Background: an optimization exercise with open tools, aiming at small area and a short achievable clock period. Do not read the settings as production practice. In this exercise RTL edits were held to simulation tests only and were not proved equivalent to the original. Not every run is shown, and edits may drop behaviour that the tests do not exercise. Power figures rest on the tool's default switching activity, not on a simulated workload.

## flow/design.v in outline (module list and top-level ports)
// module FA: 7 lines
// module HA: 7 lines
// module BSEL8: 8 lines
// module BSEL8N: 8 lines
// module AOI22X2: 7 lines
// module NANDXOR: 6 lines
// module NANDXNOR: 6 lines
// module BSEL8B: 6 lines
// module BSEL8A: 6 lines
// module BSEL4: 6 lines
// module BSEL4N: 6 lines
// module GPLEAF: 7 lines
// module KSA: 455 lines
// module PGB0000_1: 7 lines
// module PGB1111_0: 7 lines
// module PGG000_1: 6 lines
// module PGG001_1: 6 lines
// module PGG110_0: 6 lines
// module PGG111_0: 6 lines
// module X3ADD: 191 lines
// module PGBLK: 7 lines
// module PGGRY: 6 lines
// module Booth: 1733 lines
module Booth (
    input  CLK, RST,
    input  [31:0] x, y,
    output [63:0] p
);
  // ...
==> flow/flow/run.sh <==
#!/bin/bash
# Own layout flow: the standard flow, plus one step after floorplan that
# sets every combinational cell to the smallest drive strength of its family
# (Yosys/ABC map with a fixed load and tends to pick oversized gates). The
# later resizer steps (repair_design, repair_timing) size up what needs it.
set -euo pipefail
here=$(pwd)
export POST_FLOORPLAN_TCL="$here/flow/downsize.tcl"
# buffer the ports with a plain buffer (the default pick is a slow delay cell)
export BUFFER_PORTS_ARGS="-buffer_cell sky130_fd_sc_hd__buf_2"
bash standard.sh > "$here/standard.log" 2>&1
==> flow/flow/downsize.tcl <==
# Swap each combinational standard cell for the smallest-drive cell of the same
# function (same footprint family); leave flops, adders, buffers and ties alone.
set n 0
foreach inst [get_cells *] {
  set master [get_property $inst ref_name]
  if {![regexp {^sky130_fd_sc_hd__([a-z0-9]+)_([0-9]+)$} $master -> base size]} { continue }
  if {[regexp {^(df|sdf|edf|dl|fa|ha|conb|tap|fill|decap|buf|clkbuf|clkdly|dlygate|dlymetal|inv|clkinv|diode|lpflow|probe)} $base]} { continue }
  set best ""
  set bestsize 1000
  foreach lc [get_lib_cells sky130_fd_sc_hd__${base}_*] {
    set nm [get_name $lc]
    if {![regexp "^sky130_fd_sc_hd__${base}_(\[0-9\]+)\$" $nm -> s]} { continue }
    if {[get_property $lc dont_use]} { continue }
    if {$s < $bestsize} { set bestsize $s; set best $nm }
  }
  if {$best ne "" && $best ne $master} {
    replace_cell $inst $best
    incr n
  }
}
puts "downsize: replaced $n cells"
==> flow/standard.sh <==
#!/bin/bash
# synth_recipe.tcl (not shown) runs the flow's synth.tcl, then flattens the netlist and writes it again
# the make line also repeats each setting of config.mk as NAME=value (left out here)
make -C /OpenROAD-flow-scripts/flow DESIGN_CONFIG=/design/flow/config.mk WORK_HOME=/design/flow/orfs CLKGATE_MAP_FILE= SYNTH_SCRIPT=/design/flow/synth_recipe.tcl "${@:-finish}"
==> flow/config.mk <==
export PLATFORM = sky130hd
export DESIGN_NAME = Booth
export DESIGN_NICKNAME = Booth
export VERILOG_FILES = /design/flow/design.v
export SDC_FILE = /design/flow/constraint.sdc
export NUM_CORES = 4
export LEC_CHECK = 0
export CAP_MARGIN = 20
export CORE_MARGIN = 2
export CORE_UTILIZATION = 40
export SETUP_SLACK_MARGIN = 3.4
export SLEW_MARGIN = 20
export SYNTH_HIERARCHICAL = 1
export SYNTH_MINIMUM_KEEP_SIZE = 0
==> flow/constraint.sdc <==
create_clock -name core_clock -period 7.5 [get_ports {CLK}]
set_input_delay 1.5000 -clock core_clock [delete_from_list [all_inputs] [get_ports {CLK}]]
set_output_delay 1.5000 -clock core_clock [all_outputs]
set_load 0.01 [all_outputs]
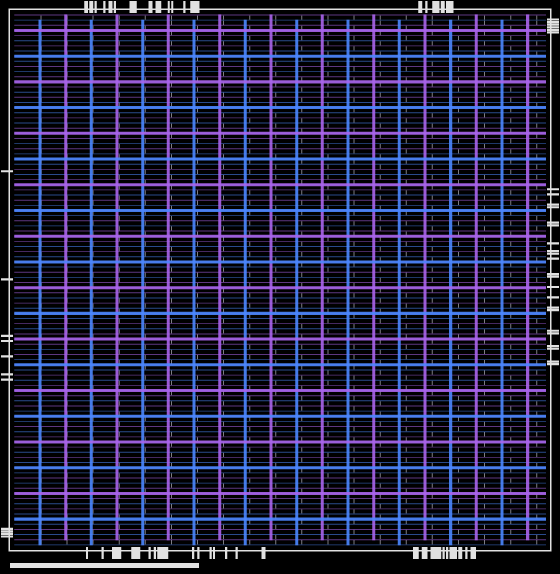
run_1/power_grid.png
The bar under the picture is 100 um long. Pins as bars on the die edge. Tap cells in gray.
- purple: VDD
- blue: VSS
- signal pins: 130
- tap cells: 1050
- met5 straps: 20
- rows: 103
- met4 straps: 20
overall die height: 286 um
Chip Width: 286 um
Max rail drop VDD: 0.447 mV
Core Box Area: 78700 um^2

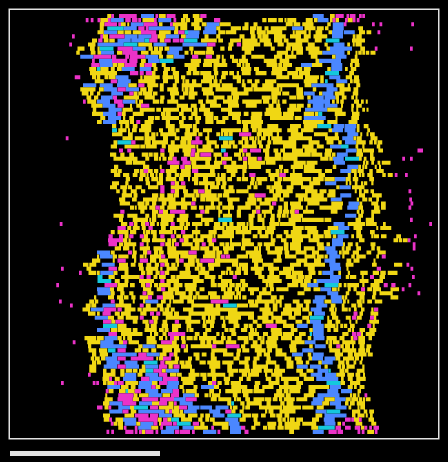
run_1/placement_by_type.png
The bar under the picture is 100 um long.
- cyan: clock drivers and dummy loads (cells 41)
- blue: sequential cells (cells 238)
- magenta: remaining buffers and delay cells (cells 361)
- yellow: combinational and other logic (cells 2645)
Core Rows: 103
Final Cell Area: 33700 um^2

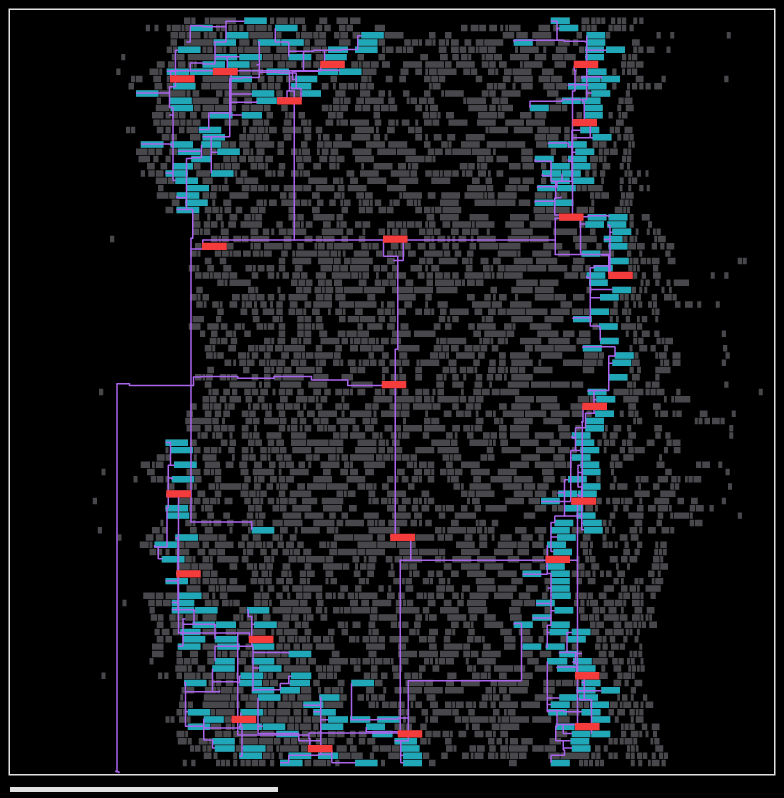
run_1/clk_routes.png
The bar under the picture is 100 um long.
- purple: clock wires (length 3270 um)
- red: clock drivers (count 23)
- cyan: flip-flops (count 238)
- routed clock nets: 24
Worst-Skew Late Latency: 0.57 ns
Clk pwr share: 0.073
final clock skew: 0.0213 ns
reported clock group power: 1210 uW

==> notes.md, run 1 <==
Starting Density 0.403; DR WL met3 17.6 mm; RSZ-0062 raised after global routing true; root buffer cell clkbuf_16; hold crit path type flip-flop to flip-flop; area of the multi-input gates 23000 um^2; GPL Wtd Cong 0.934; Worst Path Arrival 4.57 ns; clkbuf count 30; switching power 7910 uW; met3 Usage GRT 0.101; max reg flops 64; inverter count 43; PortBufs 129; Seq/total area 0.152; Clk pin slew, worst setup/hold paths 0.09 ns; Gate power share 0.771; Synth Cell Area 31700 um^2; first-pass GRT wire length 172 mm; CP top delay family adder cells; post-route insts no fill 4336; initial antenna violation count 3; power per cell area 492 nW/um^2; Yosys warnings 7; ratio of cells with drive above 1 in the final layout 0.221; DPL Wire Length 72.0 mm; WL met2 50.5 mm; cts hold-fix bufs 0; M1 GR Usage 0.348; sequential power share 0.156; final hold vios 0; WL final 123 mm; Reg area 5140 um^2; most frequent cells in the layout 674 x a22oi_1, 406 x nand2_1, 345 x xor2_1; fraction of area in multi-input gates 0.683; seq pwr 2580 uW; vias in the first global route 25700; Wirelength per Cell 28.3 um; Fmax achieved 0.241 GHz; commonest non-fill, non-tap cell in the layout a22oi_1; Inserted Diodes 1; Worst Setup End Kind flip-flop; Rel. slew slack 0.331; mean number of vias per cell 6.18; Tcrit/Tclk final 0.554; reg2reg setup slack 3.35 ns; WP buf/inv 0; CTS tree done; grt total ovfl 0; DRC violations left 0; # resized after CTS 224; H-tree Lvls 1; Sum Neg Setup Slack 0 ns; signal buffers share of area 0.0976; outcome timing/DRC/antenna clean; Crit Path Max Fanout 10; post-place setup slack 2.95 ns; IO Pins 130; gr usage total 0.279; Sw Share 0.477
run_1/congestion.png
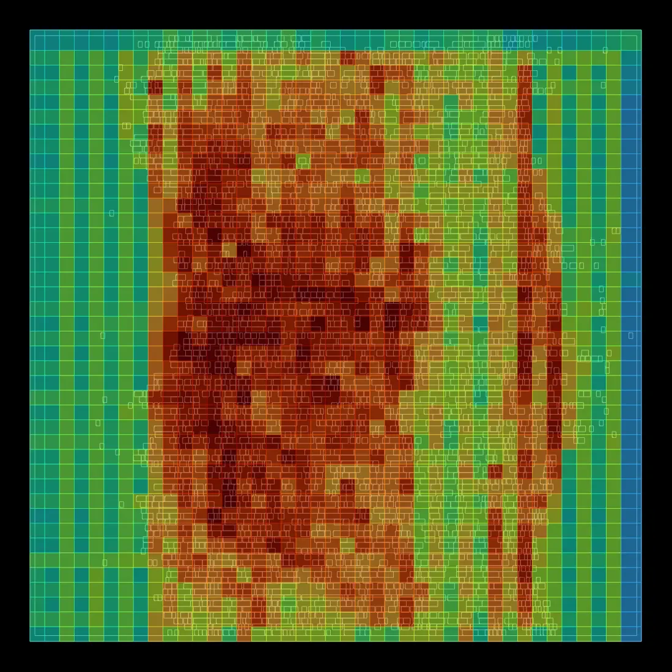

==> run 2, diff against run 1 <==
--- a/flow/config.mk
+++ b/flow/config.mk
@@ -8,6 +8,8 @@
 export CAP_MARGIN = 20
 export CORE_MARGIN = 2
 export CORE_UTILIZATION = 40
+export CTS_CLUSTER_DIAMETER = 150
+export CTS_CLUSTER_SIZE = 30
 export SETUP_SLACK_MARGIN = 3.4
 export SLEW_MARGIN = 20
 export SYNTH_HIERARCHICAL = 1
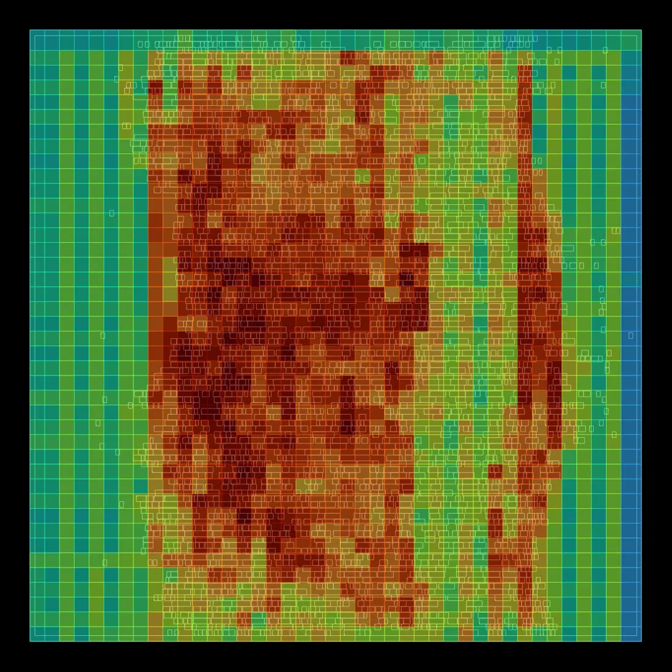
run_2/congestion.png
fin util: 0.428
gr busiest metal: met2
Wirelength per Cell: 27.9 um

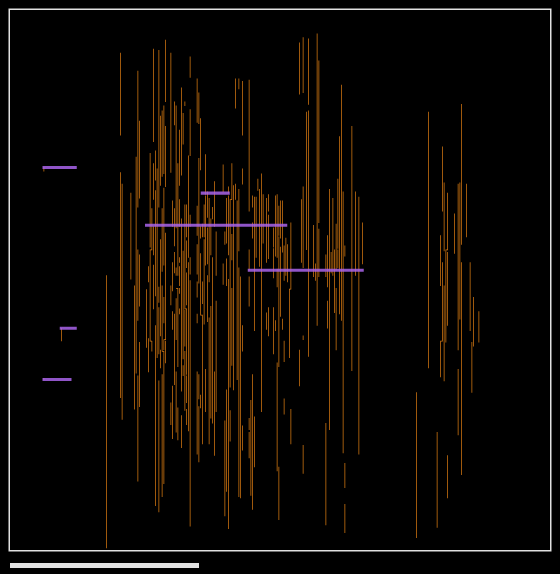
run_2/wires.png
The bar under the picture is 100 um long. Two of the layers only.
- orange: metal 4 (wire length 9890 um)
- purple: metal 5 (wire length 185 um)
gr usage total: 0.279
WL final: 121 mm
via count: 26500

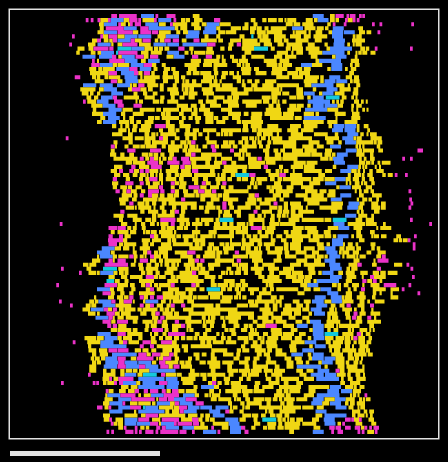
run_2/placement_by_type.png
The bar under the picture is 100 um long.
Seq/total area: 0.153
Final Cell Area: 33700 um^2

==> run 2 against run 1 <==
Sequential power barely moved. Clock skew rose by 0.016 ns. Non-clock buffer count up 25. Area after synthesis is the same. Cell count hardly changed. Utilization about the same. Power down 2.1%. Clock power is 42% lower. Critical path type unchanged. Largest cell class unchanged. Maximum frequency shrank 0.72%.
==> notes.md, run 2 <==
met3 Usage GRT 0.0997 (was 0.101); hold slack 0.934 ns (was 0.862 ns); overall die height 286 um (unchanged); Rel. slew slack 0.255 (was 0.331); DPL Wire Length 72.0 mm (unchanged); initial drt markers 4752 (was 4890); hold crit path type flip-flop to flip-flop (unchanged); Core Box Area 78700 um^2 (unchanged); CTS tree done (unchanged); Reg area 5150 um^2 (was 5140 um^2); Layout Area Growth over Synthesis 6.26% (was 6.31%); # resized after CTS 199 (was 224); Multi-In Gates 2602 (unchanged); fraction of area in multi-input gates 0.691 (was 0.683); min Tclk post-route 4.19 ns (was 4.15 ns); Starting Density 0.403 (unchanged); Max rail drop VDD 0.420 mV (was 0.447 mV); reported clock group power 705 uW (was 1210 uW); Crit Path Max Fanout 17 (was 10); Seq Cell Count 238 (unchanged); seq pwr 2580 uW (about the same); critical path depth 13 (was 11); buffers outside the clock class 386 (was 361); post-route insts no fill 4334 (was 4336); vias in the first global route 25700 (about the same); max reg flops 64 (unchanged); Leading power group combinational logic (unchanged); Worst Path Arrival 4.56 ns (was 4.57 ns); WP data required 7.87 ns (was 7.91 ns); final hold vios 0 (unchanged); largest cell class by area multi-input gates (unchanged); hold depth 2 (unchanged); tap cells 1050 (unchanged); final worst setup slack 3.31 ns (was 3.35 ns); CP top delay family adder cells (unchanged); GPL Wtd Cong 0.934 (unchanged); Comb power 12900 uW (was 12800 uW); Clk pin slew, worst setup/hold paths 0.12 ns (was 0.09 ns); DRC violations left 0 (unchanged); switching power 7860 uW (was 7910 uW); full die area 81500 um^2 (unchanged); mean number of vias per cell 6.12 (was 6.18); ratio of cells with drive above 1 in the final layout 0.234 (was 0.221); root buffer cell clkbuf_16 (unchanged); Yosys warnings 7 (unchanged); WP buf/inv 3 (was 0); final clock skew 0.0373 ns (was 0.0213 ns); RSZ-0062 raised after global routing true (unchanged); clkbuf count 15 (was 30); PortBufs 129 (unchanged); met2 GRT Util 0.420 (was 0.416); Clock Tree Buf Depth 3 (unchanged); slowest CP cell fa_2 (was dfxtp_2); Final Max Slew Viols 0 (unchanged); Chip Width 286 um (unchanged); worst setup path category flip-flop to flip-flop (unchanged); Syn Inst Count 2887 (unchanged); Tcrit/Tclk final 0.558 (was 0.554); M1 GR Usage 0.350 (was 0.348); uppermost layer routed met5 (unchanged); critical path cell sequence buf_6, buf_4, buf_8, a22oi_1, nand2_1, xor2_1, fa_1, fa_2, fa_1, fa_1, ha_1, ha_1, nor2b_1 (was a22oi_1, nand2_1, xor2_1, fa_2, fa_1, fa_1, fa_1, fa_1, ha_1, ha_1, nor2b_1); initial antenna violation count 4 (was 3); Worst Setup End Kind flip-flop (unchanged); most frequent cells in the layout 682 x a22oi_1, 402 x nand2_1, 347 x xor2_1 (was 674 x a22oi_1, 406 x nand2_1, 345 x xor2_1); LEAKAGE 0.0141 uW (was 0.0142 uW); power consumption 16200 uW (was 16600 uW); cts hold-fix bufs 0 (unchanged); P_int 8360 uW (was 8670 uW); grt total ovfl 0 (unchanged); area of the multi-input gates 23300 um^2 (was 23000 um^2); Setup crit start kind flip-flop (unchanged); fin nets 3795 (was 3782); Post-CTS Setup Bufs 147 (was 126); commonest non-fill, non-tap cell in the layout a22oi_1 (unchanged); 1st-pass router iterations 12 (unchanged); WL met1 44.0 mm (was 44.4 mm); first-pass GRT wire length 173 mm (was 172 mm); Syn Area/Cell 11.0 um^2 (unchanged); Sum Neg Setup Slack 0 ns (unchanged); inverter count 43 (unchanged); Core Rows 103 (unchanged); Synth Cell Area 31700 um^2 (unchanged); Worst-Skew Late Latency 0.54 ns (was 0.57 ns); sequential power share 0.159 (was 0.156); most used cell, CP fa_1 (unchanged); Routed Antenna Nets 0 (unchanged); post-place setup slack 2.95 ns (unchanged); largest net degree at the start of global routing 65 (unchanged); Inserted Diodes 0 (was 1); Worst-Margin Slew 1.11 ns (was 0.993 ns); max cap viols 0 (unchanged); Clock Network Area Fraction 0.00891 (was 0.0228); Fmax achieved 0.239 GHz (was 0.241 GHz); WL met2 49.9 mm (was 50.5 mm); Gate power share 0.798 (was 0.771); clock sink total 238 (unchanged); Setup-failing EPs final 0 (unchanged); power per cell area 482 nW/um^2 (was 492 nW/um^2); reg2reg setup slack 3.31 ns (was 3.35 ns); H-tree Lvls 1 (unchanged); outcome timing/DRC/antenna clean (unchanged); Sw Share 0.485 (was 0.477); max incr delay on CP 0.63 ns (was 0.60 ns); DP Area 29400 um^2 (unchanged); R2R depth 13 (was 11); IO Pins 130 (unchanged); fillcell total 7488 (was 7489); Clk pwr share 0.043 (was 0.073); DR WL met3 16.9 mm (was 17.6 mm); placed cell count 4087 (unchanged); clock buffer count from CTS 11 (was 23); signal buffers share of area 0.104 (was 0.0976)
run_2/clk_routes.png
The bar under the picture is 100 um long.
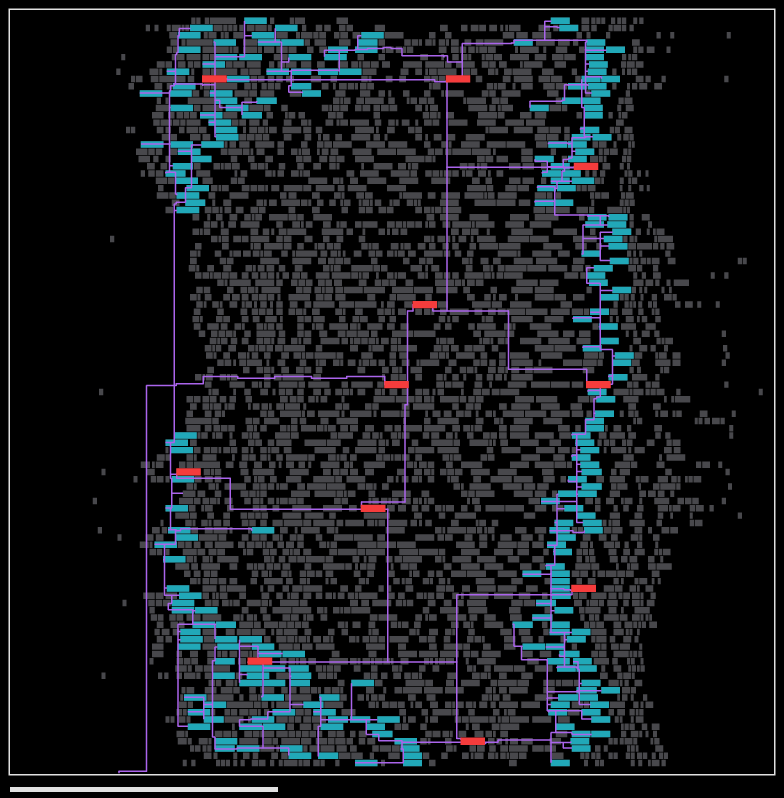

==> run 3, diff against run 2 <==
--- a/flow/config.mk
+++ b/flow/config.mk
@@ -8,9 +8,8 @@
 export CAP_MARGIN = 20
 export CORE_MARGIN = 2
 export CORE_UTILIZATION = 40
-export CTS_CLUSTER_DIAMETER = 150
-export CTS_CLUSTER_SIZE = 30
-export SETUP_SLACK_MARGIN = 3.4
+export PLACE_DENSITY = 0.5
+export SETUP_SLACK_MARGIN = 3.1
 export SLEW_MARGIN = 20
 export SYNTH_HIERARCHICAL = 1
 export SYNTH_MINIMUM_KEEP_SIZE = 0
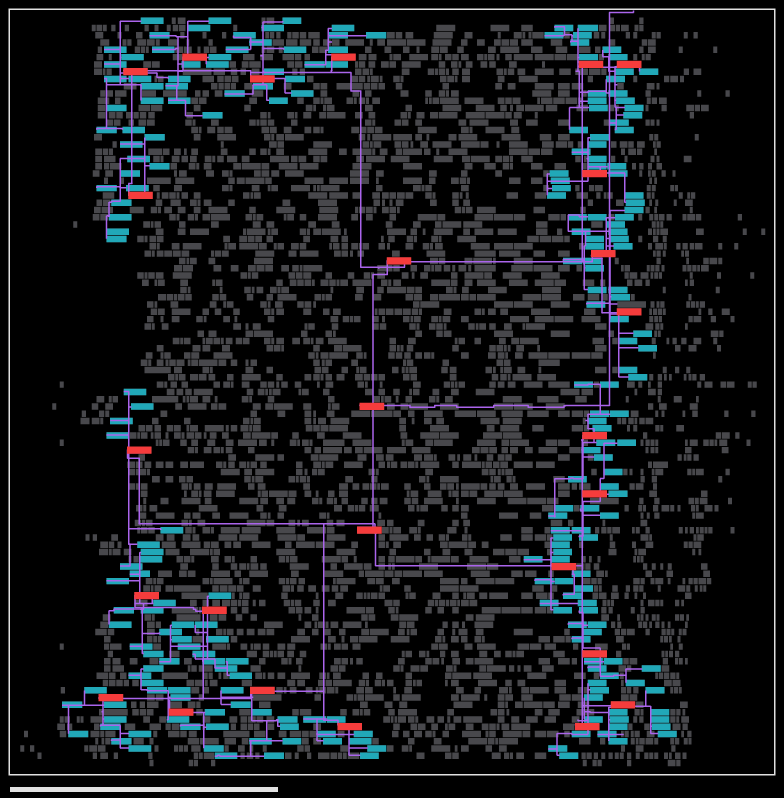
run_3/clk_routes.png
The bar under the picture is 100 um long.
- red: clock drivers (count 26)
- purple: clock wires (length 3310 um)
- cyan: flip-flops (count 238)
- flops lie: widely spread
final clock skew: 0.0382 ns
reported clock group power: 1420 uW
Clk pwr share: 0.086

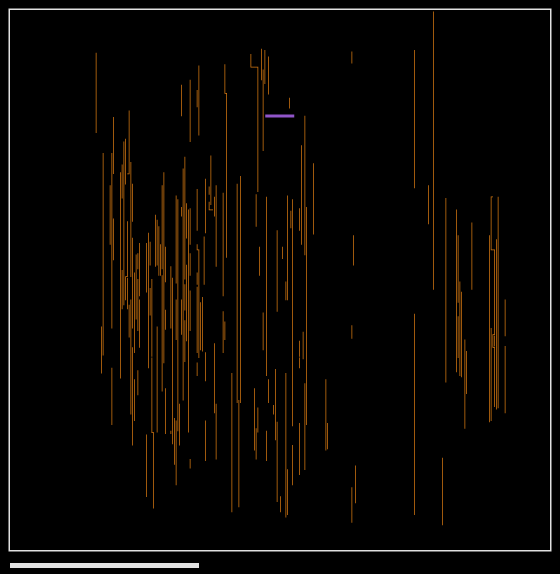
run_3/wires.png
The bar under the picture is 100 um long. Two of the layers only.
- orange: metal 4 (wire length 6540 um)
- purple: metal 5 (wire length 13.8 um)
via count: 25500
Wirelength per Cell: 28.4 um
WL final: 119 mm
gr usage total: 0.274

==> run 3 against run 2 <==
Die area unchanged. Sequential share of layout area increased by 0.94 points. Sequential power increased by 3%. Non-clock buffer count decreased by 189. Via count decreased by 3.8%. Clock power increased by 100%. Critical endpoint is now gr[31]$_DFF_P_. Largest power group unchanged.
==> notes.md, run 3 <==
fraction of area in multi-input gates 0.711 (was 0.691); fin util 0.397 (was 0.428); fin nets 3621 (was 3795); WP buf/inv 0 (was 3); 1st-pass router iterations 7 (was 12); mean number of vias per cell 6.11 (was 6.12); switching power 8000 uW (was 7860 uW); RSZ-0062 raised after global routing true (unchanged); Fmax achieved 0.230 GHz (was 0.239 GHz); Synth Cell Area 31700 um^2 (unchanged); seq pwr 2670 uW (was 2580 uW); Seq Cell Count 238 (unchanged); Layout Area Growth over Synthesis -1.36% (was 6.26%); Clock Tree Buf Depth 3 (unchanged); post-route insts no fill 4178 (was 4334); max cap viols 0 (unchanged); hold crit path type flip-flop to flip-flop (unchanged); LEAKAGE 0.0132 uW (was 0.0141 uW); DP Area 29400 um^2 (about the same); initial drt markers 4425 (was 4752); Rel. slew slack 0.354 (was 0.255); Chip Width 286 um (unchanged); tap cells 1050 (unchanged); Reg area 5070 um^2 (was 5150 um^2); Worst Path Arrival 4.78 ns (was 4.56 ns); full die area 81500 um^2 (unchanged); H-tree Lvls 1 (unchanged); Multi-In Gates 2602 (unchanged); critical path cell sequence a22oi_1, nand2_1, xor2_1, fa_1, fa_1, fa_1, fa_1, fa_1, ha_1, ha_1, nor2b_1 (was buf_6, buf_4, buf_8, a22oi_1, nand2_1, xor2_1, fa_1, fa_2, fa_1, fa_1, ha_1, ha_1, nor2b_1); M1 GR Usage 0.373 (was 0.350); gr busiest metal met2 (unchanged); final hold vios 0 (unchanged); clock sink total 238 (unchanged); WL met2 49.2 mm (was 49.9 mm); Sum Neg Setup Slack 0 ns (unchanged); most used cell, CP fa_1 (unchanged); sequential power share 0.162 (was 0.159); Seq/total area 0.162 (was 0.153); Gate power share 0.752 (was 0.798); critical path depth 11 (was 13); hold depth 4 (was 2); area of the multi-input gates 22200 um^2 (was 23300 um^2); CTS tree done (unchanged); PortBufs 129 (unchanged); inverter count 43 (unchanged); R2R depth 11 (was 13); max reg flops 64 (unchanged); power consumption 16500 uW (was 16200 uW); uppermost layer routed met5 (unchanged); buffers outside the clock class 197 (was 386); GPL Wtd Cong 0.926 (was 0.934); Comb power 12400 uW (was 12900 uW); Post-CTS Setup Bufs 5 (was 147); CP top delay family adder cells (unchanged); Worst-Skew Late Latency 0.59 ns (was 0.54 ns); IO Pins 130 (unchanged); Setup-failing EPs final 0 (unchanged); DR WL met3 15.5 mm (was 16.9 mm); Routed Antenna Nets 0 (unchanged); outcome timing/DRC/antenna clean (unchanged); Yosys warnings 7 (unchanged); Syn Area/Cell 11.0 um^2 (unchanged); Crit Path Max Fanout 32 (was 17); Final Max Slew Viols 0 (unchanged); Inserted Diodes 0 (unchanged); Clk pin slew, worst setup/hold paths 0.06 ns (was 0.12 ns); Setup crit start kind flip-flop (unchanged); Starting Density 0.403 (unchanged); min Tclk post-route 4.36 ns (was 4.19 ns); Sw Share 0.485 (about the same); vias in the first global route 25400 (was 25700); met2 GRT Util 0.406 (was 0.420); largest cell class by area multi-input gates (unchanged); Final Cell Area 31300 um^2 (was 33700 um^2); slowest CP cell dfxtp_4 (was fa_2); Tcrit/Tclk final 0.581 (was 0.558); worst setup path category flip-flop to flip-flop (unchanged); DPL Wire Length 78.1 mm (was 72.0 mm); post-place setup slack 2.82 ns (was 2.95 ns); placed cell count 4095 (was 4087); Syn Inst Count 2887 (unchanged); reg2reg setup slack 3.14 ns (was 3.31 ns); Worst Setup End Kind flip-flop (unchanged); first-pass GRT wire length 170 mm (was 173 mm); grt total ovfl 0 (unchanged); Clock Network Area Fraction 0.0307 (was 0.00891); Worst-Margin Slew 0.969 ns (was 1.11 ns); met3 Usage GRT 0.0832 (was 0.0997); hold slack 0.949 ns (was 0.934 ns); WP data required 7.93 ns (was 7.87 ns); clkbuf count 36 (was 15); Core Rows 103 (unchanged); fillcell total 7729 (was 7488); Leading power group combinational logic (unchanged); largest net degree at the start of global routing 63 (was 65); cts hold-fix bufs 0 (unchanged); commonest non-fill, non-tap cell in the layout a22oi_1 (unchanged); overall die height 286 um (unchanged); root buffer cell clkbuf_16 (unchanged); Core Box Area 78700 um^2 (unchanged); clock buffer count from CTS 26 (was 11); power per cell area 528 nW/um^2 (was 482 nW/um^2); ratio of cells with drive above 1 in the final layout 0.126 (was 0.234); final worst setup slack 3.14 ns (was 3.31 ns); DRC violations left 0 (unchanged); initial antenna violation count 1 (was 4); max incr delay on CP 0.68 ns (was 0.63 ns); WL met1 47.4 mm (was 44.0 mm); signal buffers share of area 0.0487 (was 0.104); # resized after CTS 100 (was 199); P_int 8510 uW (was 8360 uW); most frequent cells in the layout 692 x a22oi_1, 422 x nand2_1, 359 x xor2_1 (was 682 x a22oi_1, 402 x nand2_1, 347 x xor2_1)
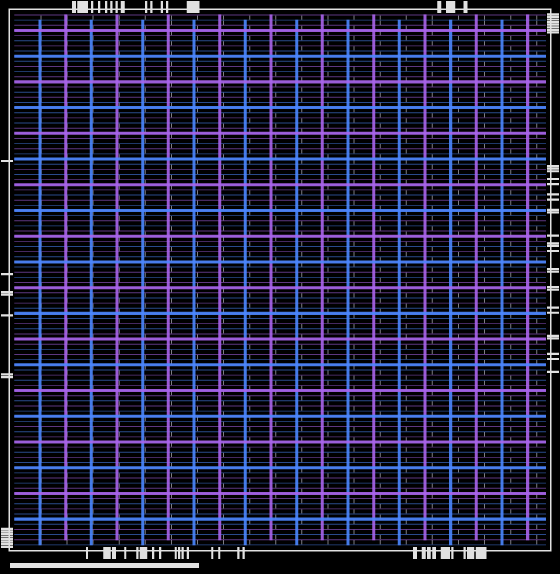
run_3/power_grid.png
The bar under the picture is 100 um long. Pins as bars on the die edge. Tap cells in gray.
- blue: VSS
- purple: VDD
- met5 straps: 20
- rows: 103
Max rail drop VDD: 0.386 mV

run_3/congestion.png
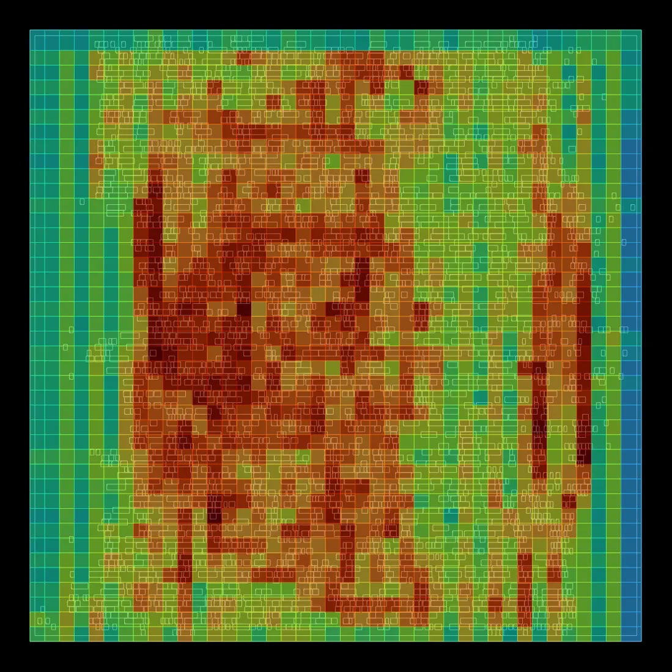

==> run 4, diff against run 3 <==
--- a/flow/config.mk
+++ b/flow/config.mk
@@ -8,7 +8,7 @@
 export CAP_MARGIN = 20
 export CORE_MARGIN = 2
 export CORE_UTILIZATION = 40
-export PLACE_DENSITY = 0.5
+export PLACE_DENSITY = 0.75
 export SETUP_SLACK_MARGIN = 3.1
 export SLEW_MARGIN = 20
 export SYNTH_HIERARCHICAL = 1
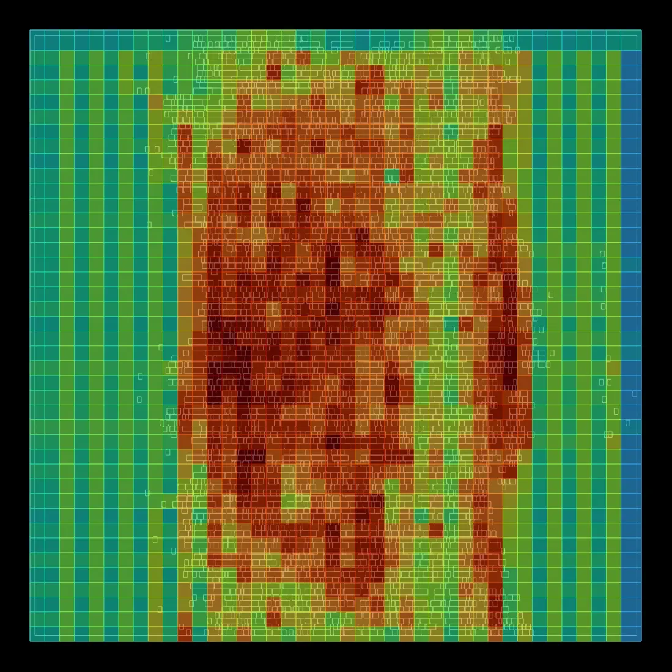
run_4/congestion.png
Wirelength per Cell: 24.3 um
gr usage total: 0.235
fin util: 0.390
met3 Usage GRT: 0.0786

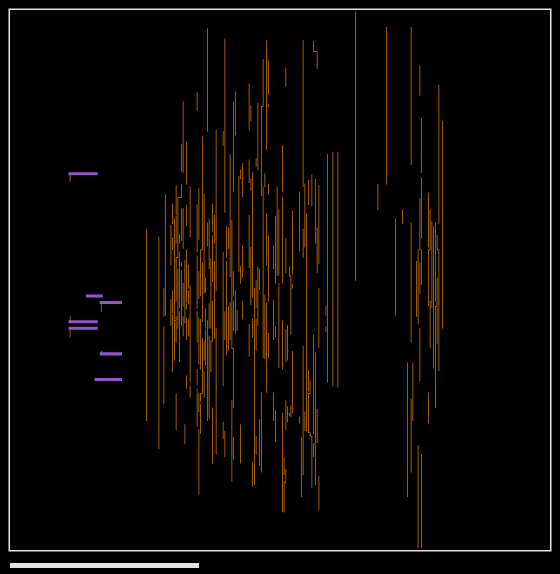
run_4/wires.png
The bar under the picture is 100 um long. Two of the layers only.
- purple: metal 5 (wire length 81.9 um)
- orange: metal 4 (wire length 7240 um)
WL final: 101 mm
via count: 25500

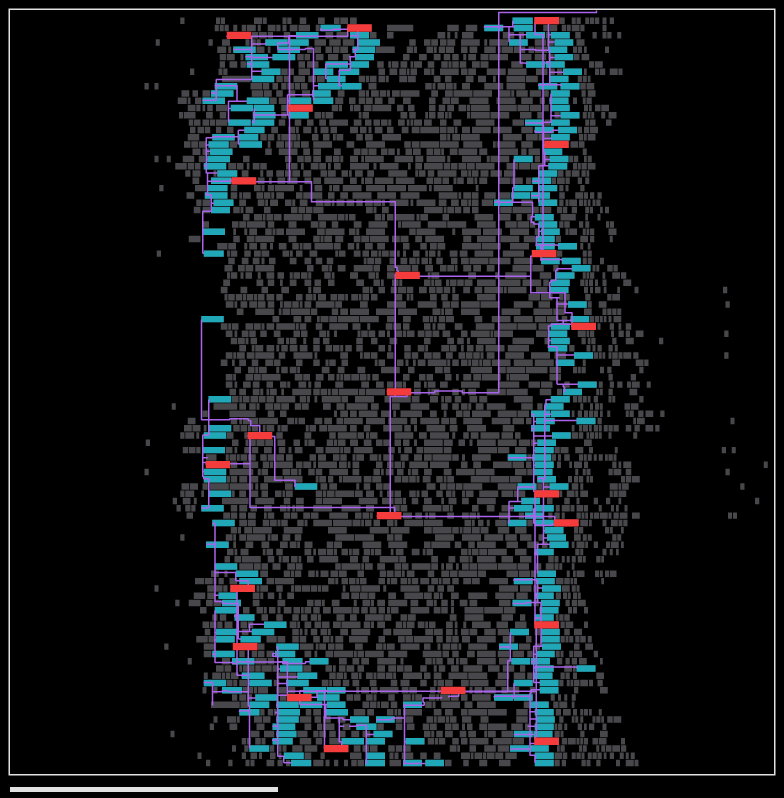
run_4/clk_routes.png
The bar under the picture is 100 um long.
- red: clock drivers (count 22)
- cyan: flip-flops (count 238)
- purple: clock wires (length 2890 um)
- routed clock nets: 23
final clock skew: 0.0215 ns
reported clock group power: 1160 uW
Worst-Skew Late Latency: 0.56 ns
Clk pwr share: 0.075

==> run 4 against run 3 <==
Still clean on timing, DRC and antenna. Synthesized cell count is the same. Utilization shrank 0.75 points. Clock-buffer cell count shrank 12. Non-clock buffer count shrank 20. Power shrank 6.7%. Maximum frequency shrank 0.90%. Wire length shrank 15%. Combinational power shrank 6%. Largest power group unchanged.
==> notes.md, run 4 <==
outcome timing/DRC/antenna clean (unchanged); overall die height 286 um (unchanged); DP Area 29400 um^2 (about the same); hold crit path type flip-flop to flip-flop (unchanged); WL met1 35.8 mm (was 47.4 mm); min Tclk post-route 4.39 ns (was 4.36 ns); initial drt markers 4567 (was 4425); fin nets 3597 (was 3621); Leading power group combinational logic (unchanged); clkbuf count 24 (was 36); final worst setup slack 3.11 ns (was 3.14 ns); post-place setup slack 2.99 ns (was 2.82 ns); CP top delay family adder cells (unchanged); Setup crit start kind flip-flop (unchanged); placed cell count 4098 (was 4095); H-tree Lvls 1 (unchanged); post-route insts no fill 4151 (was 4178); DPL Wire Length 69.0 mm (was 78.1 mm); full die area 81500 um^2 (unchanged); vias in the first global route 24700 (was 25400); Rel. slew slack 0.305 (was 0.354); max reg flops 64 (unchanged); WP data required 7.91 ns (was 7.93 ns); Core Rows 103 (unchanged); Clock Network Area Fraction 0.0243 (was 0.0307); critical path cell sequence a22oi_1, nand2_1, xor2_1, fa_1, fa_1, fa_1, fa_1, fa_1, ha_1, ha_1, nor2b_1 (unchanged); Chip Width 286 um (unchanged); RSZ-0062 raised after global routing true (unchanged); met2 GRT Util 0.365 (was 0.406); DRC violations left 0 (unchanged); power consumption 15400 uW (was 16500 uW); max cap viols 0 (unchanged); Sw Share 0.479 (was 0.485); area of the multi-input gates 22200 um^2 (about the same); final hold vios 0 (unchanged); DR WL met3 14.6 mm (was 15.5 mm); Worst Setup End Kind flip-flop (unchanged); LEAKAGE 0.0129 uW (was 0.0132 uW); most used cell, CP fa_1 (unchanged); commonest non-fill, non-tap cell in the layout a22oi_1 (unchanged); uppermost layer routed met5 (unchanged); slowest CP cell dfxtp_1 (was dfxtp_4); GPL Wtd Cong 1.01 (was 0.926); mean number of vias per cell 6.15 (was 6.11); switching power 7380 uW (was 8000 uW); power per cell area 502 nW/um^2 (was 528 nW/um^2); Tcrit/Tclk final 0.586 (was 0.581); P_int 8030 uW (was 8510 uW); # resized after CTS 54 (was 100); Syn Area/Cell 11.0 um^2 (unchanged); Clock Tree Buf Depth 3 (unchanged); Syn Inst Count 2887 (unchanged); fraction of area in multi-input gates 0.724 (was 0.711); Seq Cell Count 238 (unchanged); Inserted Diodes 2 (was 0); Setup-failing EPs final 0 (unchanged); IO Pins 130 (unchanged); Sum Neg Setup Slack 0 ns (unchanged); most frequent cells in the layout 692 x a22oi_1, 422 x nand2_1, 359 x xor2_1 (unchanged); M1 GR Usage 0.291 (was 0.373); initial antenna violation count 9 (was 1); WP buf/inv 0 (unchanged); signal buffers share of area 0.0394 (was 0.0487); Yosys warnings 7 (unchanged); Starting Density 0.403 (unchanged); clock buffer count from CTS 22 (was 26); Worst-Margin Slew 1.03 ns (was 0.969 ns); inverter count 43 (unchanged); sequential power share 0.169 (was 0.162); Crit Path Max Fanout 10 (was 32); gr busiest metal met2 (unchanged); hold depth 4 (unchanged); first-pass GRT wire length 151 mm (was 170 mm); R2R depth 11 (unchanged); largest net degree at the start of global routing 64 (was 63); largest cell class by area multi-input gates (unchanged); max incr delay on CP 0.80 ns (was 0.68 ns); Gate power share 0.756 (was 0.752); worst setup path category flip-flop to flip-flop (unchanged); Routed Antenna Nets 0 (unchanged); grt total ovfl 0 (unchanged); Core Box Area 78700 um^2 (unchanged); fillcell total 7770 (was 7729); Fmax achieved 0.228 GHz (was 0.230 GHz); Comb power 11600 uW (was 12400 uW); Clk pin slew, worst setup/hold paths 0.07 ns (was 0.06 ns); Synth Cell Area 31700 um^2 (unchanged); Post-CTS Setup Bufs 2 (was 5); hold slack 0.993 ns (was 0.949 ns); 1st-pass router iterations 13 (was 7); cts hold-fix bufs 0 (unchanged); PortBufs 129 (unchanged); CTS tree done (unchanged); clock sink total 238 (unchanged); Reg area 5050 um^2 (was 5070 um^2); Max rail drop VDD 0.411 mV (was 0.386 mV); root buffer cell clkbuf_16 (unchanged); Final Cell Area 30700 um^2 (was 31300 um^2); Final Max Slew Viols 0 (unchanged); tap cells 1050 (unchanged); WL met2 42.9 mm (was 49.2 mm); Seq/total area 0.165 (was 0.162); seq pwr 2610 uW (was 2670 uW); ratio of cells with drive above 1 in the final layout 0.112 (was 0.126); buffers outside the clock class 177 (was 197); critical path depth 11 (unchanged); Layout Area Growth over Synthesis -3.22% (was -1.36%); Worst Path Arrival 4.80 ns (was 4.78 ns); Multi-In Gates 2602 (unchanged); reg2reg setup slack 3.11 ns (was 3.14 ns)
run_4/power_grid.png
The bar under the picture is 100 um long. Pins as bars on the die edge. Tap cells in gray.
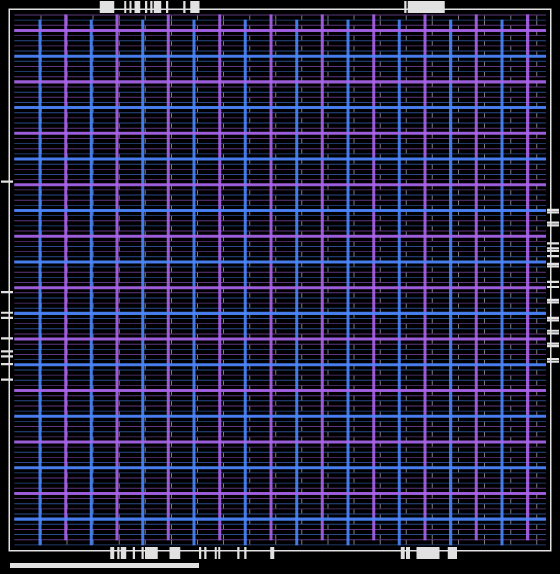

==> run 5, diff against run 4 <==
--- a/flow/config.mk
+++ b/flow/config.mk
@@ -8,7 +8,6 @@
 export CAP_MARGIN = 20
 export CORE_MARGIN = 2
 export CORE_UTILIZATION = 40
-export PLACE_DENSITY = 0.75
 export SETUP_SLACK_MARGIN = 3.1
 export SLEW_MARGIN = 20
 export SYNTH_HIERARCHICAL = 1
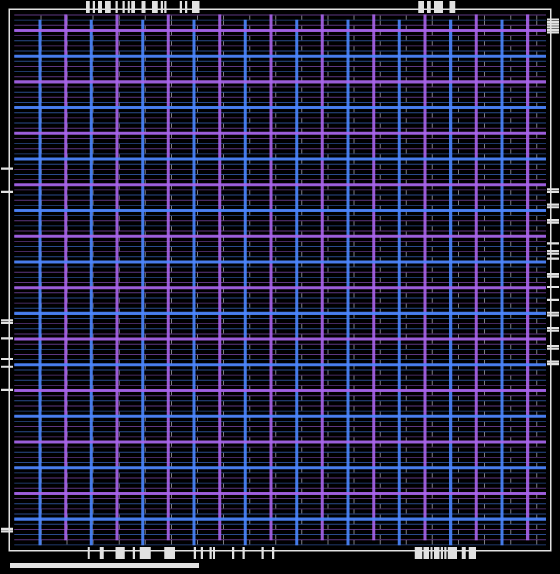
run_5/power_grid.png
The bar under the picture is 100 um long. Pins as bars on the die edge. Tap cells in gray.
- purple: VDD
- blue: VSS
- rows: 103
- signal pins: 130
- met1 rails: 104
- tap cells: 1050
Max rail drop VDD: 0.342 mV

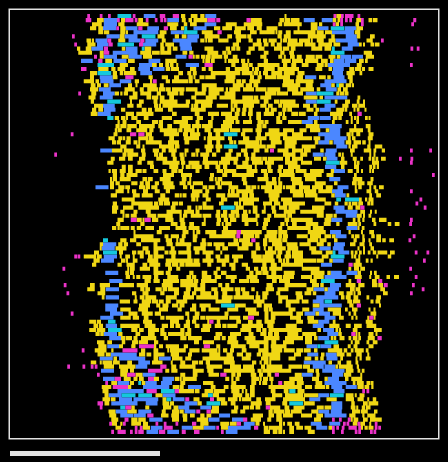
run_5/placement_by_type.png
The bar under the picture is 100 um long.
- magenta: remaining buffers and delay cells (cells 197)
- cyan: clock drivers and dummy loads (cells 44)
- blue: sequential cells (cells 238)
- yellow: combinational and other logic (cells 2645)
Final Cell Area: 30900 um^2
fin util: 0.392
Seq/total area: 0.163

==> run 5 against run 4 <==
Clock skew is 0.0066 ns lower. Sequential power shrank 2%. Critical path depth down 2. Wire length is 6.5% higher. Setup slack improved by 0.042 ns. Hold slack worse by 0.076 ns. Register-to-register slack improved by 0.06 ns. Critical path type is now flip-flop to primary output.
==> notes.md, run 5 <==
outcome timing/DRC/antenna clean (unchanged); post-place setup slack 2.96 ns (was 2.99 ns); Fmax achieved 0.230 GHz (was 0.228 GHz); reg2reg setup slack 3.17 ns (was 3.11 ns); Sum Neg Setup Slack 0 ns (unchanged); Wirelength per Cell 25.7 um (was 24.3 um); clock buffer count from CTS 24 (was 22); min Tclk post-route 4.35 ns (was 4.39 ns); Seq Cell Count 238 (unchanged); Rel. slew slack 0.379 (was 0.305); hold depth 3 (was 4); most frequent cells in the layout 692 x a22oi_1, 422 x nand2_1, 359 x xor2_1 (unchanged); final clock skew 0.0149 ns (was 0.0215 ns); final worst setup slack 3.15 ns (was 3.11 ns); 1st-pass router iterations 8 (was 13); hold slack 0.916 ns (was 0.993 ns); P_int 8190 uW (was 8030 uW); grt total ovfl 0 (unchanged); largest cell class by area multi-input gates (unchanged); reported clock group power 1280 uW (was 1160 uW); via count 25000 (was 25500); max reg flops 64 (unchanged); uppermost layer routed met5 (unchanged); max incr delay on CP 0.39 ns (was 0.80 ns); clock sink total 238 (unchanged); area of the multi-input gates 22200 um^2 (about the same); Syn Area/Cell 11.0 um^2 (unchanged); commonest non-fill, non-tap cell in the layout a22oi_1 (unchanged); critical path cell sequence nand2_1, nor2_1, nand2_1, o21ai_2, a21oi_1, o21ai_1, a21oi_1, xnor2_1, buf_2 (was a22oi_1, nand2_1, xor2_1, fa_1, fa_1, fa_1, fa_1, fa_1, ha_1, ha_1, nor2b_1); largest net degree at the start of global routing 60 (was 64); gr busiest metal met2 (unchanged); fin nets 3619 (was 3597); WL met2 45.7 mm (was 42.9 mm); DR WL met3 14.3 mm (was 14.6 mm); Synth Cell Area 31700 um^2 (unchanged); Clock Tree Buf Depth 3 (unchanged); Layout Area Growth over Synthesis -2.52% (was -3.22%); mean number of vias per cell 5.98 (was 6.15); fraction of area in multi-input gates 0.719 (was 0.724); Routed Antenna Nets 0 (unchanged); clkbuf count 27 (was 24); initial antenna violation count 3 (was 9); tap cells 1050 (unchanged); Setup-failing EPs final 0 (unchanged); placed cell count 4114 (was 4098); overall die height 286 um (unchanged); Sw Share 0.479 (about the same); Reg area 5040 um^2 (was 5050 um^2); final hold vios 0 (unchanged); Comb power 11900 uW (was 11600 uW); signal buffers share of area 0.0426 (was 0.0394); Worst-Skew Late Latency 0.55 ns (was 0.56 ns); worst setup path category flip-flop to primary output (was flip-flop to flip-flop); first-pass GRT wire length 159 mm (was 151 mm); critical path depth 9 (was 11); root buffer cell clkbuf_16 (unchanged); seq pwr 2570 uW (was 2610 uW); RSZ-0062 raised after global routing true (unchanged); DP Area 29500 um^2 (was 29400 um^2); Worst Setup End Kind primary output (was flip-flop); WL final 107 mm (was 101 mm); hold crit path type flip-flop to flip-flop (unchanged); LEAKAGE 0.0131 uW (was 0.0129 uW); DPL Wire Length 73.2 mm (was 69.0 mm); Post-CTS Setup Bufs 5 (was 2); switching power 7540 uW (was 7380 uW); Crit Path Max Fanout 3 (was 10); vias in the first global route 24300 (was 24700); Starting Density 0.403 (unchanged); Clk pwr share 0.081 (was 0.075); inverter count 43 (unchanged); power per cell area 509 nW/um^2 (was 502 nW/um^2); Syn Inst Count 2887 (unchanged); WL met1 42.0 mm (was 35.8 mm); slowest CP cell dfxtp_1 (unchanged); # resized after CTS 76 (was 54); CTS tree done (unchanged); ratio of cells with drive above 1 in the final layout 0.125 (was 0.112); Leading power group combinational logic (unchanged); sequential power share 0.163 (was 0.169); full die area 81500 um^2 (unchanged); R2R depth 11 (unchanged); buffers outside the clock class 197 (was 177); initial drt markers 3806 (was 4567); met3 Usage GRT 0.0819 (was 0.0786); GPL Wtd Cong 1.07 (was 1.01); Yosys warnings 7 (unchanged); max cap viols 0 (unchanged); power consumption 15700 uW (was 15400 uW); Core Box Area 78700 um^2 (unchanged); H-tree Lvls 1 (unchanged); WP data required 6.00 ns (was 7.91 ns); Worst-Margin Slew 0.922 ns (was 1.03 ns); Chip Width 286 um (unchanged); WP buf/inv 1 (was 0); Multi-In Gates 2602 (unchanged); PortBufs 129 (unchanged); cts hold-fix bufs 0 (unchanged); CP top delay family compound AO/OA/AOI/OAI gates (was adder cells); Clock Network Area Fraction 0.0273 (was 0.0243); fillcell total 7846 (was 7770); DRC violations left 0 (unchanged); Worst Path Arrival 2.85 ns (was 4.80 ns); Inserted Diodes 0 (was 2)
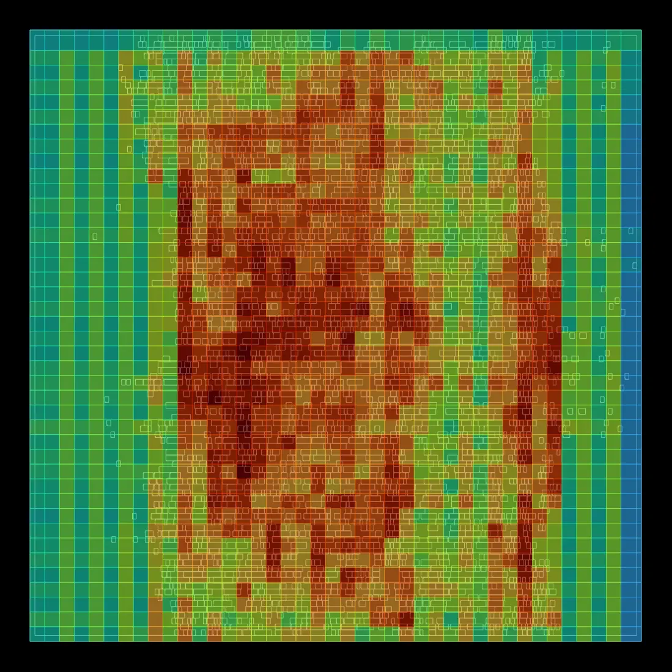
run_5/congestion.png
gr usage total: 0.254
met2 GRT Util: 0.382
M1 GR Usage: 0.337

run_5/clk_routes.png
The bar under the picture is 100 um long.
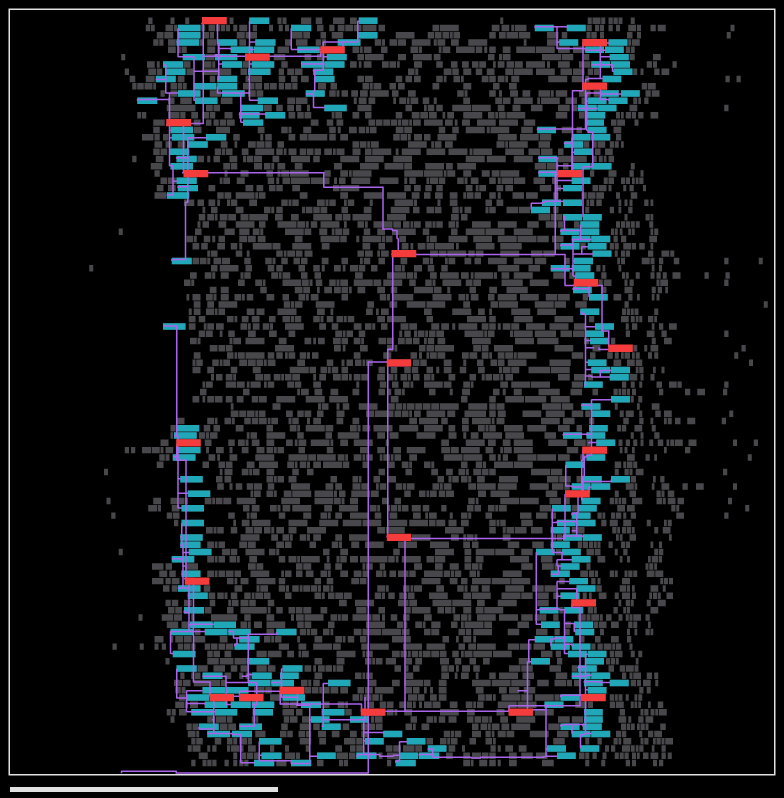

==> run 6, diff against run 5 <==
--- a/flow/design.v
+++ b/flow/design.v
@@ -75,7 +75,8 @@
     input  a, b, rst,
     output g, p
 );
-    assign g = a & b & ~rst;
+    wire   bn = b & ~rst;
+    assign g = a & bn;
     assign p = a ^ b;
 endmodule
 module KSA (
--- a/flow/flow/run.sh
+++ b/flow/flow/run.sh
@@ -7,5 +7,5 @@
 here=$(pwd)
 export POST_FLOORPLAN_TCL="$here/flow/downsize.tcl"
 # buffer the ports with a plain buffer (the default pick is a slow delay cell)
-export BUFFER_PORTS_ARGS="-buffer_cell sky130_fd_sc_hd__buf_2"
+export BUFFER_PORTS_ARGS="-buffer_cell sky130_fd_sc_hd__buf_1"
 bash standard.sh > "$here/standard.log" 2>&1
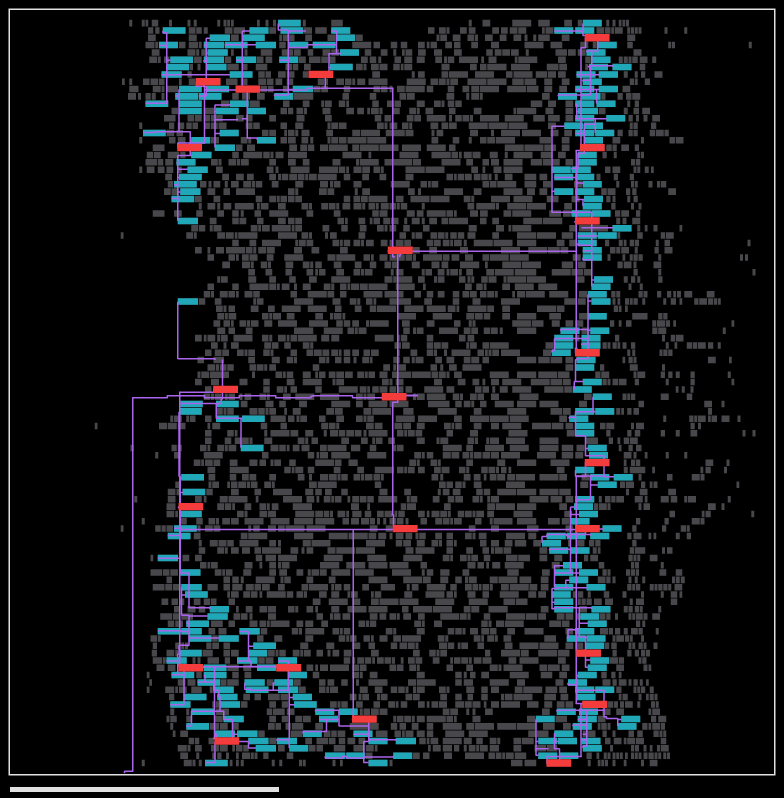
run_6/clk_routes.png
The bar under the picture is 100 um long.
- cyan: flip-flops (count 238)
- purple: clock wires (length 3000 um)
- red: clock drivers (count 22)
- routed clock nets: 23
Worst-Skew Late Latency: 0.57 ns
final clock skew: 0.0352 ns
Clk pwr share: 0.069

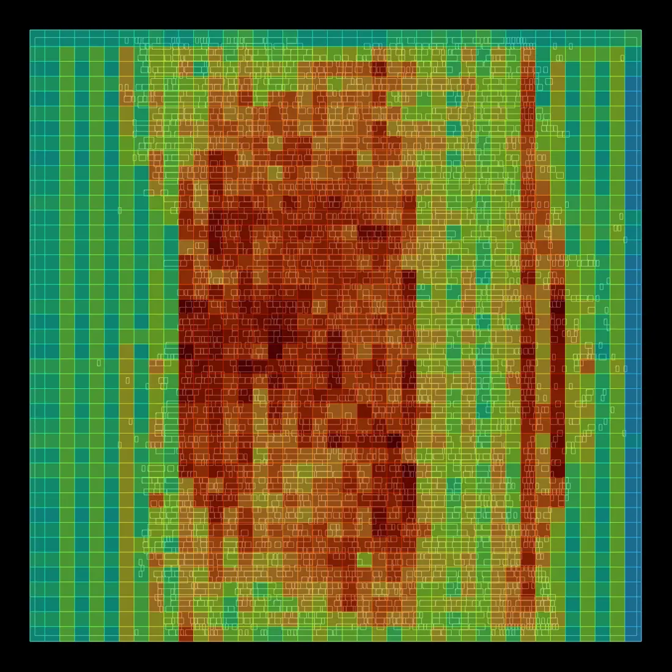
run_6/congestion.png
Wirelength per Cell: 27.0 um
M1 GR Usage: 0.342
fin util: 0.392
met3 Usage GRT: 0.101

==> run 6 against run 5 <==
Sequential share of layout area is 0.18 points higher. Area after synthesis shrank 1.3%. Cell count down 0.55%. Hold slack gained 0.017 ns. Critical path depth grew 1. Largest cell class unchanged. Highest routed layer unchanged.
==> notes.md, run 6 <==
Syn Inst Count 2887 (unchanged); overall die height 284 um (was 286 um); fillcell total 7754 (was 7846); max cap viols 0 (unchanged); reported clock group power 1160 uW (was 1280 uW); clock buffer count from CTS 22 (was 24); via count 25600 (was 25000); final hold vios 0 (unchanged); RSZ-0062 raised after global routing true (unchanged); Final Cell Area 30300 um^2 (was 30900 um^2); uppermost layer routed met5 (unchanged); grt total ovfl 0 (unchanged); gr busiest metal met2 (unchanged); inverter count 43 (unchanged); Worst Path Arrival 4.84 ns (was 2.85 ns); Fmax achieved 0.227 GHz (was 0.230 GHz); PortBufs 129 (unchanged); max incr delay on CP 0.93 ns (was 0.39 ns); initial antenna violation count 4 (was 3); post-route insts no fill 4151 (was 4174); slowest CP cell dfxtp_1 (unchanged); signal buffers share of area 0.0317 (was 0.0426); Gate power share 0.773 (was 0.756); Synth Cell Area 31300 um^2 (was 31700 um^2); tap cells 1040 (was 1050); initial drt markers 4307 (was 3806); critical path depth 10 (was 9); outcome timing/DRC/antenna clean (unchanged); # resized after CTS 59 (was 76); Max rail drop VDD 0.464 mV (was 0.342 mV); full die area 80500 um^2 (was 81500 um^2); sequential power share 0.157 (was 0.163); fraction of area in multi-input gates 0.730 (was 0.719); Setup crit start kind flip-flop (unchanged); post-place setup slack 3.03 ns (was 2.96 ns); Seq Cell Count 238 (unchanged); root buffer cell clkbuf_16 (unchanged); seq pwr 2640 uW (was 2570 uW); DRC violations left 0 (unchanged); max reg flops 64 (unchanged); min Tclk post-route 4.40 ns (was 4.35 ns); P_int 8540 uW (was 8190 uW); Tcrit/Tclk final 0.587 (was 0.580); area of the multi-input gates 22200 um^2 (about the same); power per cell area 552 nW/um^2 (was 509 nW/um^2); Yosys warnings 7 (unchanged); WL met1 42.2 mm (was 42.0 mm); Clock Tree Buf Depth 3 (unchanged); reg2reg setup slack 3.10 ns (was 3.17 ns); H-tree Lvls 1 (unchanged); DP Area 29200 um^2 (was 29500 um^2); Comb power 13000 uW (was 11900 uW); gr usage total 0.269 (was 0.254); clkbuf count 29 (was 27); WL met2 47.4 mm (was 45.7 mm); most used cell, CP fa_1; Rel. slew slack 0.347 (was 0.379); largest cell class by area multi-input gates (unchanged); buffers outside the clock class 186 (was 197); ratio of cells with drive above 1 in the final layout 0.0701 (was 0.125); Multi-In Gates 2602 (unchanged); Layout Area Growth over Synthesis -3.06% (was -2.52%); first-pass GRT wire length 166 mm (was 159 mm); met2 GRT Util 0.404 (was 0.382); Reg area 5000 um^2 (was 5040 um^2); R2R depth 10 (was 11); WL final 112 mm (was 107 mm); Routed Antenna Nets 0 (unchanged); CTS tree done (unchanged); worst setup path category flip-flop to flip-flop (was flip-flop to primary output); Clock Network Area Fraction 0.0246 (was 0.0273); 1st-pass router iterations 12 (was 8); WP data required 7.93 ns (was 6.00 ns); Crit Path Max Fanout 11 (was 3); WP buf/inv 0 (was 1); Sum Neg Setup Slack 0 ns (unchanged); Seq/total area 0.165 (was 0.163); largest net degree at the start of global routing 65 (was 60); Final Max Slew Viols 0 (unchanged); Sw Share 0.490 (was 0.479); Inserted Diodes 2 (was 0); power consumption 16700 uW (was 15700 uW); Post-CTS Setup Bufs 3 (was 5); LEAKAGE 0.0126 uW (was 0.0131 uW); GPL Wtd Cong 1.00 (was 1.07); Worst Setup End Kind flip-flop (was primary output); placed cell count 4103 (was 4114); hold slack 0.933 ns (was 0.916 ns); Worst-Margin Slew 0.970 ns (was 0.922 ns); DPL Wire Length 73.0 mm (was 73.2 mm); Clk pin slew, worst setup/hold paths 0.07 ns (about the same); CP top delay family adder cells (was compound AO/OA/AOI/OAI gates); hold crit path type flip-flop to flip-flop (unchanged); Starting Density 0.404 (was 0.403); vias in the first global route 25400 (was 24300); Chip Width 284 um (was 286 um); Syn Area/Cell 10.8 um^2 (was 11.0 um^2); DR WL met3 16.2 mm (was 14.3 mm); Setup-failing EPs final 0 (unchanged); hold depth 4 (was 3); fin nets 3550 (was 3619); commonest non-fill, non-tap cell in the layout a22oi_1 (unchanged); cts hold-fix bufs 0 (unchanged); switching power 8210 uW (was 7540 uW); most frequent cells in the layout 692 x a22oi_1, 421 x nand2_1, 414 x xor2_1 (was 692 x a22oi_1, 422 x nand2_1, 359 x xor2_1); clock sink total 238 (unchanged); critical path cell sequence a22oi_1, nand2_1, xor2_1, fa_1, fa_1, fa_1, fa_1, fa_1, ha_1, and3b_1 (was nand2_1, nor2_1, nand2_1, o21ai_2, a21oi_1, o21ai_1, a21oi_1, xnor2_1, buf_2); IO Pins 130 (unchanged); final worst setup slack 3.10 ns (was 3.15 ns); mean number of vias per cell 6.18 (was 5.98); Leading power group combinational logic (unchanged)
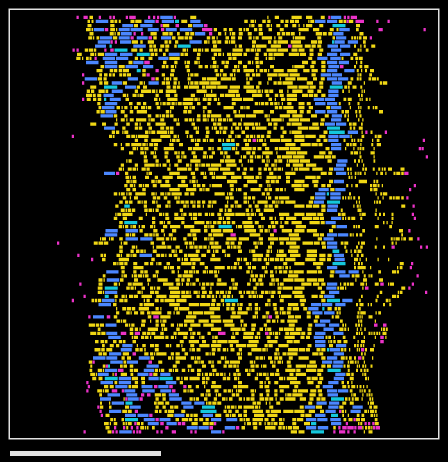
run_6/placement_by_type.png
The bar under the picture is 100 um long.
- yellow: combinational and other logic (cells 2645)
- magenta: remaining buffers and delay cells (cells 186)
- blue: sequential cells (cells 238)
- cyan: clock drivers and dummy loads (cells 40)
Core Rows: 102
Core Box Area: 77500 um^2

run_6/wires.png
The bar under the picture is 100 um long. Two of the layers only.
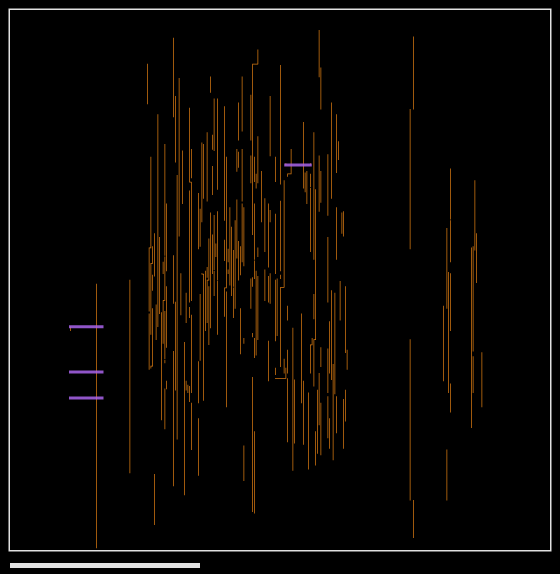

==> run 7, diff against run 6 <==
--- a/flow/config.mk
+++ b/flow/config.mk
@@ -8,7 +8,7 @@
 export CAP_MARGIN = 20
 export CORE_MARGIN = 2
 export CORE_UTILIZATION = 40
-export SETUP_SLACK_MARGIN = 3.1
+export SETUP_SLACK_MARGIN = 3.0
 export SLEW_MARGIN = 20
 export SYNTH_HIERARCHICAL = 1
 export SYNTH_MINIMUM_KEEP_SIZE = 0
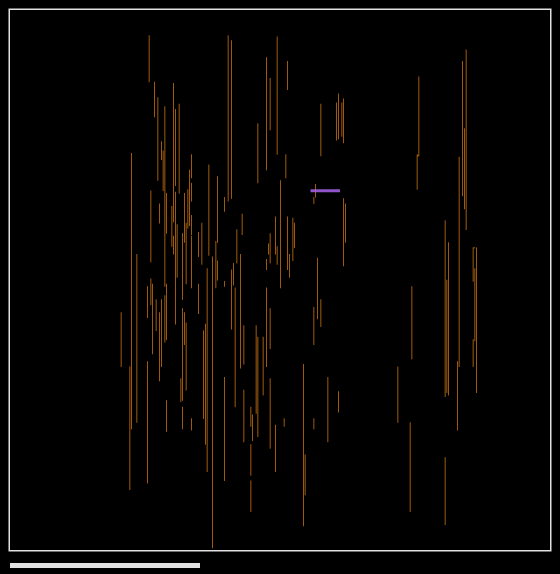
run_7/wires.png
The bar under the picture is 100 um long. Two of the layers only.
- purple: metal 5 (wire length 13.8 um)
- orange: metal 4 (wire length 4580 um)
WL final: 105 mm
via count: 24900

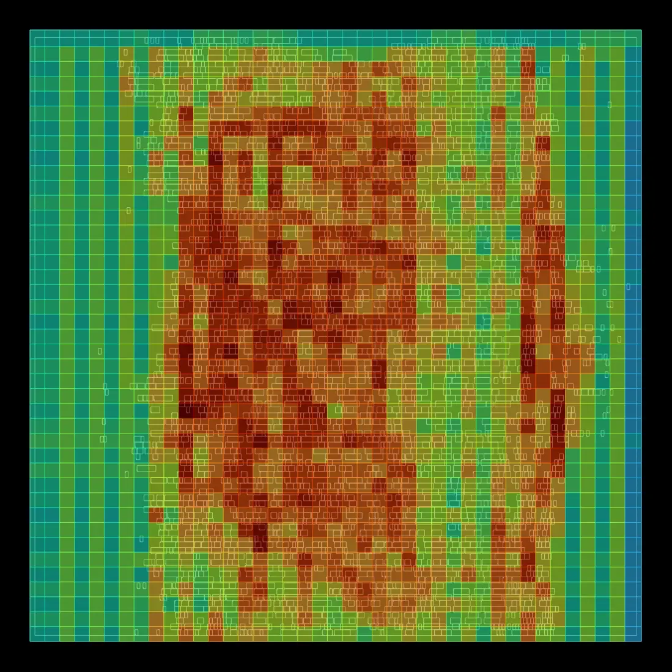
run_7/congestion.png
fin util: 0.393
M1 GR Usage: 0.334

==> run 7 against run 6 <==
Sequential cell count is the same. Final area grew 0.26%. Highest routed layer unchanged. Clock skew is essentially flat. Register-to-register slack lost 0.05 ns. Global-route usage shrank 1.5 points. Cell count grew 0.43%. Non-clock buffer count grew 16. Die area is the same.
==> notes.md, run 7 <==
gr busiest metal met2 (unchanged); ratio of cells with drive above 1 in the final layout 0.0604 (was 0.0701); inverter count 43 (unchanged); PortBufs 129 (unchanged); Worst Setup End Kind flip-flop (unchanged); met2 GRT Util 0.388 (was 0.404); Reg area 4900 um^2 (was 5000 um^2); Worst-Margin Slew 0.979 ns (was 0.970 ns); final clock skew 0.0348 ns (was 0.0352 ns); Leading power group combinational logic (unchanged); root buffer cell clkbuf_16 (unchanged); DPL Wire Length 73.1 mm (was 73.0 mm); commonest non-fill, non-tap cell in the layout a22oi_1 (unchanged); Clk pin slew, worst setup/hold paths 0.07 ns (about the same); # resized after CTS 19 (was 59); Multi-In Gates 2602 (unchanged); worst setup path category flip-flop to flip-flop (unchanged); reg2reg setup slack 3.05 ns (was 3.10 ns); CP top delay family adder cells (unchanged); Clk pwr share 0.082 (was 0.069); hold crit path type flip-flop to flip-flop (unchanged); tap cells 1040 (unchanged); Tcrit/Tclk final 0.594 (was 0.587); switching power 8060 uW (was 8210 uW); largest cell class by area multi-input gates (unchanged); critical path depth 10 (unchanged); 1st-pass router iterations 7 (was 12); Starting Density 0.404 (unchanged); power per cell area 550 nW/um^2 (was 552 nW/um^2); critical path cell sequence a22oi_1, nand2_1, xor2_1, fa_1, fa_1, fa_1, fa_1, fa_1, ha_1, xor2_1 (was a22oi_1, nand2_1, xor2_1, fa_1, fa_1, fa_1, fa_1, fa_1, ha_1, and3b_1); signal buffers share of area 0.0345 (was 0.0317); GPL Wtd Cong 0.960 (was 1.00); clock buffer count from CTS 24 (was 22); WL met2 45.3 mm (was 47.4 mm); Routed Antenna Nets 0 (unchanged); power consumption 16700 uW (about the same); most used cell, CP fa_1 (unchanged); Seq/total area 0.161 (was 0.165); area of the multi-input gates 22100 um^2 (was 22200 um^2); Final Cell Area 30400 um^2 (was 30300 um^2); initial antenna violation count 1 (was 4); Clock Tree Buf Depth 3 (unchanged); DP Area 29300 um^2 (was 29200 um^2); LEAKAGE 0.0127 uW (was 0.0126 uW); most frequent cells in the layout 692 x a22oi_1, 422 x nand2_1, 414 x xor2_1 (was 692 x a22oi_1, 421 x nand2_1, 414 x xor2_1); hold slack 1.00 ns (was 0.933 ns); Crit Path Max Fanout 10 (was 11); Comb power 12800 uW (was 13000 uW); WP data required 7.94 ns (was 7.93 ns); Synth Cell Area 31300 um^2 (unchanged); Setup-failing EPs final 0 (unchanged); Worst-Skew Late Latency 0.58 ns (was 0.57 ns); WL met1 41.5 mm (was 42.2 mm); first-pass GRT wire length 159 mm (was 166 mm); R2R depth 10 (unchanged); DR WL met3 13.5 mm (was 16.2 mm); Core Rows 102 (unchanged); Worst Path Arrival 4.89 ns (was 4.84 ns); Core Box Area 77500 um^2 (unchanged); IO Pins 130 (unchanged); grt total ovfl 0 (unchanged); Seq Cell Count 238 (unchanged); clock sink total 238 (unchanged); Inserted Diodes 0 (was 2); outcome timing/DRC/antenna clean (unchanged); placed cell count 4121 (was 4103); post-route insts no fill 4169 (was 4151); fin nets 3568 (was 3550); fillcell total 7753 (was 7754); Clock Network Area Fraction 0.0299 (was 0.0246); uppermost layer routed met5 (unchanged); max incr delay on CP 0.95 ns (was 0.93 ns); reported clock group power 1370 uW (was 1160 uW); Fmax achieved 0.225 GHz (was 0.227 GHz); CTS tree done (unchanged); gr usage total 0.253 (was 0.269); Setup crit start kind flip-flop (unchanged); cts hold-fix bufs 0 (unchanged); H-tree Lvls 1 (unchanged); post-place setup slack 3.02 ns (was 3.03 ns); clkbuf count 28 (was 29); final worst setup slack 3.05 ns (was 3.10 ns); initial drt markers 3755 (was 4307); seq pwr 2530 uW (was 2640 uW); largest net degree at the start of global routing 96 (was 65); WP buf/inv 0 (unchanged); Wirelength per Cell 25.2 um (was 27.0 um); Layout Area Growth over Synthesis -2.81% (was -3.06%); slowest CP cell dfxtp_1 (unchanged); P_int 8670 uW (was 8540 uW); fraction of area in multi-input gates 0.726 (was 0.730); Chip Width 284 um (unchanged); mean number of vias per cell 5.98 (was 6.18); full die area 80500 um^2 (unchanged); Syn Inst Count 2887 (unchanged); vias in the first global route 24800 (was 25400); Final Max Slew Viols 0 (unchanged); max cap viols 0 (unchanged); Syn Area/Cell 10.8 um^2 (unchanged); Rel. slew slack 0.340 (was 0.347); met3 Usage GRT 0.0765 (was 0.101); max reg flops 64 (unchanged); DRC violations left 0 (unchanged); sequential power share 0.151 (was 0.157); buffers outside the clock class 202 (was 186); Sw Share 0.482 (was 0.490); RSZ-0062 raised after global routing true (unchanged); Yosys warnings 7 (unchanged); Sum Neg Setup Slack 0 ns (unchanged); Gate power share 0.767 (was 0.773); final hold vios 0 (unchanged); hold depth 3 (was 4); Post-CTS Setup Bufs 1 (was 3); min Tclk post-route 4.45 ns (was 4.40 ns)
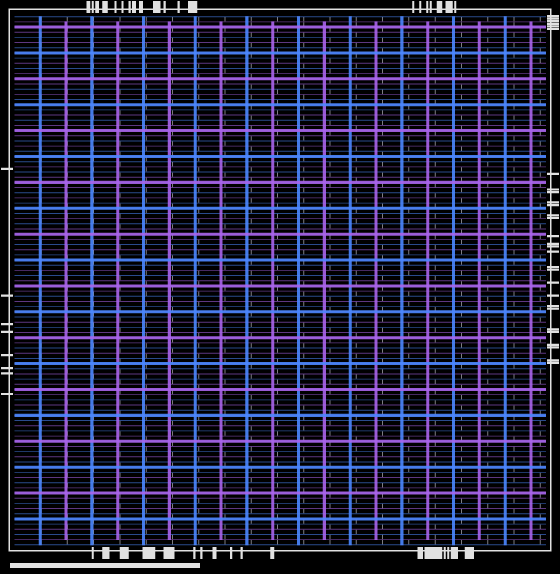
run_7/power_grid.png
The bar under the picture is 100 um long. Pins as bars on the die edge. Tap cells in gray.
Max rail drop VDD: 0.386 mV
overall die height: 284 um

run_7/placement_by_type.png
The bar under the picture is 100 um long.
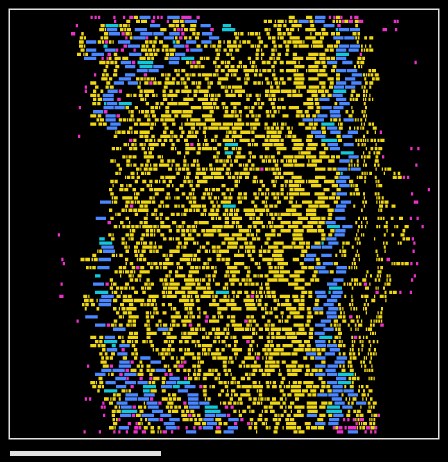

==> run 8, diff against run 7 <==
--- a/flow/config.mk
+++ b/flow/config.mk
@@ -8,7 +8,7 @@
 export CAP_MARGIN = 20
 export CORE_MARGIN = 2
 export CORE_UTILIZATION = 40
-export SETUP_SLACK_MARGIN = 3.0
+export SETUP_SLACK_MARGIN = 3.5
 export SLEW_MARGIN = 20
 export SYNTH_HIERARCHICAL = 1
 export SYNTH_MINIMUM_KEEP_SIZE = 0
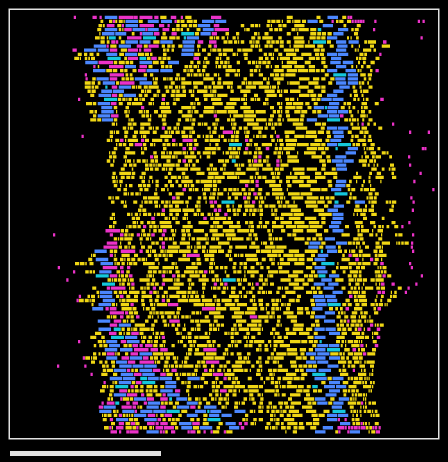
run_8/placement_by_type.png
The bar under the picture is 100 um long.
- blue: sequential cells (cells 238)
- cyan: clock drivers and dummy loads (cells 42)
- yellow: combinational and other logic (cells 2645)
- magenta: remaining buffers and delay cells (cells 339)
Seq/total area: 0.152
Final Cell Area: 33900 um^2
fin util: 0.438

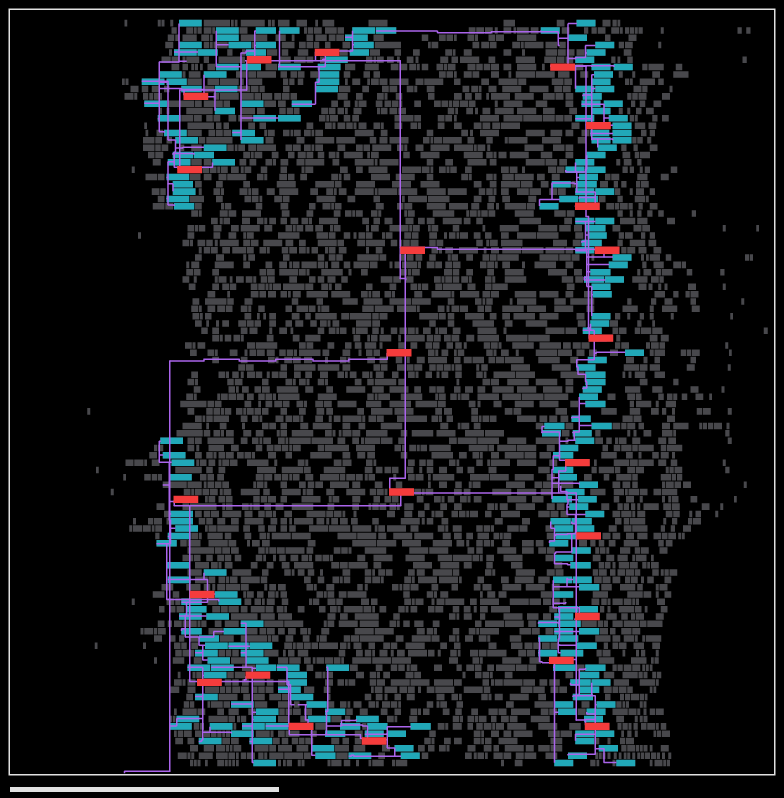
run_8/clk_routes.png
The bar under the picture is 100 um long.
- purple: clock wires (length 2960 um)
- red: clock drivers (count 23)
- cyan: flip-flops (count 238)
- routed clock nets: 24
Worst-Skew Late Latency: 0.55 ns
reported clock group power: 1150 uW
Clk pwr share: 0.064

==> run 8 against run 7 <==
Still clean on timing, DRC and antenna. Clock-buffer cell count is 4 higher. First-iteration DRC count is 28% higher. Wire length is 19% higher. Synthesized cell count stayed put. Non-clock buffer count is 137 higher. Global-route usage is 3.0 points higher. Sequential power is 4% higher. Die area stayed put. Via count is 8.0% higher. Cell count is 3.3% higher. Critical path depth is 1 higher. Critical path type unchanged.
==> notes.md, run 8 <==
Core Rows 102 (unchanged); clkbuf count 32 (was 28); outcome timing/DRC/antenna clean (unchanged); largest cell class by area multi-input gates (unchanged); signal buffers share of area 0.0896 (was 0.0345); Leading power group combinational logic (unchanged); Worst-Margin Slew 1.00 ns (was 0.979 ns); LEAKAGE 0.0140 uW (was 0.0127 uW); 1st-pass router iterations 11 (was 7); clock sink total 238 (unchanged); WL met1 44.4 mm (was 41.5 mm); clock buffer count from CTS 23 (was 24); IO Pins 130 (unchanged); Starting Density 0.404 (unchanged); final hold vios 0 (unchanged); slowest CP cell fa_2 (was dfxtp_1); largest net degree at the start of global routing 65 (was 96); uppermost layer routed met5 (unchanged); RSZ-0062 raised after global routing true (unchanged); reg2reg setup slack 3.44 ns (was 3.05 ns); hold depth 4 (was 3); WP data required 7.94 ns (about the same); Inserted Diodes 3 (was 0); # resized after CTS 281 (was 19); post-route insts no fill 4307 (was 4169); Post-CTS Setup Bufs 85 (was 1); Worst Path Arrival 4.50 ns (was 4.89 ns); Routed Antenna Nets 0 (unchanged); Max rail drop VDD 0.551 mV (was 0.386 mV); Multi-In Gates 2602 (unchanged); GPL Wtd Cong 0.956 (was 0.960); most used cell, CP fa_1 (unchanged); fin nets 3704 (was 3568); final worst setup slack 3.44 ns (was 3.05 ns); met3 Usage GRT 0.105 (was 0.0765); buffers outside the clock class 339 (was 202); met2 GRT Util 0.429 (was 0.388); DP Area 29200 um^2 (was 29300 um^2); Seq Cell Count 238 (unchanged); full die area 80500 um^2 (unchanged); Syn Area/Cell 10.8 um^2 (unchanged); initial drt markers 4816 (was 3755); fraction of area in multi-input gates 0.693 (was 0.726); inverter count 43 (unchanged); cts hold-fix bufs 0 (unchanged); Gate power share 0.790 (was 0.767); max cap viols 0 (unchanged); Worst Setup End Kind flip-flop (unchanged); tap cells 1040 (unchanged); power consumption 18100 uW (was 16700 uW); Clock Tree Buf Depth 3 (unchanged); critical path depth 11 (was 10); grt total ovfl 0 (unchanged); Chip Width 284 um (unchanged); vias in the first global route 25600 (was 24800); WL met2 51.9 mm (was 45.3 mm); WP buf/inv 1 (was 0); area of the multi-input gates 23500 um^2 (was 22100 um^2); Syn Inst Count 2887 (unchanged); Sw Share 0.485 (was 0.482)
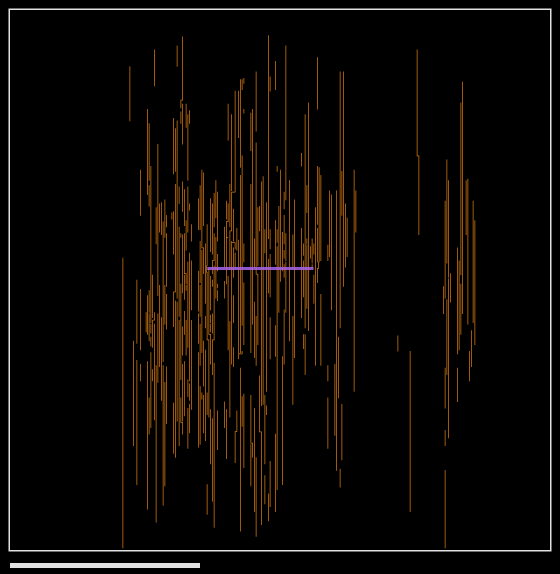
run_8/wires.png
The bar under the picture is 100 um long. Two of the layers only.
- orange: metal 4 (wire length 9970 um)
- purple: metal 5 (wire length 54.3 um)
gr usage total: 0.283
Wirelength per Cell: 28.9 um
via count: 26900
WL final: 124 mm

run_8/power_grid.png
The bar under the picture is 100 um long. Pins as bars on the die edge. Tap cells in gray.
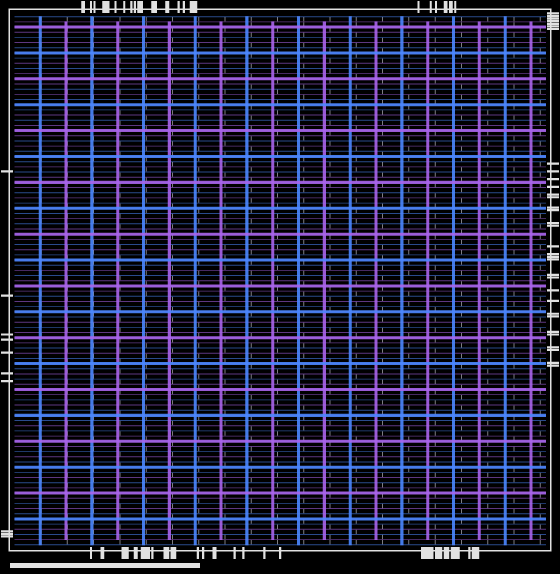

==> run 9, diff against run 8 <==
--- a/flow/config.mk
+++ b/flow/config.mk
@@ -8,7 +8,7 @@
 export CAP_MARGIN = 20
 export CORE_MARGIN = 2
 export CORE_UTILIZATION = 40
-export SETUP_SLACK_MARGIN = 3.5
+export SETUP_SLACK_MARGIN = 3.35
 export SLEW_MARGIN = 20
 export SYNTH_HIERARCHICAL = 1
 export SYNTH_MINIMUM_KEEP_SIZE = 0
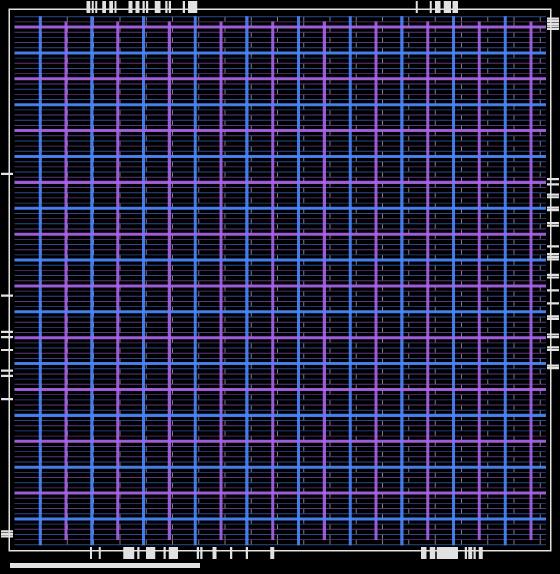
run_9/power_grid.png
The bar under the picture is 100 um long. Pins as bars on the die edge. Tap cells in gray.
- purple: VDD
- blue: VSS
- met5 straps: 20
- met4 straps: 20
- met1 rails: 103
- rows: 102
- signal pins: 130
Max rail drop VDD: 0.528 mV
Chip Width: 284 um

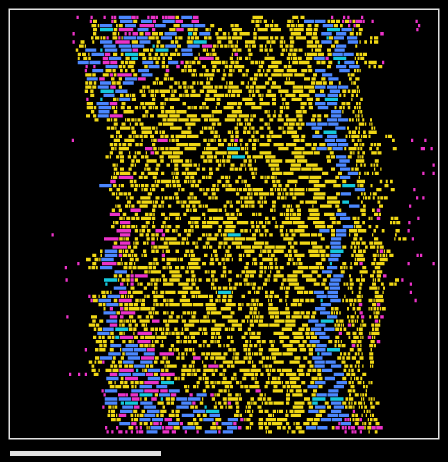
run_9/placement_by_type.png
The bar under the picture is 100 um long.
- magenta: remaining buffers and delay cells (cells 248)
- cyan: clock drivers and dummy loads (cells 43)
- yellow: combinational and other logic (cells 2645)
- blue: sequential cells (cells 238)
Seq/total area: 0.157
fin util: 0.416
Final Cell Area: 32200 um^2

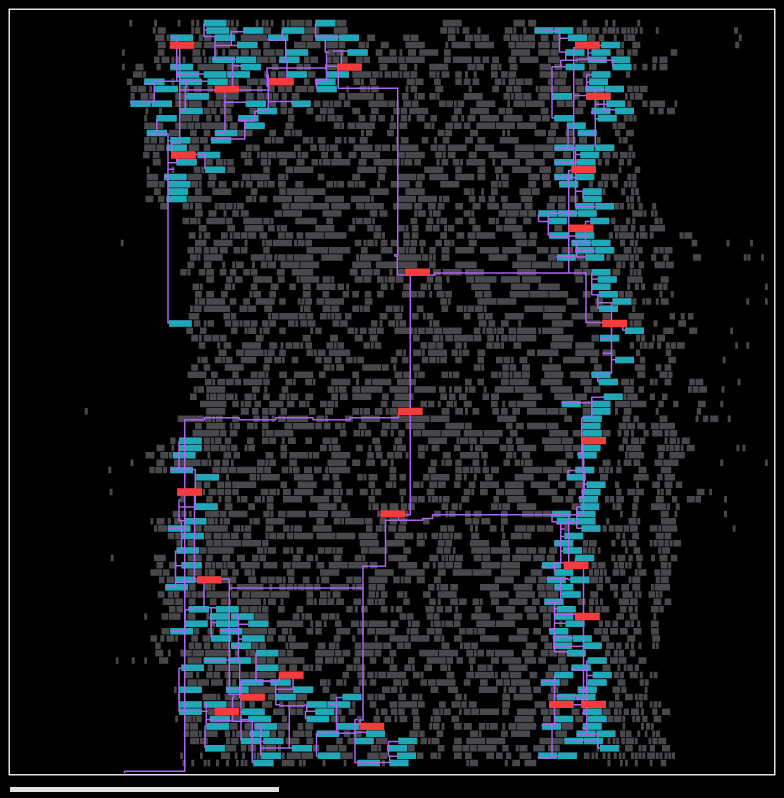
run_9/clk_routes.png
The bar under the picture is 100 um long.
reported clock group power: 1140 uW
final clock skew: 0.0239 ns
Worst-Skew Late Latency: 0.56 ns
Clk pwr share: 0.065

==> run 9 against run 8 <==
Sequential share of layout area is 0.51 points higher. Largest power group unchanged. Synthesized cell count is the same. Final area is 5.1% lower. Setup slack worse by 0.091 ns. Die area is the same.
==> notes.md, run 9 <==
min Tclk post-route 4.15 ns (was 4.06 ns); gr busiest metal met2 (unchanged); grt total ovfl 0 (unchanged); met2 GRT Util 0.401 (was 0.429); met3 Usage GRT 0.0849 (was 0.105); sequential power share 0.147 (was 0.146); root buffer cell clkbuf_16 (unchanged); Routed Antenna Nets 0 (unchanged); Multi-In Gates 2602 (unchanged); power per cell area 543 nW/um^2 (was 533 nW/um^2); DRC violations left 0 (unchanged); most frequent cells in the layout 689 x a22oi_1, 414 x xor2_1, 409 x nand2_1 (was 681 x a22oi_1, 405 x xor2_1, 384 x nand2_1); Clock Network Area Fraction 0.0231 (was 0.0222); switching power 8600 uW (was 8770 uW); WL met1 43.4 mm (was 44.4 mm); ratio of cells with drive above 1 in the final layout 0.137 (was 0.219); commonest non-fill, non-tap cell in the layout a22oi_1 (unchanged); vias in the first global route 25600 (about the same); reg2reg setup slack 3.38 ns (was 3.44 ns); post-route insts no fill 4217 (was 4307); DR WL met3 16.3 mm (was 18.1 mm); cts hold-fix bufs 0 (unchanged); Tcrit/Tclk final 0.553 (was 0.541); # resized after CTS 173 (was 281); tap cells 1040 (unchanged); post-place setup slack 3.08 ns (was 3.11 ns); Reg area 5050 um^2 (was 5150 um^2); Clk pin slew, worst setup/hold paths 0.06 ns (about the same); hold depth 4 (unchanged); Syn Area/Cell 10.8 um^2 (unchanged); hold crit path type flip-flop to flip-flop (unchanged); fillcell total 7581 (was 7477); max cap viols 0 (unchanged); Sum Neg Setup Slack 0 ns (unchanged); Seq Cell Count 238 (unchanged); WL met2 48.9 mm (was 51.9 mm); seq pwr 2580 uW (was 2640 uW); buffers outside the clock class 248 (was 339); signal buffers share of area 0.0681 (was 0.0896); Worst-Margin Slew 0.945 ns (was 1.00 ns); clock buffer count from CTS 24 (was 23); Setup crit start kind flip-flop (unchanged); Synth Cell Area 31300 um^2 (unchanged); critical path depth 9 (was 11); WP data required 6.00 ns (was 7.94 ns); Crit Path Max Fanout 3 (was 7); worst setup path category flip-flop to primary output (was flip-flop to flip-flop); Core Rows 102 (unchanged); Worst Setup End Kind primary output (was flip-flop); Worst Path Arrival 2.65 ns (was 4.50 ns); outcome timing/DRC/antenna clean (unchanged); placed cell count 4094 (was 4082); area of the multi-input gates 22700 um^2 (was 23500 um^2); Yosys warnings 7 (unchanged); via count 26400 (was 26900); max incr delay on CP 0.38 ns (was 0.60 ns); R2R depth 11 (unchanged); LEAKAGE 0.0133 uW (was 0.0140 uW); Starting Density 0.404 (unchanged); PortBufs 129 (unchanged); Inserted Diodes 3 (unchanged); Post-CTS Setup Bufs 11 (was 85); first-pass GRT wire length 164 mm (was 174 mm); Fmax achieved 0.241 GHz (was 0.246 GHz); Core Box Area 77500 um^2 (unchanged); clock sink total 238 (unchanged); final hold vios 0 (unchanged); Comb power 13800 uW (was 14300 uW); Layout Area Growth over Synthesis 2.91% (was 8.47%); WL final 118 mm (was 124 mm); Gate power share 0.787 (was 0.790); Clock Tree Buf Depth 3 (unchanged); Setup-failing EPs final 0 (unchanged); clkbuf count 32 (unchanged); M1 GR Usage 0.337 (was 0.353); Leading power group combinational logic (unchanged); largest net degree at the start of global routing 65 (unchanged); 1st-pass router iterations 11 (unchanged); slowest CP cell dfxtp_1 (was fa_2); fin nets 3614 (was 3704); inverter count 43 (unchanged); max reg flops 64 (unchanged); Syn Inst Count 2887 (unchanged); GPL Wtd Cong 0.997 (was 0.956); Sw Share 0.491 (was 0.485); uppermost layer routed met5 (unchanged); gr usage total 0.263 (was 0.283); initial antenna violation count 2 (unchanged); Final Max Slew Viols 0 (unchanged); power consumption 17500 uW (was 18100 uW); IO Pins 130 (unchanged); P_int 8900 uW (was 9320 uW); final worst setup slack 3.35 ns (was 3.44 ns); critical path cell sequence nand2_1, nor2_2, nand2_2, nor2_2, nand2_1, o21ai_4, a21oi_1, xnor2_1, buf_1 (was buf_4, a22oi_1, nand2_1, xor2_1, fa_2, fa_1, fa_1, fa_2, fa_1, ha_1, and3b_1); Rel. slew slack 0.363 (was 0.323); DPL Wire Length 72.2 mm (was 71.5 mm); full die area 80500 um^2 (unchanged); DP Area 29200 um^2 (about the same); largest cell class by area multi-input gates (unchanged); fraction of area in multi-input gates 0.706 (was 0.693); H-tree Lvls 1 (unchanged); Wirelength per Cell 28.0 um (was 28.9 um); mean number of vias per cell 6.25 (about the same); CP top delay family simple AND/OR/NAND/NOR gates (was adder cells); CTS tree done (unchanged); initial drt markers 4680 (was 4816); hold slack 0.925 ns (was 0.946 ns); WP buf/inv 1 (unchanged); RSZ-0062 raised after global routing true (unchanged)
run_9/wires.png
The bar under the picture is 100 um long. Two of the layers only.
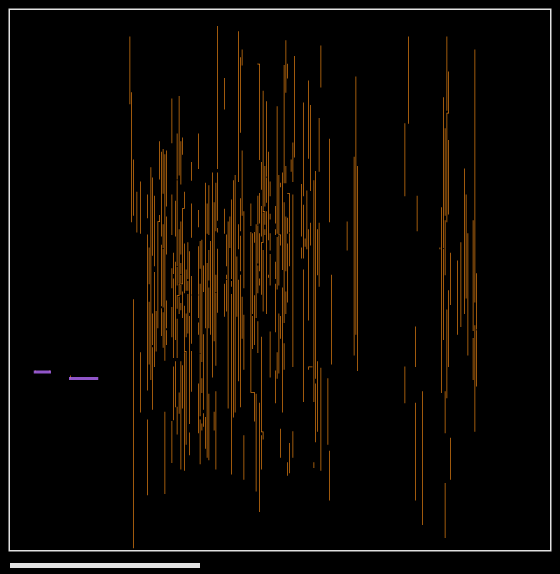

==> run 10, diff against run 9 <==
--- a/flow/config.mk
+++ b/flow/config.mk
@@ -8,7 +8,7 @@
 export CAP_MARGIN = 20
 export CORE_MARGIN = 2
 export CORE_UTILIZATION = 40
-export SETUP_SLACK_MARGIN = 3.35
+export SETUP_SLACK_MARGIN = 3.25
 export SLEW_MARGIN = 20
 export SYNTH_HIERARCHICAL = 1
 export SYNTH_MINIMUM_KEEP_SIZE = 0
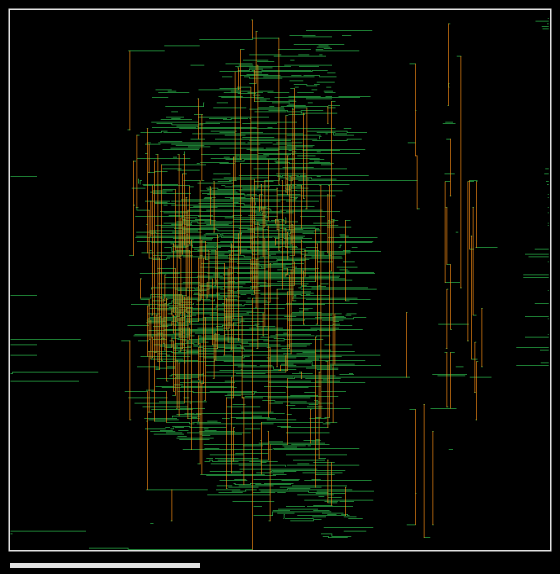
run_10/wires.png
The bar under the picture is 100 um long. Two of the layers only.
- orange: metal 4 (wire length 7240 um)
- green: metal 3 (wire length 14700 um)
Wirelength per Cell: 26.5 um
WL final: 110 mm
gr usage total: 0.256
via count: 25500

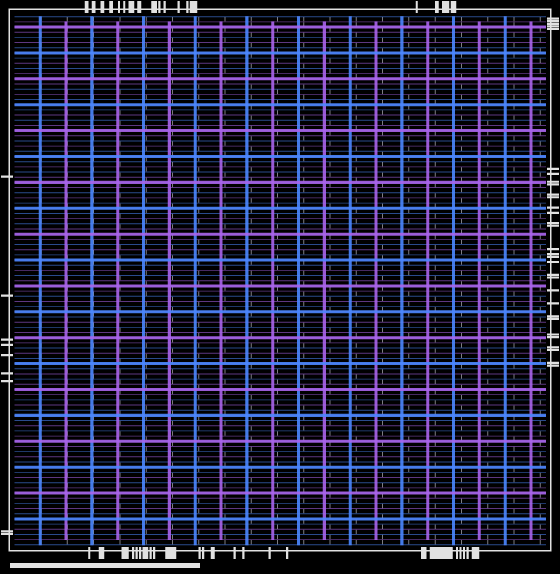
run_10/power_grid.png
The bar under the picture is 100 um long. Pins as bars on the die edge. Tap cells in gray.
- purple: VDD
- blue: VSS
- met1 rails: 103
- rows: 102
- met4 straps: 20
Max rail drop VDD: 0.371 mV

==> run 10 against run 9 <==
Still clean on timing, DRC and antenna. Clock-buffer cell count decreased by 3. Setup slack got worse by 0.10 ns. Critical path depth increased by 1. First-iteration DRC count decreased by 7.7%. Die area unchanged. Final area decreased by 4.2%. Hold slack improved by 0.011 ns. Via count decreased by 3.4%. Largest power group unchanged.
==> notes.md, run 10 <==
met3 Usage GRT 0.0695 (was 0.0849); hold slack 0.936 ns (was 0.925 ns); Chip Width 284 um (unchanged); inverter count 43 (unchanged); fraction of area in multi-input gates 0.724 (was 0.706); M1 GR Usage 0.347 (was 0.337); hold crit path type flip-flop to flip-flop (unchanged); placed cell count 4081 (was 4094); Worst Setup End Kind flip-flop (was primary output); fillcell total 7755 (was 7581); largest net degree at the start of global routing 57 (was 65); gr busiest metal met2 (unchanged); area of the multi-input gates 22300 um^2 (was 22700 um^2); WP data required 7.92 ns (was 6.00 ns); Final Cell Area 30900 um^2 (was 32200 um^2); clkbuf count 29 (was 32); Worst Path Arrival 4.68 ns (was 2.65 ns); WL met1 42.4 mm (was 43.4 mm); Clk pwr share 0.068 (was 0.065); Sum Neg Setup Slack 0 ns (unchanged); clock buffer count from CTS 23 (was 24); PortBufs 129 (unchanged); critical path depth 10 (was 9); # resized after CTS 116 (was 173); max reg flops 64 (unchanged); Worst-Margin Slew 0.971 ns (was 0.945 ns); full die area 80500 um^2 (unchanged); seq pwr 2660 uW (was 2580 uW); Starting Density 0.404 (unchanged); P_int 8620 uW (was 8900 uW); switching power 8250 uW (was 8600 uW); IO Pins 130 (unchanged); final clock skew 0.0202 ns (was 0.0239 ns); 1st-pass router iterations 11 (unchanged); reg2reg setup slack 3.25 ns (was 3.38 ns); Rel. slew slack 0.346 (was 0.363); final worst setup slack 3.25 ns (was 3.35 ns); DRC violations left 0 (unchanged); DR WL met3 14.7 mm (was 16.3 mm); post-place setup slack 3.08 ns (about the same); Clock Tree Buf Depth 3 (unchanged); Syn Inst Count 2887 (unchanged); Synth Cell Area 31300 um^2 (unchanged); most used cell, CP fa_1; Worst-Skew Late Latency 0.55 ns (was 0.56 ns); grt total ovfl 0 (unchanged); power consumption 16900 uW (was 17500 uW); RSZ-0062 raised after global routing true (unchanged); Fmax achieved 0.235 GHz (was 0.241 GHz); Inserted Diodes 1 (was 3); tap cells 1040 (unchanged); H-tree Lvls 1 (unchanged); commonest non-fill, non-tap cell in the layout a22oi_1 (unchanged); buffers outside the clock class 188 (was 248); Gate power share 0.775 (was 0.787); GPL Wtd Cong 0.960 (was 0.997); Final Max Slew Viols 0 (unchanged); reported clock group power 1140 uW (about the same); critical path cell sequence a22oi_1, nand2_1, xor2_1, fa_1, fa_1, fa_1, fa_1, fa_1, ha_1, xor2_1 (was nand2_1, nor2_2, nand2_2, nor2_2, nand2_1, o21ai_4, a21oi_1, xnor2_1, buf_1); largest cell class by area multi-input gates (unchanged); overall die height 284 um (unchanged); vias in the first global route 24400 (was 25600); Setup-failing EPs final 0 (unchanged); WP buf/inv 0 (was 1); root buffer cell clkbuf_16 (unchanged); hold depth 4 (unchanged); Syn Area/Cell 10.8 um^2 (unchanged); uppermost layer routed met4 (was met5); Yosys warnings 7 (unchanged); ratio of cells with drive above 1 in the final layout 0.0919 (was 0.137); first-pass GRT wire length 160 mm (was 164 mm); Comb power 13100 uW (was 13800 uW); Core Box Area 77500 um^2 (unchanged); most frequent cells in the layout 692 x a22oi_1, 421 x nand2_1, 415 x xor2_1 (was 689 x a22oi_1, 414 x xor2_1, 409 x nand2_1); CTS tree done (unchanged); slowest CP cell dfxtp_1 (unchanged); power per cell area 547 nW/um^2 (was 543 nW/um^2); Multi-In Gates 2602 (unchanged); Seq Cell Count 238 (unchanged); final hold vios 0 (unchanged); worst setup path category flip-flop to flip-flop (was flip-flop to primary output); signal buffers share of area 0.0401 (was 0.0681); Setup crit start kind flip-flop (unchanged); initial drt markers 4318 (was 4680); DP Area 29100 um^2 (was 29200 um^2); CP top delay family adder cells (was simple AND/OR/NAND/NOR gates); max cap viols 0 (unchanged); LEAKAGE 0.0127 uW (was 0.0133 uW); Core Rows 102 (unchanged); Clk pin slew, worst setup/hold paths 0.07 ns (was 0.06 ns); Routed Antenna Nets 0 (unchanged); min Tclk post-route 4.25 ns (was 4.15 ns); initial antenna violation count 0 (was 2); R2R depth 10 (was 11); met2 GRT Util 0.381 (was 0.401); Post-CTS Setup Bufs 8 (was 11); Sw Share 0.489 (was 0.491); cts hold-fix bufs 0 (unchanged); Leading power group combinational logic (unchanged); fin nets 3553 (was 3614); DPL Wire Length 71.7 mm (was 72.2 mm); Crit Path Max Fanout 10 (was 3); Clock Network Area Fraction 0.0243 (was 0.0231); outcome timing/DRC/antenna clean (unchanged); mean number of vias per cell 6.13 (was 6.25); sequential power share 0.158 (was 0.147); clock sink total 238 (unchanged); WL met2 45.7 mm (was 48.9 mm); post-route insts no fill 4154 (was 4217); Reg area 5070 um^2 (was 5050 um^2); max incr delay on CP 0.81 ns (was 0.38 ns); Layout Area Growth over Synthesis -1.38% (was 2.91%); Tcrit/Tclk final 0.567 (was 0.553)
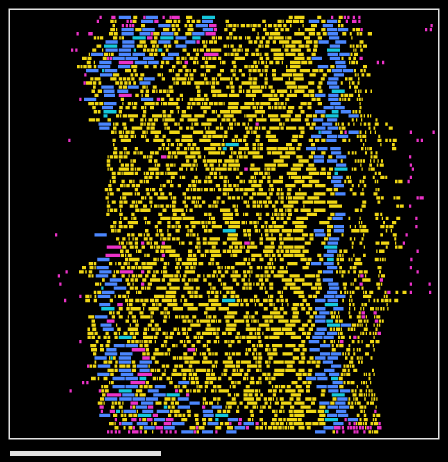
run_10/placement_by_type.png
The bar under the picture is 100 um long.
Seq/total area: 0.164
fin util: 0.398

run_10/congestion.png
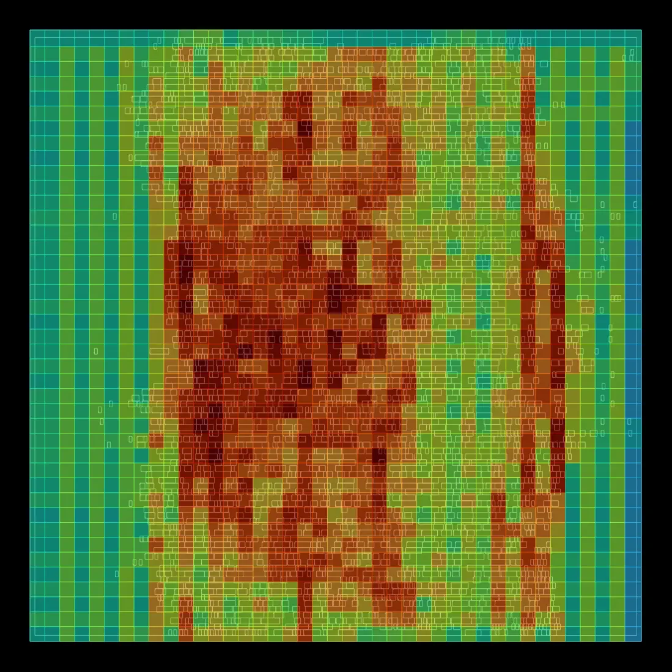

==> run 11, diff against run 10 <==
--- a/flow/config.mk
+++ b/flow/config.mk
@@ -8,6 +8,7 @@
 export CAP_MARGIN = 20
 export CORE_MARGIN = 2
 export CORE_UTILIZATION = 40
+export CTS_BUF_LIST = sky130_fd_sc_hd__clkbuf_8
 export SETUP_SLACK_MARGIN = 3.25
 export SLEW_MARGIN = 20
 export SYNTH_HIERARCHICAL = 1
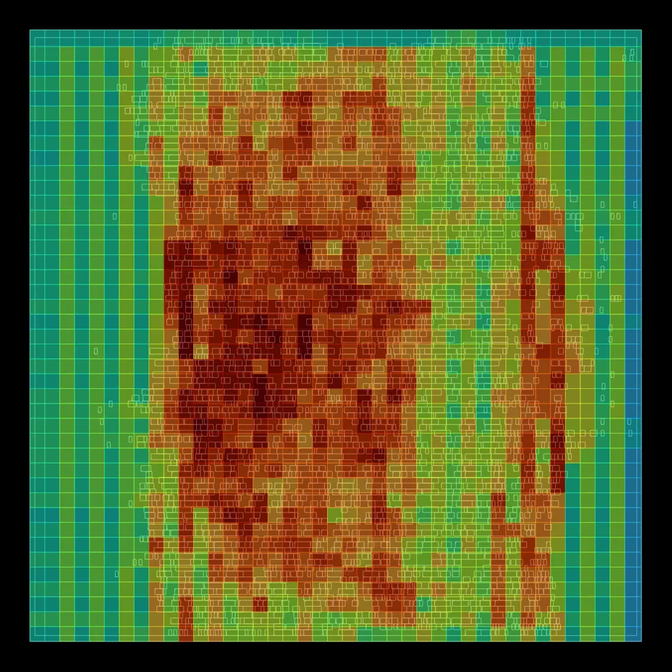
run_11/congestion.png
met3 Usage GRT: 0.0768
fin util: 0.401
M1 GR Usage: 0.347

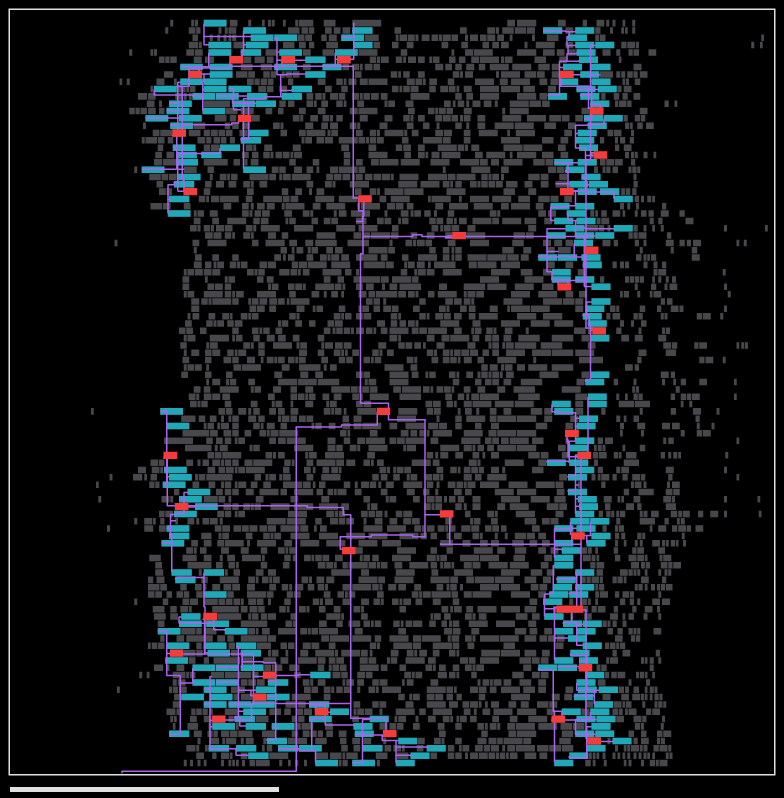
run_11/clk_routes.png
The bar under the picture is 100 um long.
- cyan: flip-flops (count 238)
- red: clock drivers (count 36)
- purple: clock wires (length 3170 um)
- routed clock nets: 37
final clock skew: 0.0534 ns
Clk pwr share: 0.067

==> run 11 against run 10 <==
First-iteration DRC count decreased by 4.4%. Non-clock buffer count increased by 12. Maximum frequency decreased by 0.19%. Sequential power about the same. Still clean. Critical path type unchanged. Sequential cell count unchanged. Synthesized cell count unchanged. Sequential share of layout area decreased by 0.11 points. Wire length increased by 2.0%. Critical endpoint is now gr[34]$_DFF_P_.
==> notes.md, run 11 <==
seq pwr 2640 uW (was 2660 uW); # resized after CTS 126 (was 116); signal buffers share of area 0.0471 (was 0.0401); hold depth 4 (unchanged); Starting Density 0.404 (unchanged); ratio of cells with drive above 1 in the final layout 0.0989 (was 0.0919); cts hold-fix bufs 0 (unchanged); largest cell class by area multi-input gates (unchanged); CP top delay family adder cells (unchanged); initial antenna violation count 1 (was 0); Routed Antenna Nets 0 (unchanged); DR WL met3 15.6 mm (was 14.7 mm); Crit Path Max Fanout 10 (unchanged); max incr delay on CP 0.79 ns (was 0.81 ns); WP data required 7.95 ns (was 7.92 ns); fillcell total 7736 (was 7755); max cap viols 0 (unchanged); 1st-pass router iterations 8 (was 11); Clk pin slew, worst setup/hold paths 0.07 ns (about the same); mean number of vias per cell 6.12 (was 6.13); WL final 112 mm (was 110 mm); Syn Inst Count 2887 (unchanged); post-place setup slack 3.08 ns (unchanged); critical path cell sequence a22oi_1, nand2_1, xor2_1, fa_1, fa_2, fa_2, fa_1, fa_1, ha_1, and3b_1 (was a22oi_1, nand2_1, xor2_1, fa_1, fa_1, fa_1, fa_1, fa_1, ha_1, xor2_1); inverter count 43 (unchanged); via count 25600 (was 25500); Setup-failing EPs final 0 (unchanged); Max rail drop VDD 0.366 mV (was 0.371 mV); Chip Width 284 um (unchanged); Multi-In Gates 2602 (unchanged); largest net degree at the start of global routing 57 (unchanged); Syn Area/Cell 10.8 um^2 (unchanged); slowest CP cell dfxtp_1 (unchanged); post-route insts no fill 4186 (was 4154); initial drt markers 4129 (was 4318); Gate power share 0.776 (was 0.775); Clock Network Area Fraction 0.0248 (was 0.0243); switching power 8220 uW (was 8250 uW); Synth Cell Area 31300 um^2 (unchanged); DP Area 29100 um^2 (unchanged); tap cells 1040 (unchanged); most used cell, CP fa_1 (unchanged); uppermost layer routed met4 (unchanged); Sum Neg Setup Slack 0 ns (unchanged); WL met2 46.9 mm (was 45.7 mm); CTS tree done (unchanged); Yosys warnings 7 (unchanged); placed cell count 4081 (unchanged); Layout Area Growth over Synthesis -0.608% (was -1.38%); H-tree Lvls 2 (was 1); Setup crit start kind flip-flop (unchanged); gr busiest metal met2 (unchanged); full die area 80500 um^2 (unchanged); met2 GRT Util 0.380 (was 0.381); root buffer cell clkbuf_8 (was clkbuf_16); clock sink total 238 (unchanged); min Tclk post-route 4.26 ns (was 4.25 ns); max reg flops 64 (unchanged); DRC violations left 0 (unchanged); Leading power group combinational logic (unchanged); Rel. slew slack 0.350 (was 0.346); Worst Path Arrival 4.71 ns (was 4.68 ns); clkbuf count 47 (was 29); Wirelength per Cell 26.8 um (was 26.5 um); final hold vios 0 (unchanged); fin nets 3578 (was 3553); final worst setup slack 3.24 ns (was 3.25 ns); vias in the first global route 24500 (was 24400); overall die height 284 um (unchanged); hold crit path type flip-flop to flip-flop (unchanged); Worst-Margin Slew 0.965 ns (was 0.971 ns); fraction of area in multi-input gates 0.718 (was 0.724); hold slack 0.944 ns (was 0.936 ns); sequential power share 0.157 (was 0.158); buffers outside the clock class 200 (was 188); outcome timing/DRC/antenna clean (unchanged); Fmax achieved 0.235 GHz (about the same); area of the multi-input gates 22300 um^2 (about the same); Sw Share 0.487 (was 0.489); clock buffer count from CTS 36 (was 23); worst setup path category flip-flop to flip-flop (unchanged); P_int 8650 uW (was 8620 uW); GPL Wtd Cong 0.960 (unchanged); WL met1 42.5 mm (was 42.4 mm); first-pass GRT wire length 160 mm (about the same); Tcrit/Tclk final 0.568 (was 0.567); gr usage total 0.257 (was 0.256); most frequent cells in the layout 692 x a22oi_1, 422 x nand2_1, 415 x xor2_1 (was 692 x a22oi_1, 421 x nand2_1, 415 x xor2_1); reported clock group power 1130 uW (was 1140 uW); RSZ-0062 raised after global routing true (unchanged); DPL Wire Length 71.7 mm (unchanged); PortBufs 129 (unchanged); Post-CTS Setup Bufs 8 (unchanged); R2R depth 10 (unchanged); Comb power 13100 uW (about the same)
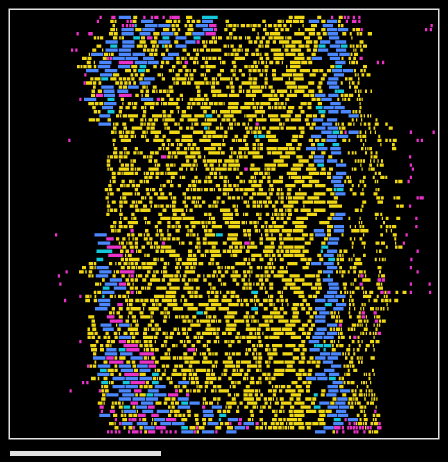
run_11/placement_by_type.png
The bar under the picture is 100 um long.
- magenta: remaining buffers and delay cells (cells 200)
- yellow: combinational and other logic (cells 2645)
- blue: sequential cells (cells 238)
- cyan: clock drivers and dummy loads (cells 62)
Seq/total area: 0.163
Final Cell Area: 31100 um^2

run_11/wires.png
The bar under the picture is 100 um long. Two of the layers only.
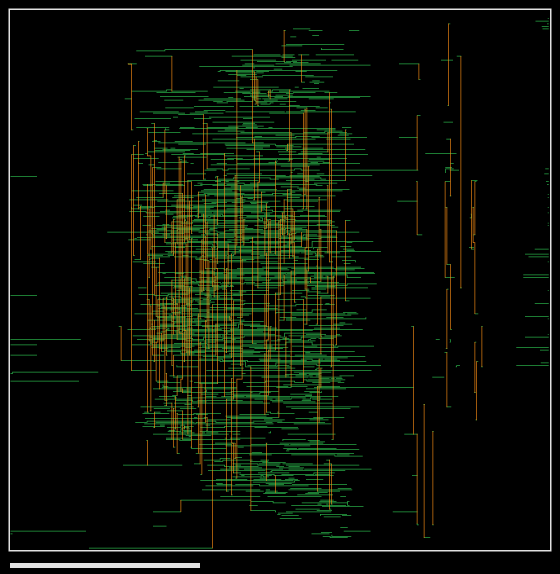

==> run 12, diff against run 11 <==
--- a/flow/design.v
+++ b/flow/design.v
@@ -1934,9 +1934,9 @@
     HA u_ha1 (.a(pp0_1), .b(hc0), .s(hs1), .co(hc1));
     HA u_ha2 (.a(pp0_2), .b(hc1), .s(hs2), .co(hc2));
     FA u_fa0 (.a(neg[1]), .b(pp0_3), .c(pp1_0), .s(fs0), .co(fc0));
-    HA u_ha3 (.a(fs0), .b(hc2), .s(hs3), .co(hc3));
+    HA u_ha3 (.a(hc2), .b(fs0), .s(hs3), .co(hc3));
     FA u_fa1 (.a(pp0_4), .b(pp1_1), .c(fc0), .s(fs1), .co(fc1));
-    HA u_ha4 (.a(fs1), .b(hc3), .s(hs4), .co(hc4));
+    HA u_ha4 (.a(hc3), .b(fs1), .s(hs4), .co(hc4));
     FA u_fa2 (.a(pp0_5), .b(pp1_2), .c(fc1), .s(fs2), .co(fc2));
     HA u_ha5 (.a(hc4), .b(fs2), .s(hs5), .co(hc5));
     FA u_fa3 (.a(neg[2]), .b(pp0_6), .c(pp1_3), .s(fs3), .co(fc3));
@@ -1967,12 +1967,12 @@
     FA u_fa21 (.a(pp0_14), .b(pp1_11), .c(pp2_8), .s(fs21), .co(fc21));
     FA u_fa22 (.a(pp3_5), .b(pp4_2), .c(fc18), .s(fs22), .co(fc22));
     FA u_fa23 (.a(fs21), .b(fc19), .c(fs22), .s(fs23), .co(fc23));
-    HA u_ha13 (.a(fc20), .b(fs23), .s(hs13), .co(hc13));
+    HA u_ha13 (.a(fc20), .b(hc12), .s(hs13), .co(hc13));
     FA u_fa24 (.a(neg[5]), .b(pp0_15), .c(pp1_12), .s(fs24), .co(fc24));
     FA u_fa25 (.a(pp2_9), .b(pp3_6), .c(pp4_3), .s(fs25), .co(fc25));
     FA u_fa26 (.a(pp5_0), .b(fc21), .c(fs24), .s(fs26), .co(fc26));
     FA u_fa27 (.a(fs25), .b(fc22), .c(fs26), .s(fs27), .co(fc27));
-    HA u_ha14 (.a(fc23), .b(fs27), .s(hs14), .co(hc14));
+    HA u_ha14 (.a(fc23), .b(hc13), .s(hs14), .co(hc14));
     FA u_fa28 (.a(pp0_16), .b(pp1_13), .c(pp2_10), .s(fs28), .co(fc28));
     FA u_fa29 (.a(pp3_7), .b(pp4_4), .c(pp5_1), .s(fs29), .co(fc29));
     FA u_fa30 (.a(fc24), .b(fc25), .c(fs28), .s(fs30), .co(fc30));
@@ -2062,7 +2062,7 @@
     FA u_fa102 (.a(fc92), .b(fs98), .c(fs99), .s(fs102), .co(fc102));
     FA u_fa103 (.a(fs100), .b(fc93), .c(fc94), .s(fs103), .co(fc103));
     FA u_fa104 (.a(fs101), .b(fs102), .c(fc95), .s(fs104), .co(fc104));
-    FA u_fa105 (.a(fs103), .b(fc96), .c(fs104), .s(fs105), .co(fc105));
+    FA u_fa105 (.a(fc96), .b(fs103), .c(fs104), .s(fs105), .co(fc105));
     HA u_ha27 (.a(fc97), .b(hc26), .s(hs27), .co(hc27));
     FA u_fa106 (.a(pp0_29), .b(pp1_26), .c(pp2_23), .s(fs106), .co(fc106));
     FA u_fa107 (.a(pp3_20), .b(pp4_17), .c(pp5_14), .s(fs107), .co(fc107));
@@ -2163,8 +2163,8 @@
     FA u_fa189 (.a(fc177), .b(fc178), .c(fc179), .s(fs189), .co(fc189));
     FA u_fa190 (.a(fs186), .b(fs187), .c(fs188), .s(fs190), .co(fc190));
     FA u_fa191 (.a(fc180), .b(fc181), .c(fs189), .s(fs191), .co(fc191));
-    FA u_fa192 (.a(fs190), .b(fc182), .c(fs191), .s(fs192), .co(fc192));
-    FA u_fa193 (.a(fc183), .b(fc184), .c(fs192), .s(fs193), .co(fc193));
+    FA u_fa192 (.a(fs190), .b(fc182), .c(fc183), .s(fs192), .co(fc192));
+    FA u_fa193 (.a(fs191), .b(fc184), .c(fs192), .s(fs193), .co(fc193));
     HA u_ha37 (.a(fc185), .b(fs193), .s(hs37), .co(hc37));
     assign iv4 = ~pp2_33;
     FA u_fa194 (.a(pp3_30), .b(pp4_27), .c(pp5_24), .s(fs194), .co(fc194));
@@ -2217,7 +2217,7 @@
     FA u_fa233 (.a(iv7), .b(fc224), .c(fc225), .s(fs233), .co(fc233));
     FA u_fa234 (.a(fc226), .b(fs231), .c(fs232), .s(fs234), .co(fc234));
     FA u_fa235 (.a(fc227), .b(fc228), .c(fs233), .s(fs235), .co(fc235));
-    FA u_fa236 (.a(fs234), .b(fs235), .c(fc229), .s(fs236), .co(fc236));
+    FA u_fa236 (.a(fs234), .b(fc229), .c(fs235), .s(fs236), .co(fc236));
     HA u_ha43 (.a(fs236), .b(fc230), .s(hs43), .co(hc43));
     assign iv8 = ~pp4_33;
     FA u_fa237 (.a(pp5_30), .b(pp6_27), .c(pp7_24), .s(fs237), .co(fc237));
@@ -2275,7 +2275,7 @@
     FA u_fa276 (.a(pp8_29), .b(pp9_26), .c(pp10_23), .s(fs276), .co(fc276));
     FA u_fa277 (.a(iv13), .b(fc272), .c(fc273), .s(fs277), .co(fc277));
     FA u_fa278 (.a(fs276), .b(fc274), .c(fs277), .s(fs278), .co(fc278));
-    HA u_ha52 (.a(fs278), .b(fc275), .s(hs52), .co(hc52));
+    HA u_ha52 (.a(fc275), .b(fs278), .s(hs52), .co(hc52));
     assign iv14 = ~pp7_33;
     FA u_fa279 (.a(pp8_30), .b(pp9_27), .c(pp10_24), .s(fs279), .co(fc279));
     FA u_fa280 (.a(pp7_32), .b(iv14), .c(fc276), .s(fs280), .co(fc280));
@@ -2333,8 +2333,8 @@
     GPLEAF u_gp11 (.a(hc9), .b(hs10), .rst(RST), .g(g_d[11]), .p(p_d[11]));
     GPLEAF u_gp12 (.a(hc10), .b(hs11), .rst(RST), .g(g_d[12]), .p(p_d[12]));
     GPLEAF u_gp13 (.a(fs20), .b(hs12), .rst(RST), .g(g_d[13]), .p(p_d[13]));
-    GPLEAF u_gp14 (.a(hc12), .b(hs13), .rst(RST), .g(g_d[14]), .p(p_d[14]));
-    GPLEAF u_gp15 (.a(hc13), .b(hs14), .rst(RST), .g(g_d[15]), .p(p_d[15]));
+    GPLEAF u_gp14 (.a(fs23), .b(hs13), .rst(RST), .g(g_d[14]), .p(p_d[14]));
+    GPLEAF u_gp15 (.a(fs27), .b(hs14), .rst(RST), .g(g_d[15]), .p(p_d[15]));
     GPLEAF u_gp16 (.a(hc14), .b(hs15), .rst(RST), .g(g_d[16]), .p(p_d[16]));
     GPLEAF u_gp17 (.a(hc15), .b(hs16), .rst(RST), .g(g_d[17]), .p(p_d[17]));
     GPLEAF u_gp18 (.a(hc16), .b(hs17), .rst(RST), .g(g_d[18]), .p(p_d[18]));
--- a/flow/config.mk
+++ b/flow/config.mk
@@ -8,7 +8,6 @@
 export CAP_MARGIN = 20
 export CORE_MARGIN = 2
 export CORE_UTILIZATION = 40
-export CTS_BUF_LIST = sky130_fd_sc_hd__clkbuf_8
 export SETUP_SLACK_MARGIN = 3.25
 export SLEW_MARGIN = 20
 export SYNTH_HIERARCHICAL = 1
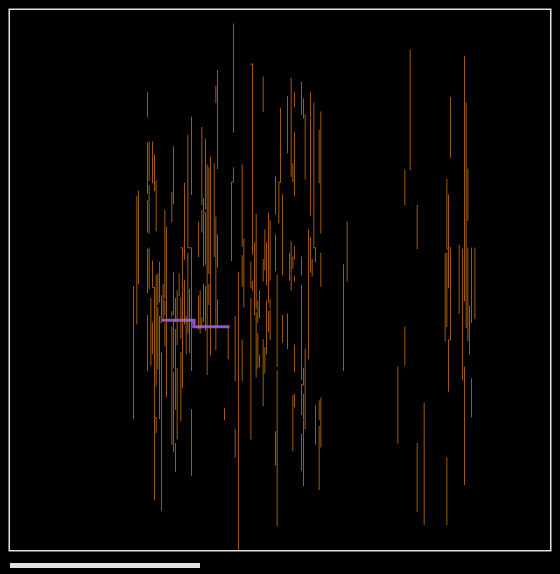
run_12/wires.png
The bar under the picture is 100 um long. Two of the layers only.
- orange: metal 4 (wire length 6260 um)
- purple: metal 5 (wire length 37.4 um)
Wirelength per Cell: 26.6 um
gr usage total: 0.264
WL final: 110 mm
via count: 25400

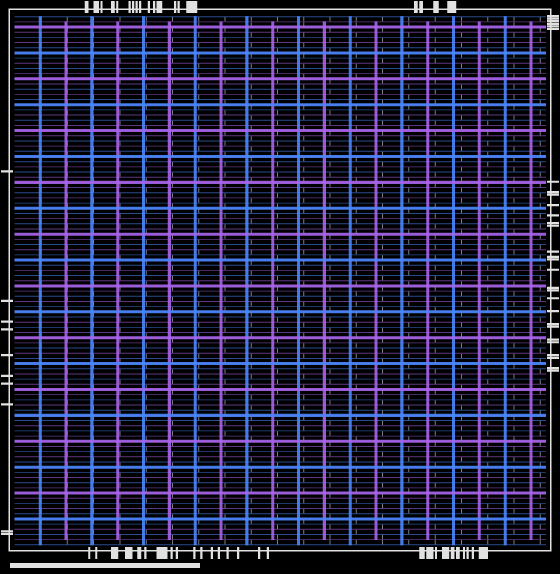
run_12/power_grid.png
The bar under the picture is 100 um long. Pins as bars on the die edge. Tap cells in gray.
Max rail drop VDD: 0.520 mV

==> run 12 against run 11 <==
Register-to-register slack better by 0.06 ns. Non-clock buffer count down 15. Setup slack better by 0.044 ns. Wire length down 1.6%. Clock skew down 0.015 ns. Sequential power about the same. Final area down 0.93%. Sequential share of layout area up 0.060 points. Critical endpoint is now p[53]. Largest power group unchanged.
==> notes.md, run 12 <==
WL met1 42.5 mm (about the same); Sw Share 0.489 (was 0.487); final worst setup slack 3.28 ns (was 3.24 ns); uppermost layer routed met5 (was met4); power consumption 17000 uW (was 16900 uW); most frequent cells in the layout 692 x a22oi_1, 420 x nand2_1, 415 x xor2_1 (was 692 x a22oi_1, 422 x nand2_1, 415 x xor2_1); area of the multi-input gates 22400 um^2 (was 22300 um^2); post-route insts no fill 4152 (was 4186); PortBufs 129 (unchanged); power per cell area 551 nW/um^2 (was 543 nW/um^2); DPL Wire Length 71.8 mm (was 71.7 mm); signal buffers share of area 0.0353 (was 0.0471); Seq/total area 0.164 (was 0.163); Routed Antenna Nets 0 (unchanged); 1st-pass router iterations 9 (was 8); Synth Cell Area 31300 um^2 (unchanged); reported clock group power 1240 uW (was 1130 uW); initial drt markers 3800 (was 4129); CP top delay family compound AO/OA/AOI/OAI gates (was adder cells); full die area 80500 um^2 (unchanged); Comb power 13100 uW (about the same); slowest CP cell o21ai_0 (was dfxtp_1); seq pwr 2660 uW (was 2640 uW); Setup crit start kind flip-flop (unchanged); Clock Tree Buf Depth 3 (unchanged); largest cell class by area multi-input gates (unchanged); Sum Neg Setup Slack 0 ns (unchanged); Worst Path Arrival 2.72 ns (was 4.71 ns); final hold vios 0 (unchanged); overall die height 284 um (unchanged); Crit Path Max Fanout 3 (was 10); clock buffer count from CTS 24 (was 36); post-place setup slack 3.11 ns (was 3.08 ns); Seq Cell Count 238 (unchanged); outcome timing/DRC/antenna clean (unchanged); Final Max Slew Viols 0 (unchanged); Starting Density 0.404 (unchanged); Multi-In Gates 2602 (unchanged); WP data required 6.00 ns (was 7.95 ns); LEAKAGE 0.0127 uW (was 0.0129 uW); WL met2 46.8 mm (was 46.9 mm); DR WL met3 14.8 mm (was 15.6 mm); worst setup path category flip-flop to primary output (was flip-flop to flip-flop); placed cell count 4088 (was 4081); hold depth 4 (unchanged); Reg area 5050 um^2 (was 5080 um^2); # resized after CTS 115 (was 126); fillcell total 7717 (was 7736); tap cells 1040 (unchanged); Core Rows 102 (unchanged); Clk pin slew, worst setup/hold paths 0.07 ns (about the same); CTS tree done (unchanged); Fmax achieved 0.237 GHz (was 0.235 GHz); DP Area 29200 um^2 (was 29100 um^2); reg2reg setup slack 3.30 ns (was 3.24 ns); buffers outside the clock class 185 (was 200); Worst-Skew Late Latency 0.58 ns (was 0.59 ns); clkbuf count 35 (was 47); Chip Width 284 um (unchanged); Clock Network Area Fraction 0.0263 (was 0.0248); Setup-failing EPs final 0 (unchanged); grt total ovfl 0 (unchanged); P_int 8660 uW (was 8650 uW); root buffer cell clkbuf_16 (was clkbuf_8); fin nets 3551 (was 3578); initial antenna violation count 1 (unchanged)
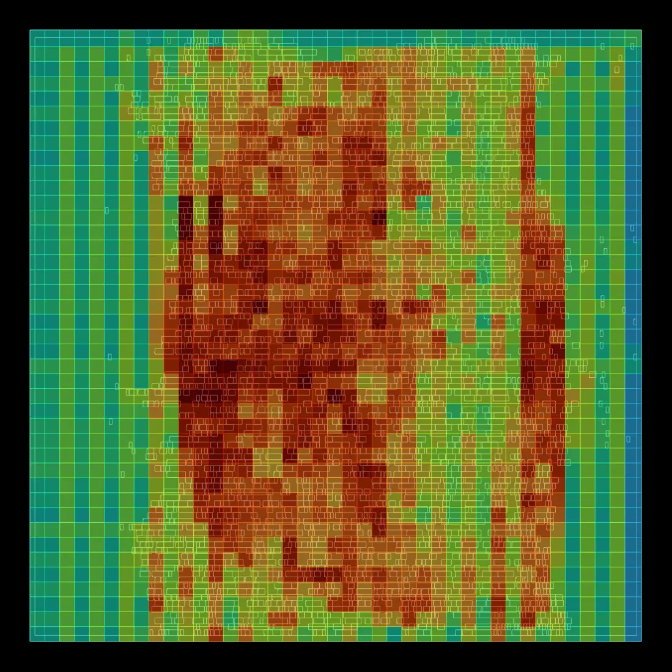
run_12/congestion.png
fin util: 0.398
M1 GR Usage: 0.337
met3 Usage GRT: 0.0965
met2 GRT Util: 0.399


## Gallery

Cells colored by class.
The bar under the picture is 100 um long.
image #1
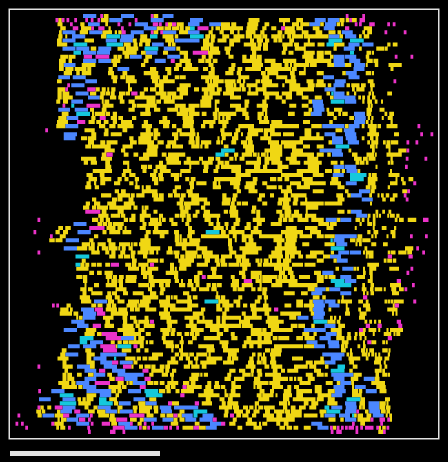
image #2
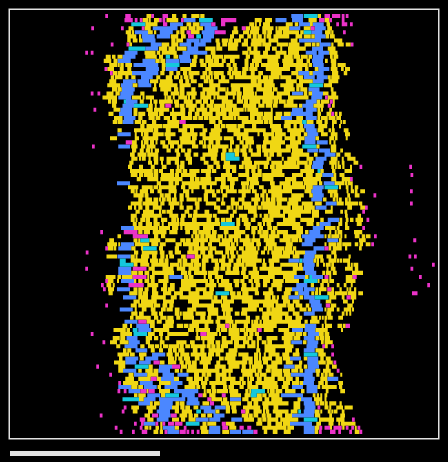
- run 4 = image #2
- run 3 = image #1

Key to image #1:
- magenta: remaining buffers and delay cells (cells 197)
- yellow: combinational and other logic (cells 2645)
- blue: sequential cells (cells 238)
- cyan: clock drivers and dummy loads (cells 48)

-- afterwards: timing with drivers on the ports --
How much do the figures lean on ideal ports? The routed layouts below were timed once more, with nothing changed but the port constraints.
Step 1: set_driving_cell puts a clkbuf_16 on CLK and a buf_2 on each other input, an assumption about the parent block.
Step 2 also shifts input and output timing later by t, the mid clock arrival at the registers, as if the neighbouring blocks saw the same clock.
a / b / c = ideal ports / drivers / drivers and shift; a / b = the first two.
run	t (ns)	setup WS [ns]	worst hold slack (ns)
run 1	0.619	3.345 / 3.313 / 3.272	0.862 / 0.862 / 0.862
run 2	0.587	3.315 / 3.292 / 3.290	0.934 / 0.934 / 0.934
run 3	0.636	3.145 / 3.086 / 3.145	0.949 / 0.949 / 0.949
run 4	0.611	3.105 / 3.070 / 3.105	0.993 / 0.993 / 0.993
run 5	0.611	3.148 / 3.085 / 3.171	0.916 / 0.916 / 0.916
run 6	0.617	3.096 / 3.062 / 3.096	0.933 / 0.933 / 0.933
run 7	0.624	3.046 / 3.019 / 3.046	1.003 / 1.003 / 1.003
run 8	0.611	3.441 / 3.441 / 3.308	0.946 / 0.946 / 0.946
run 9	0.615	3.349 / 3.281 / 3.334	0.925 / 0.925 / 0.925
run 10	0.601	3.247 / 3.242 / 3.247	0.936 / 0.936 / 0.936
run 11	0.625	3.239 / 3.239 / 3.239	0.944 / 0.944 / 0.944
run 12	0.623	3.283 / 3.220 / 3.299	0.974 / 0.974 / 0.974
After both steps every run listed still meets setup and hold. The setup slack of run 8, which loses most, moves by 0.000 ns with the drivers and by -0.133 ns with both steps.
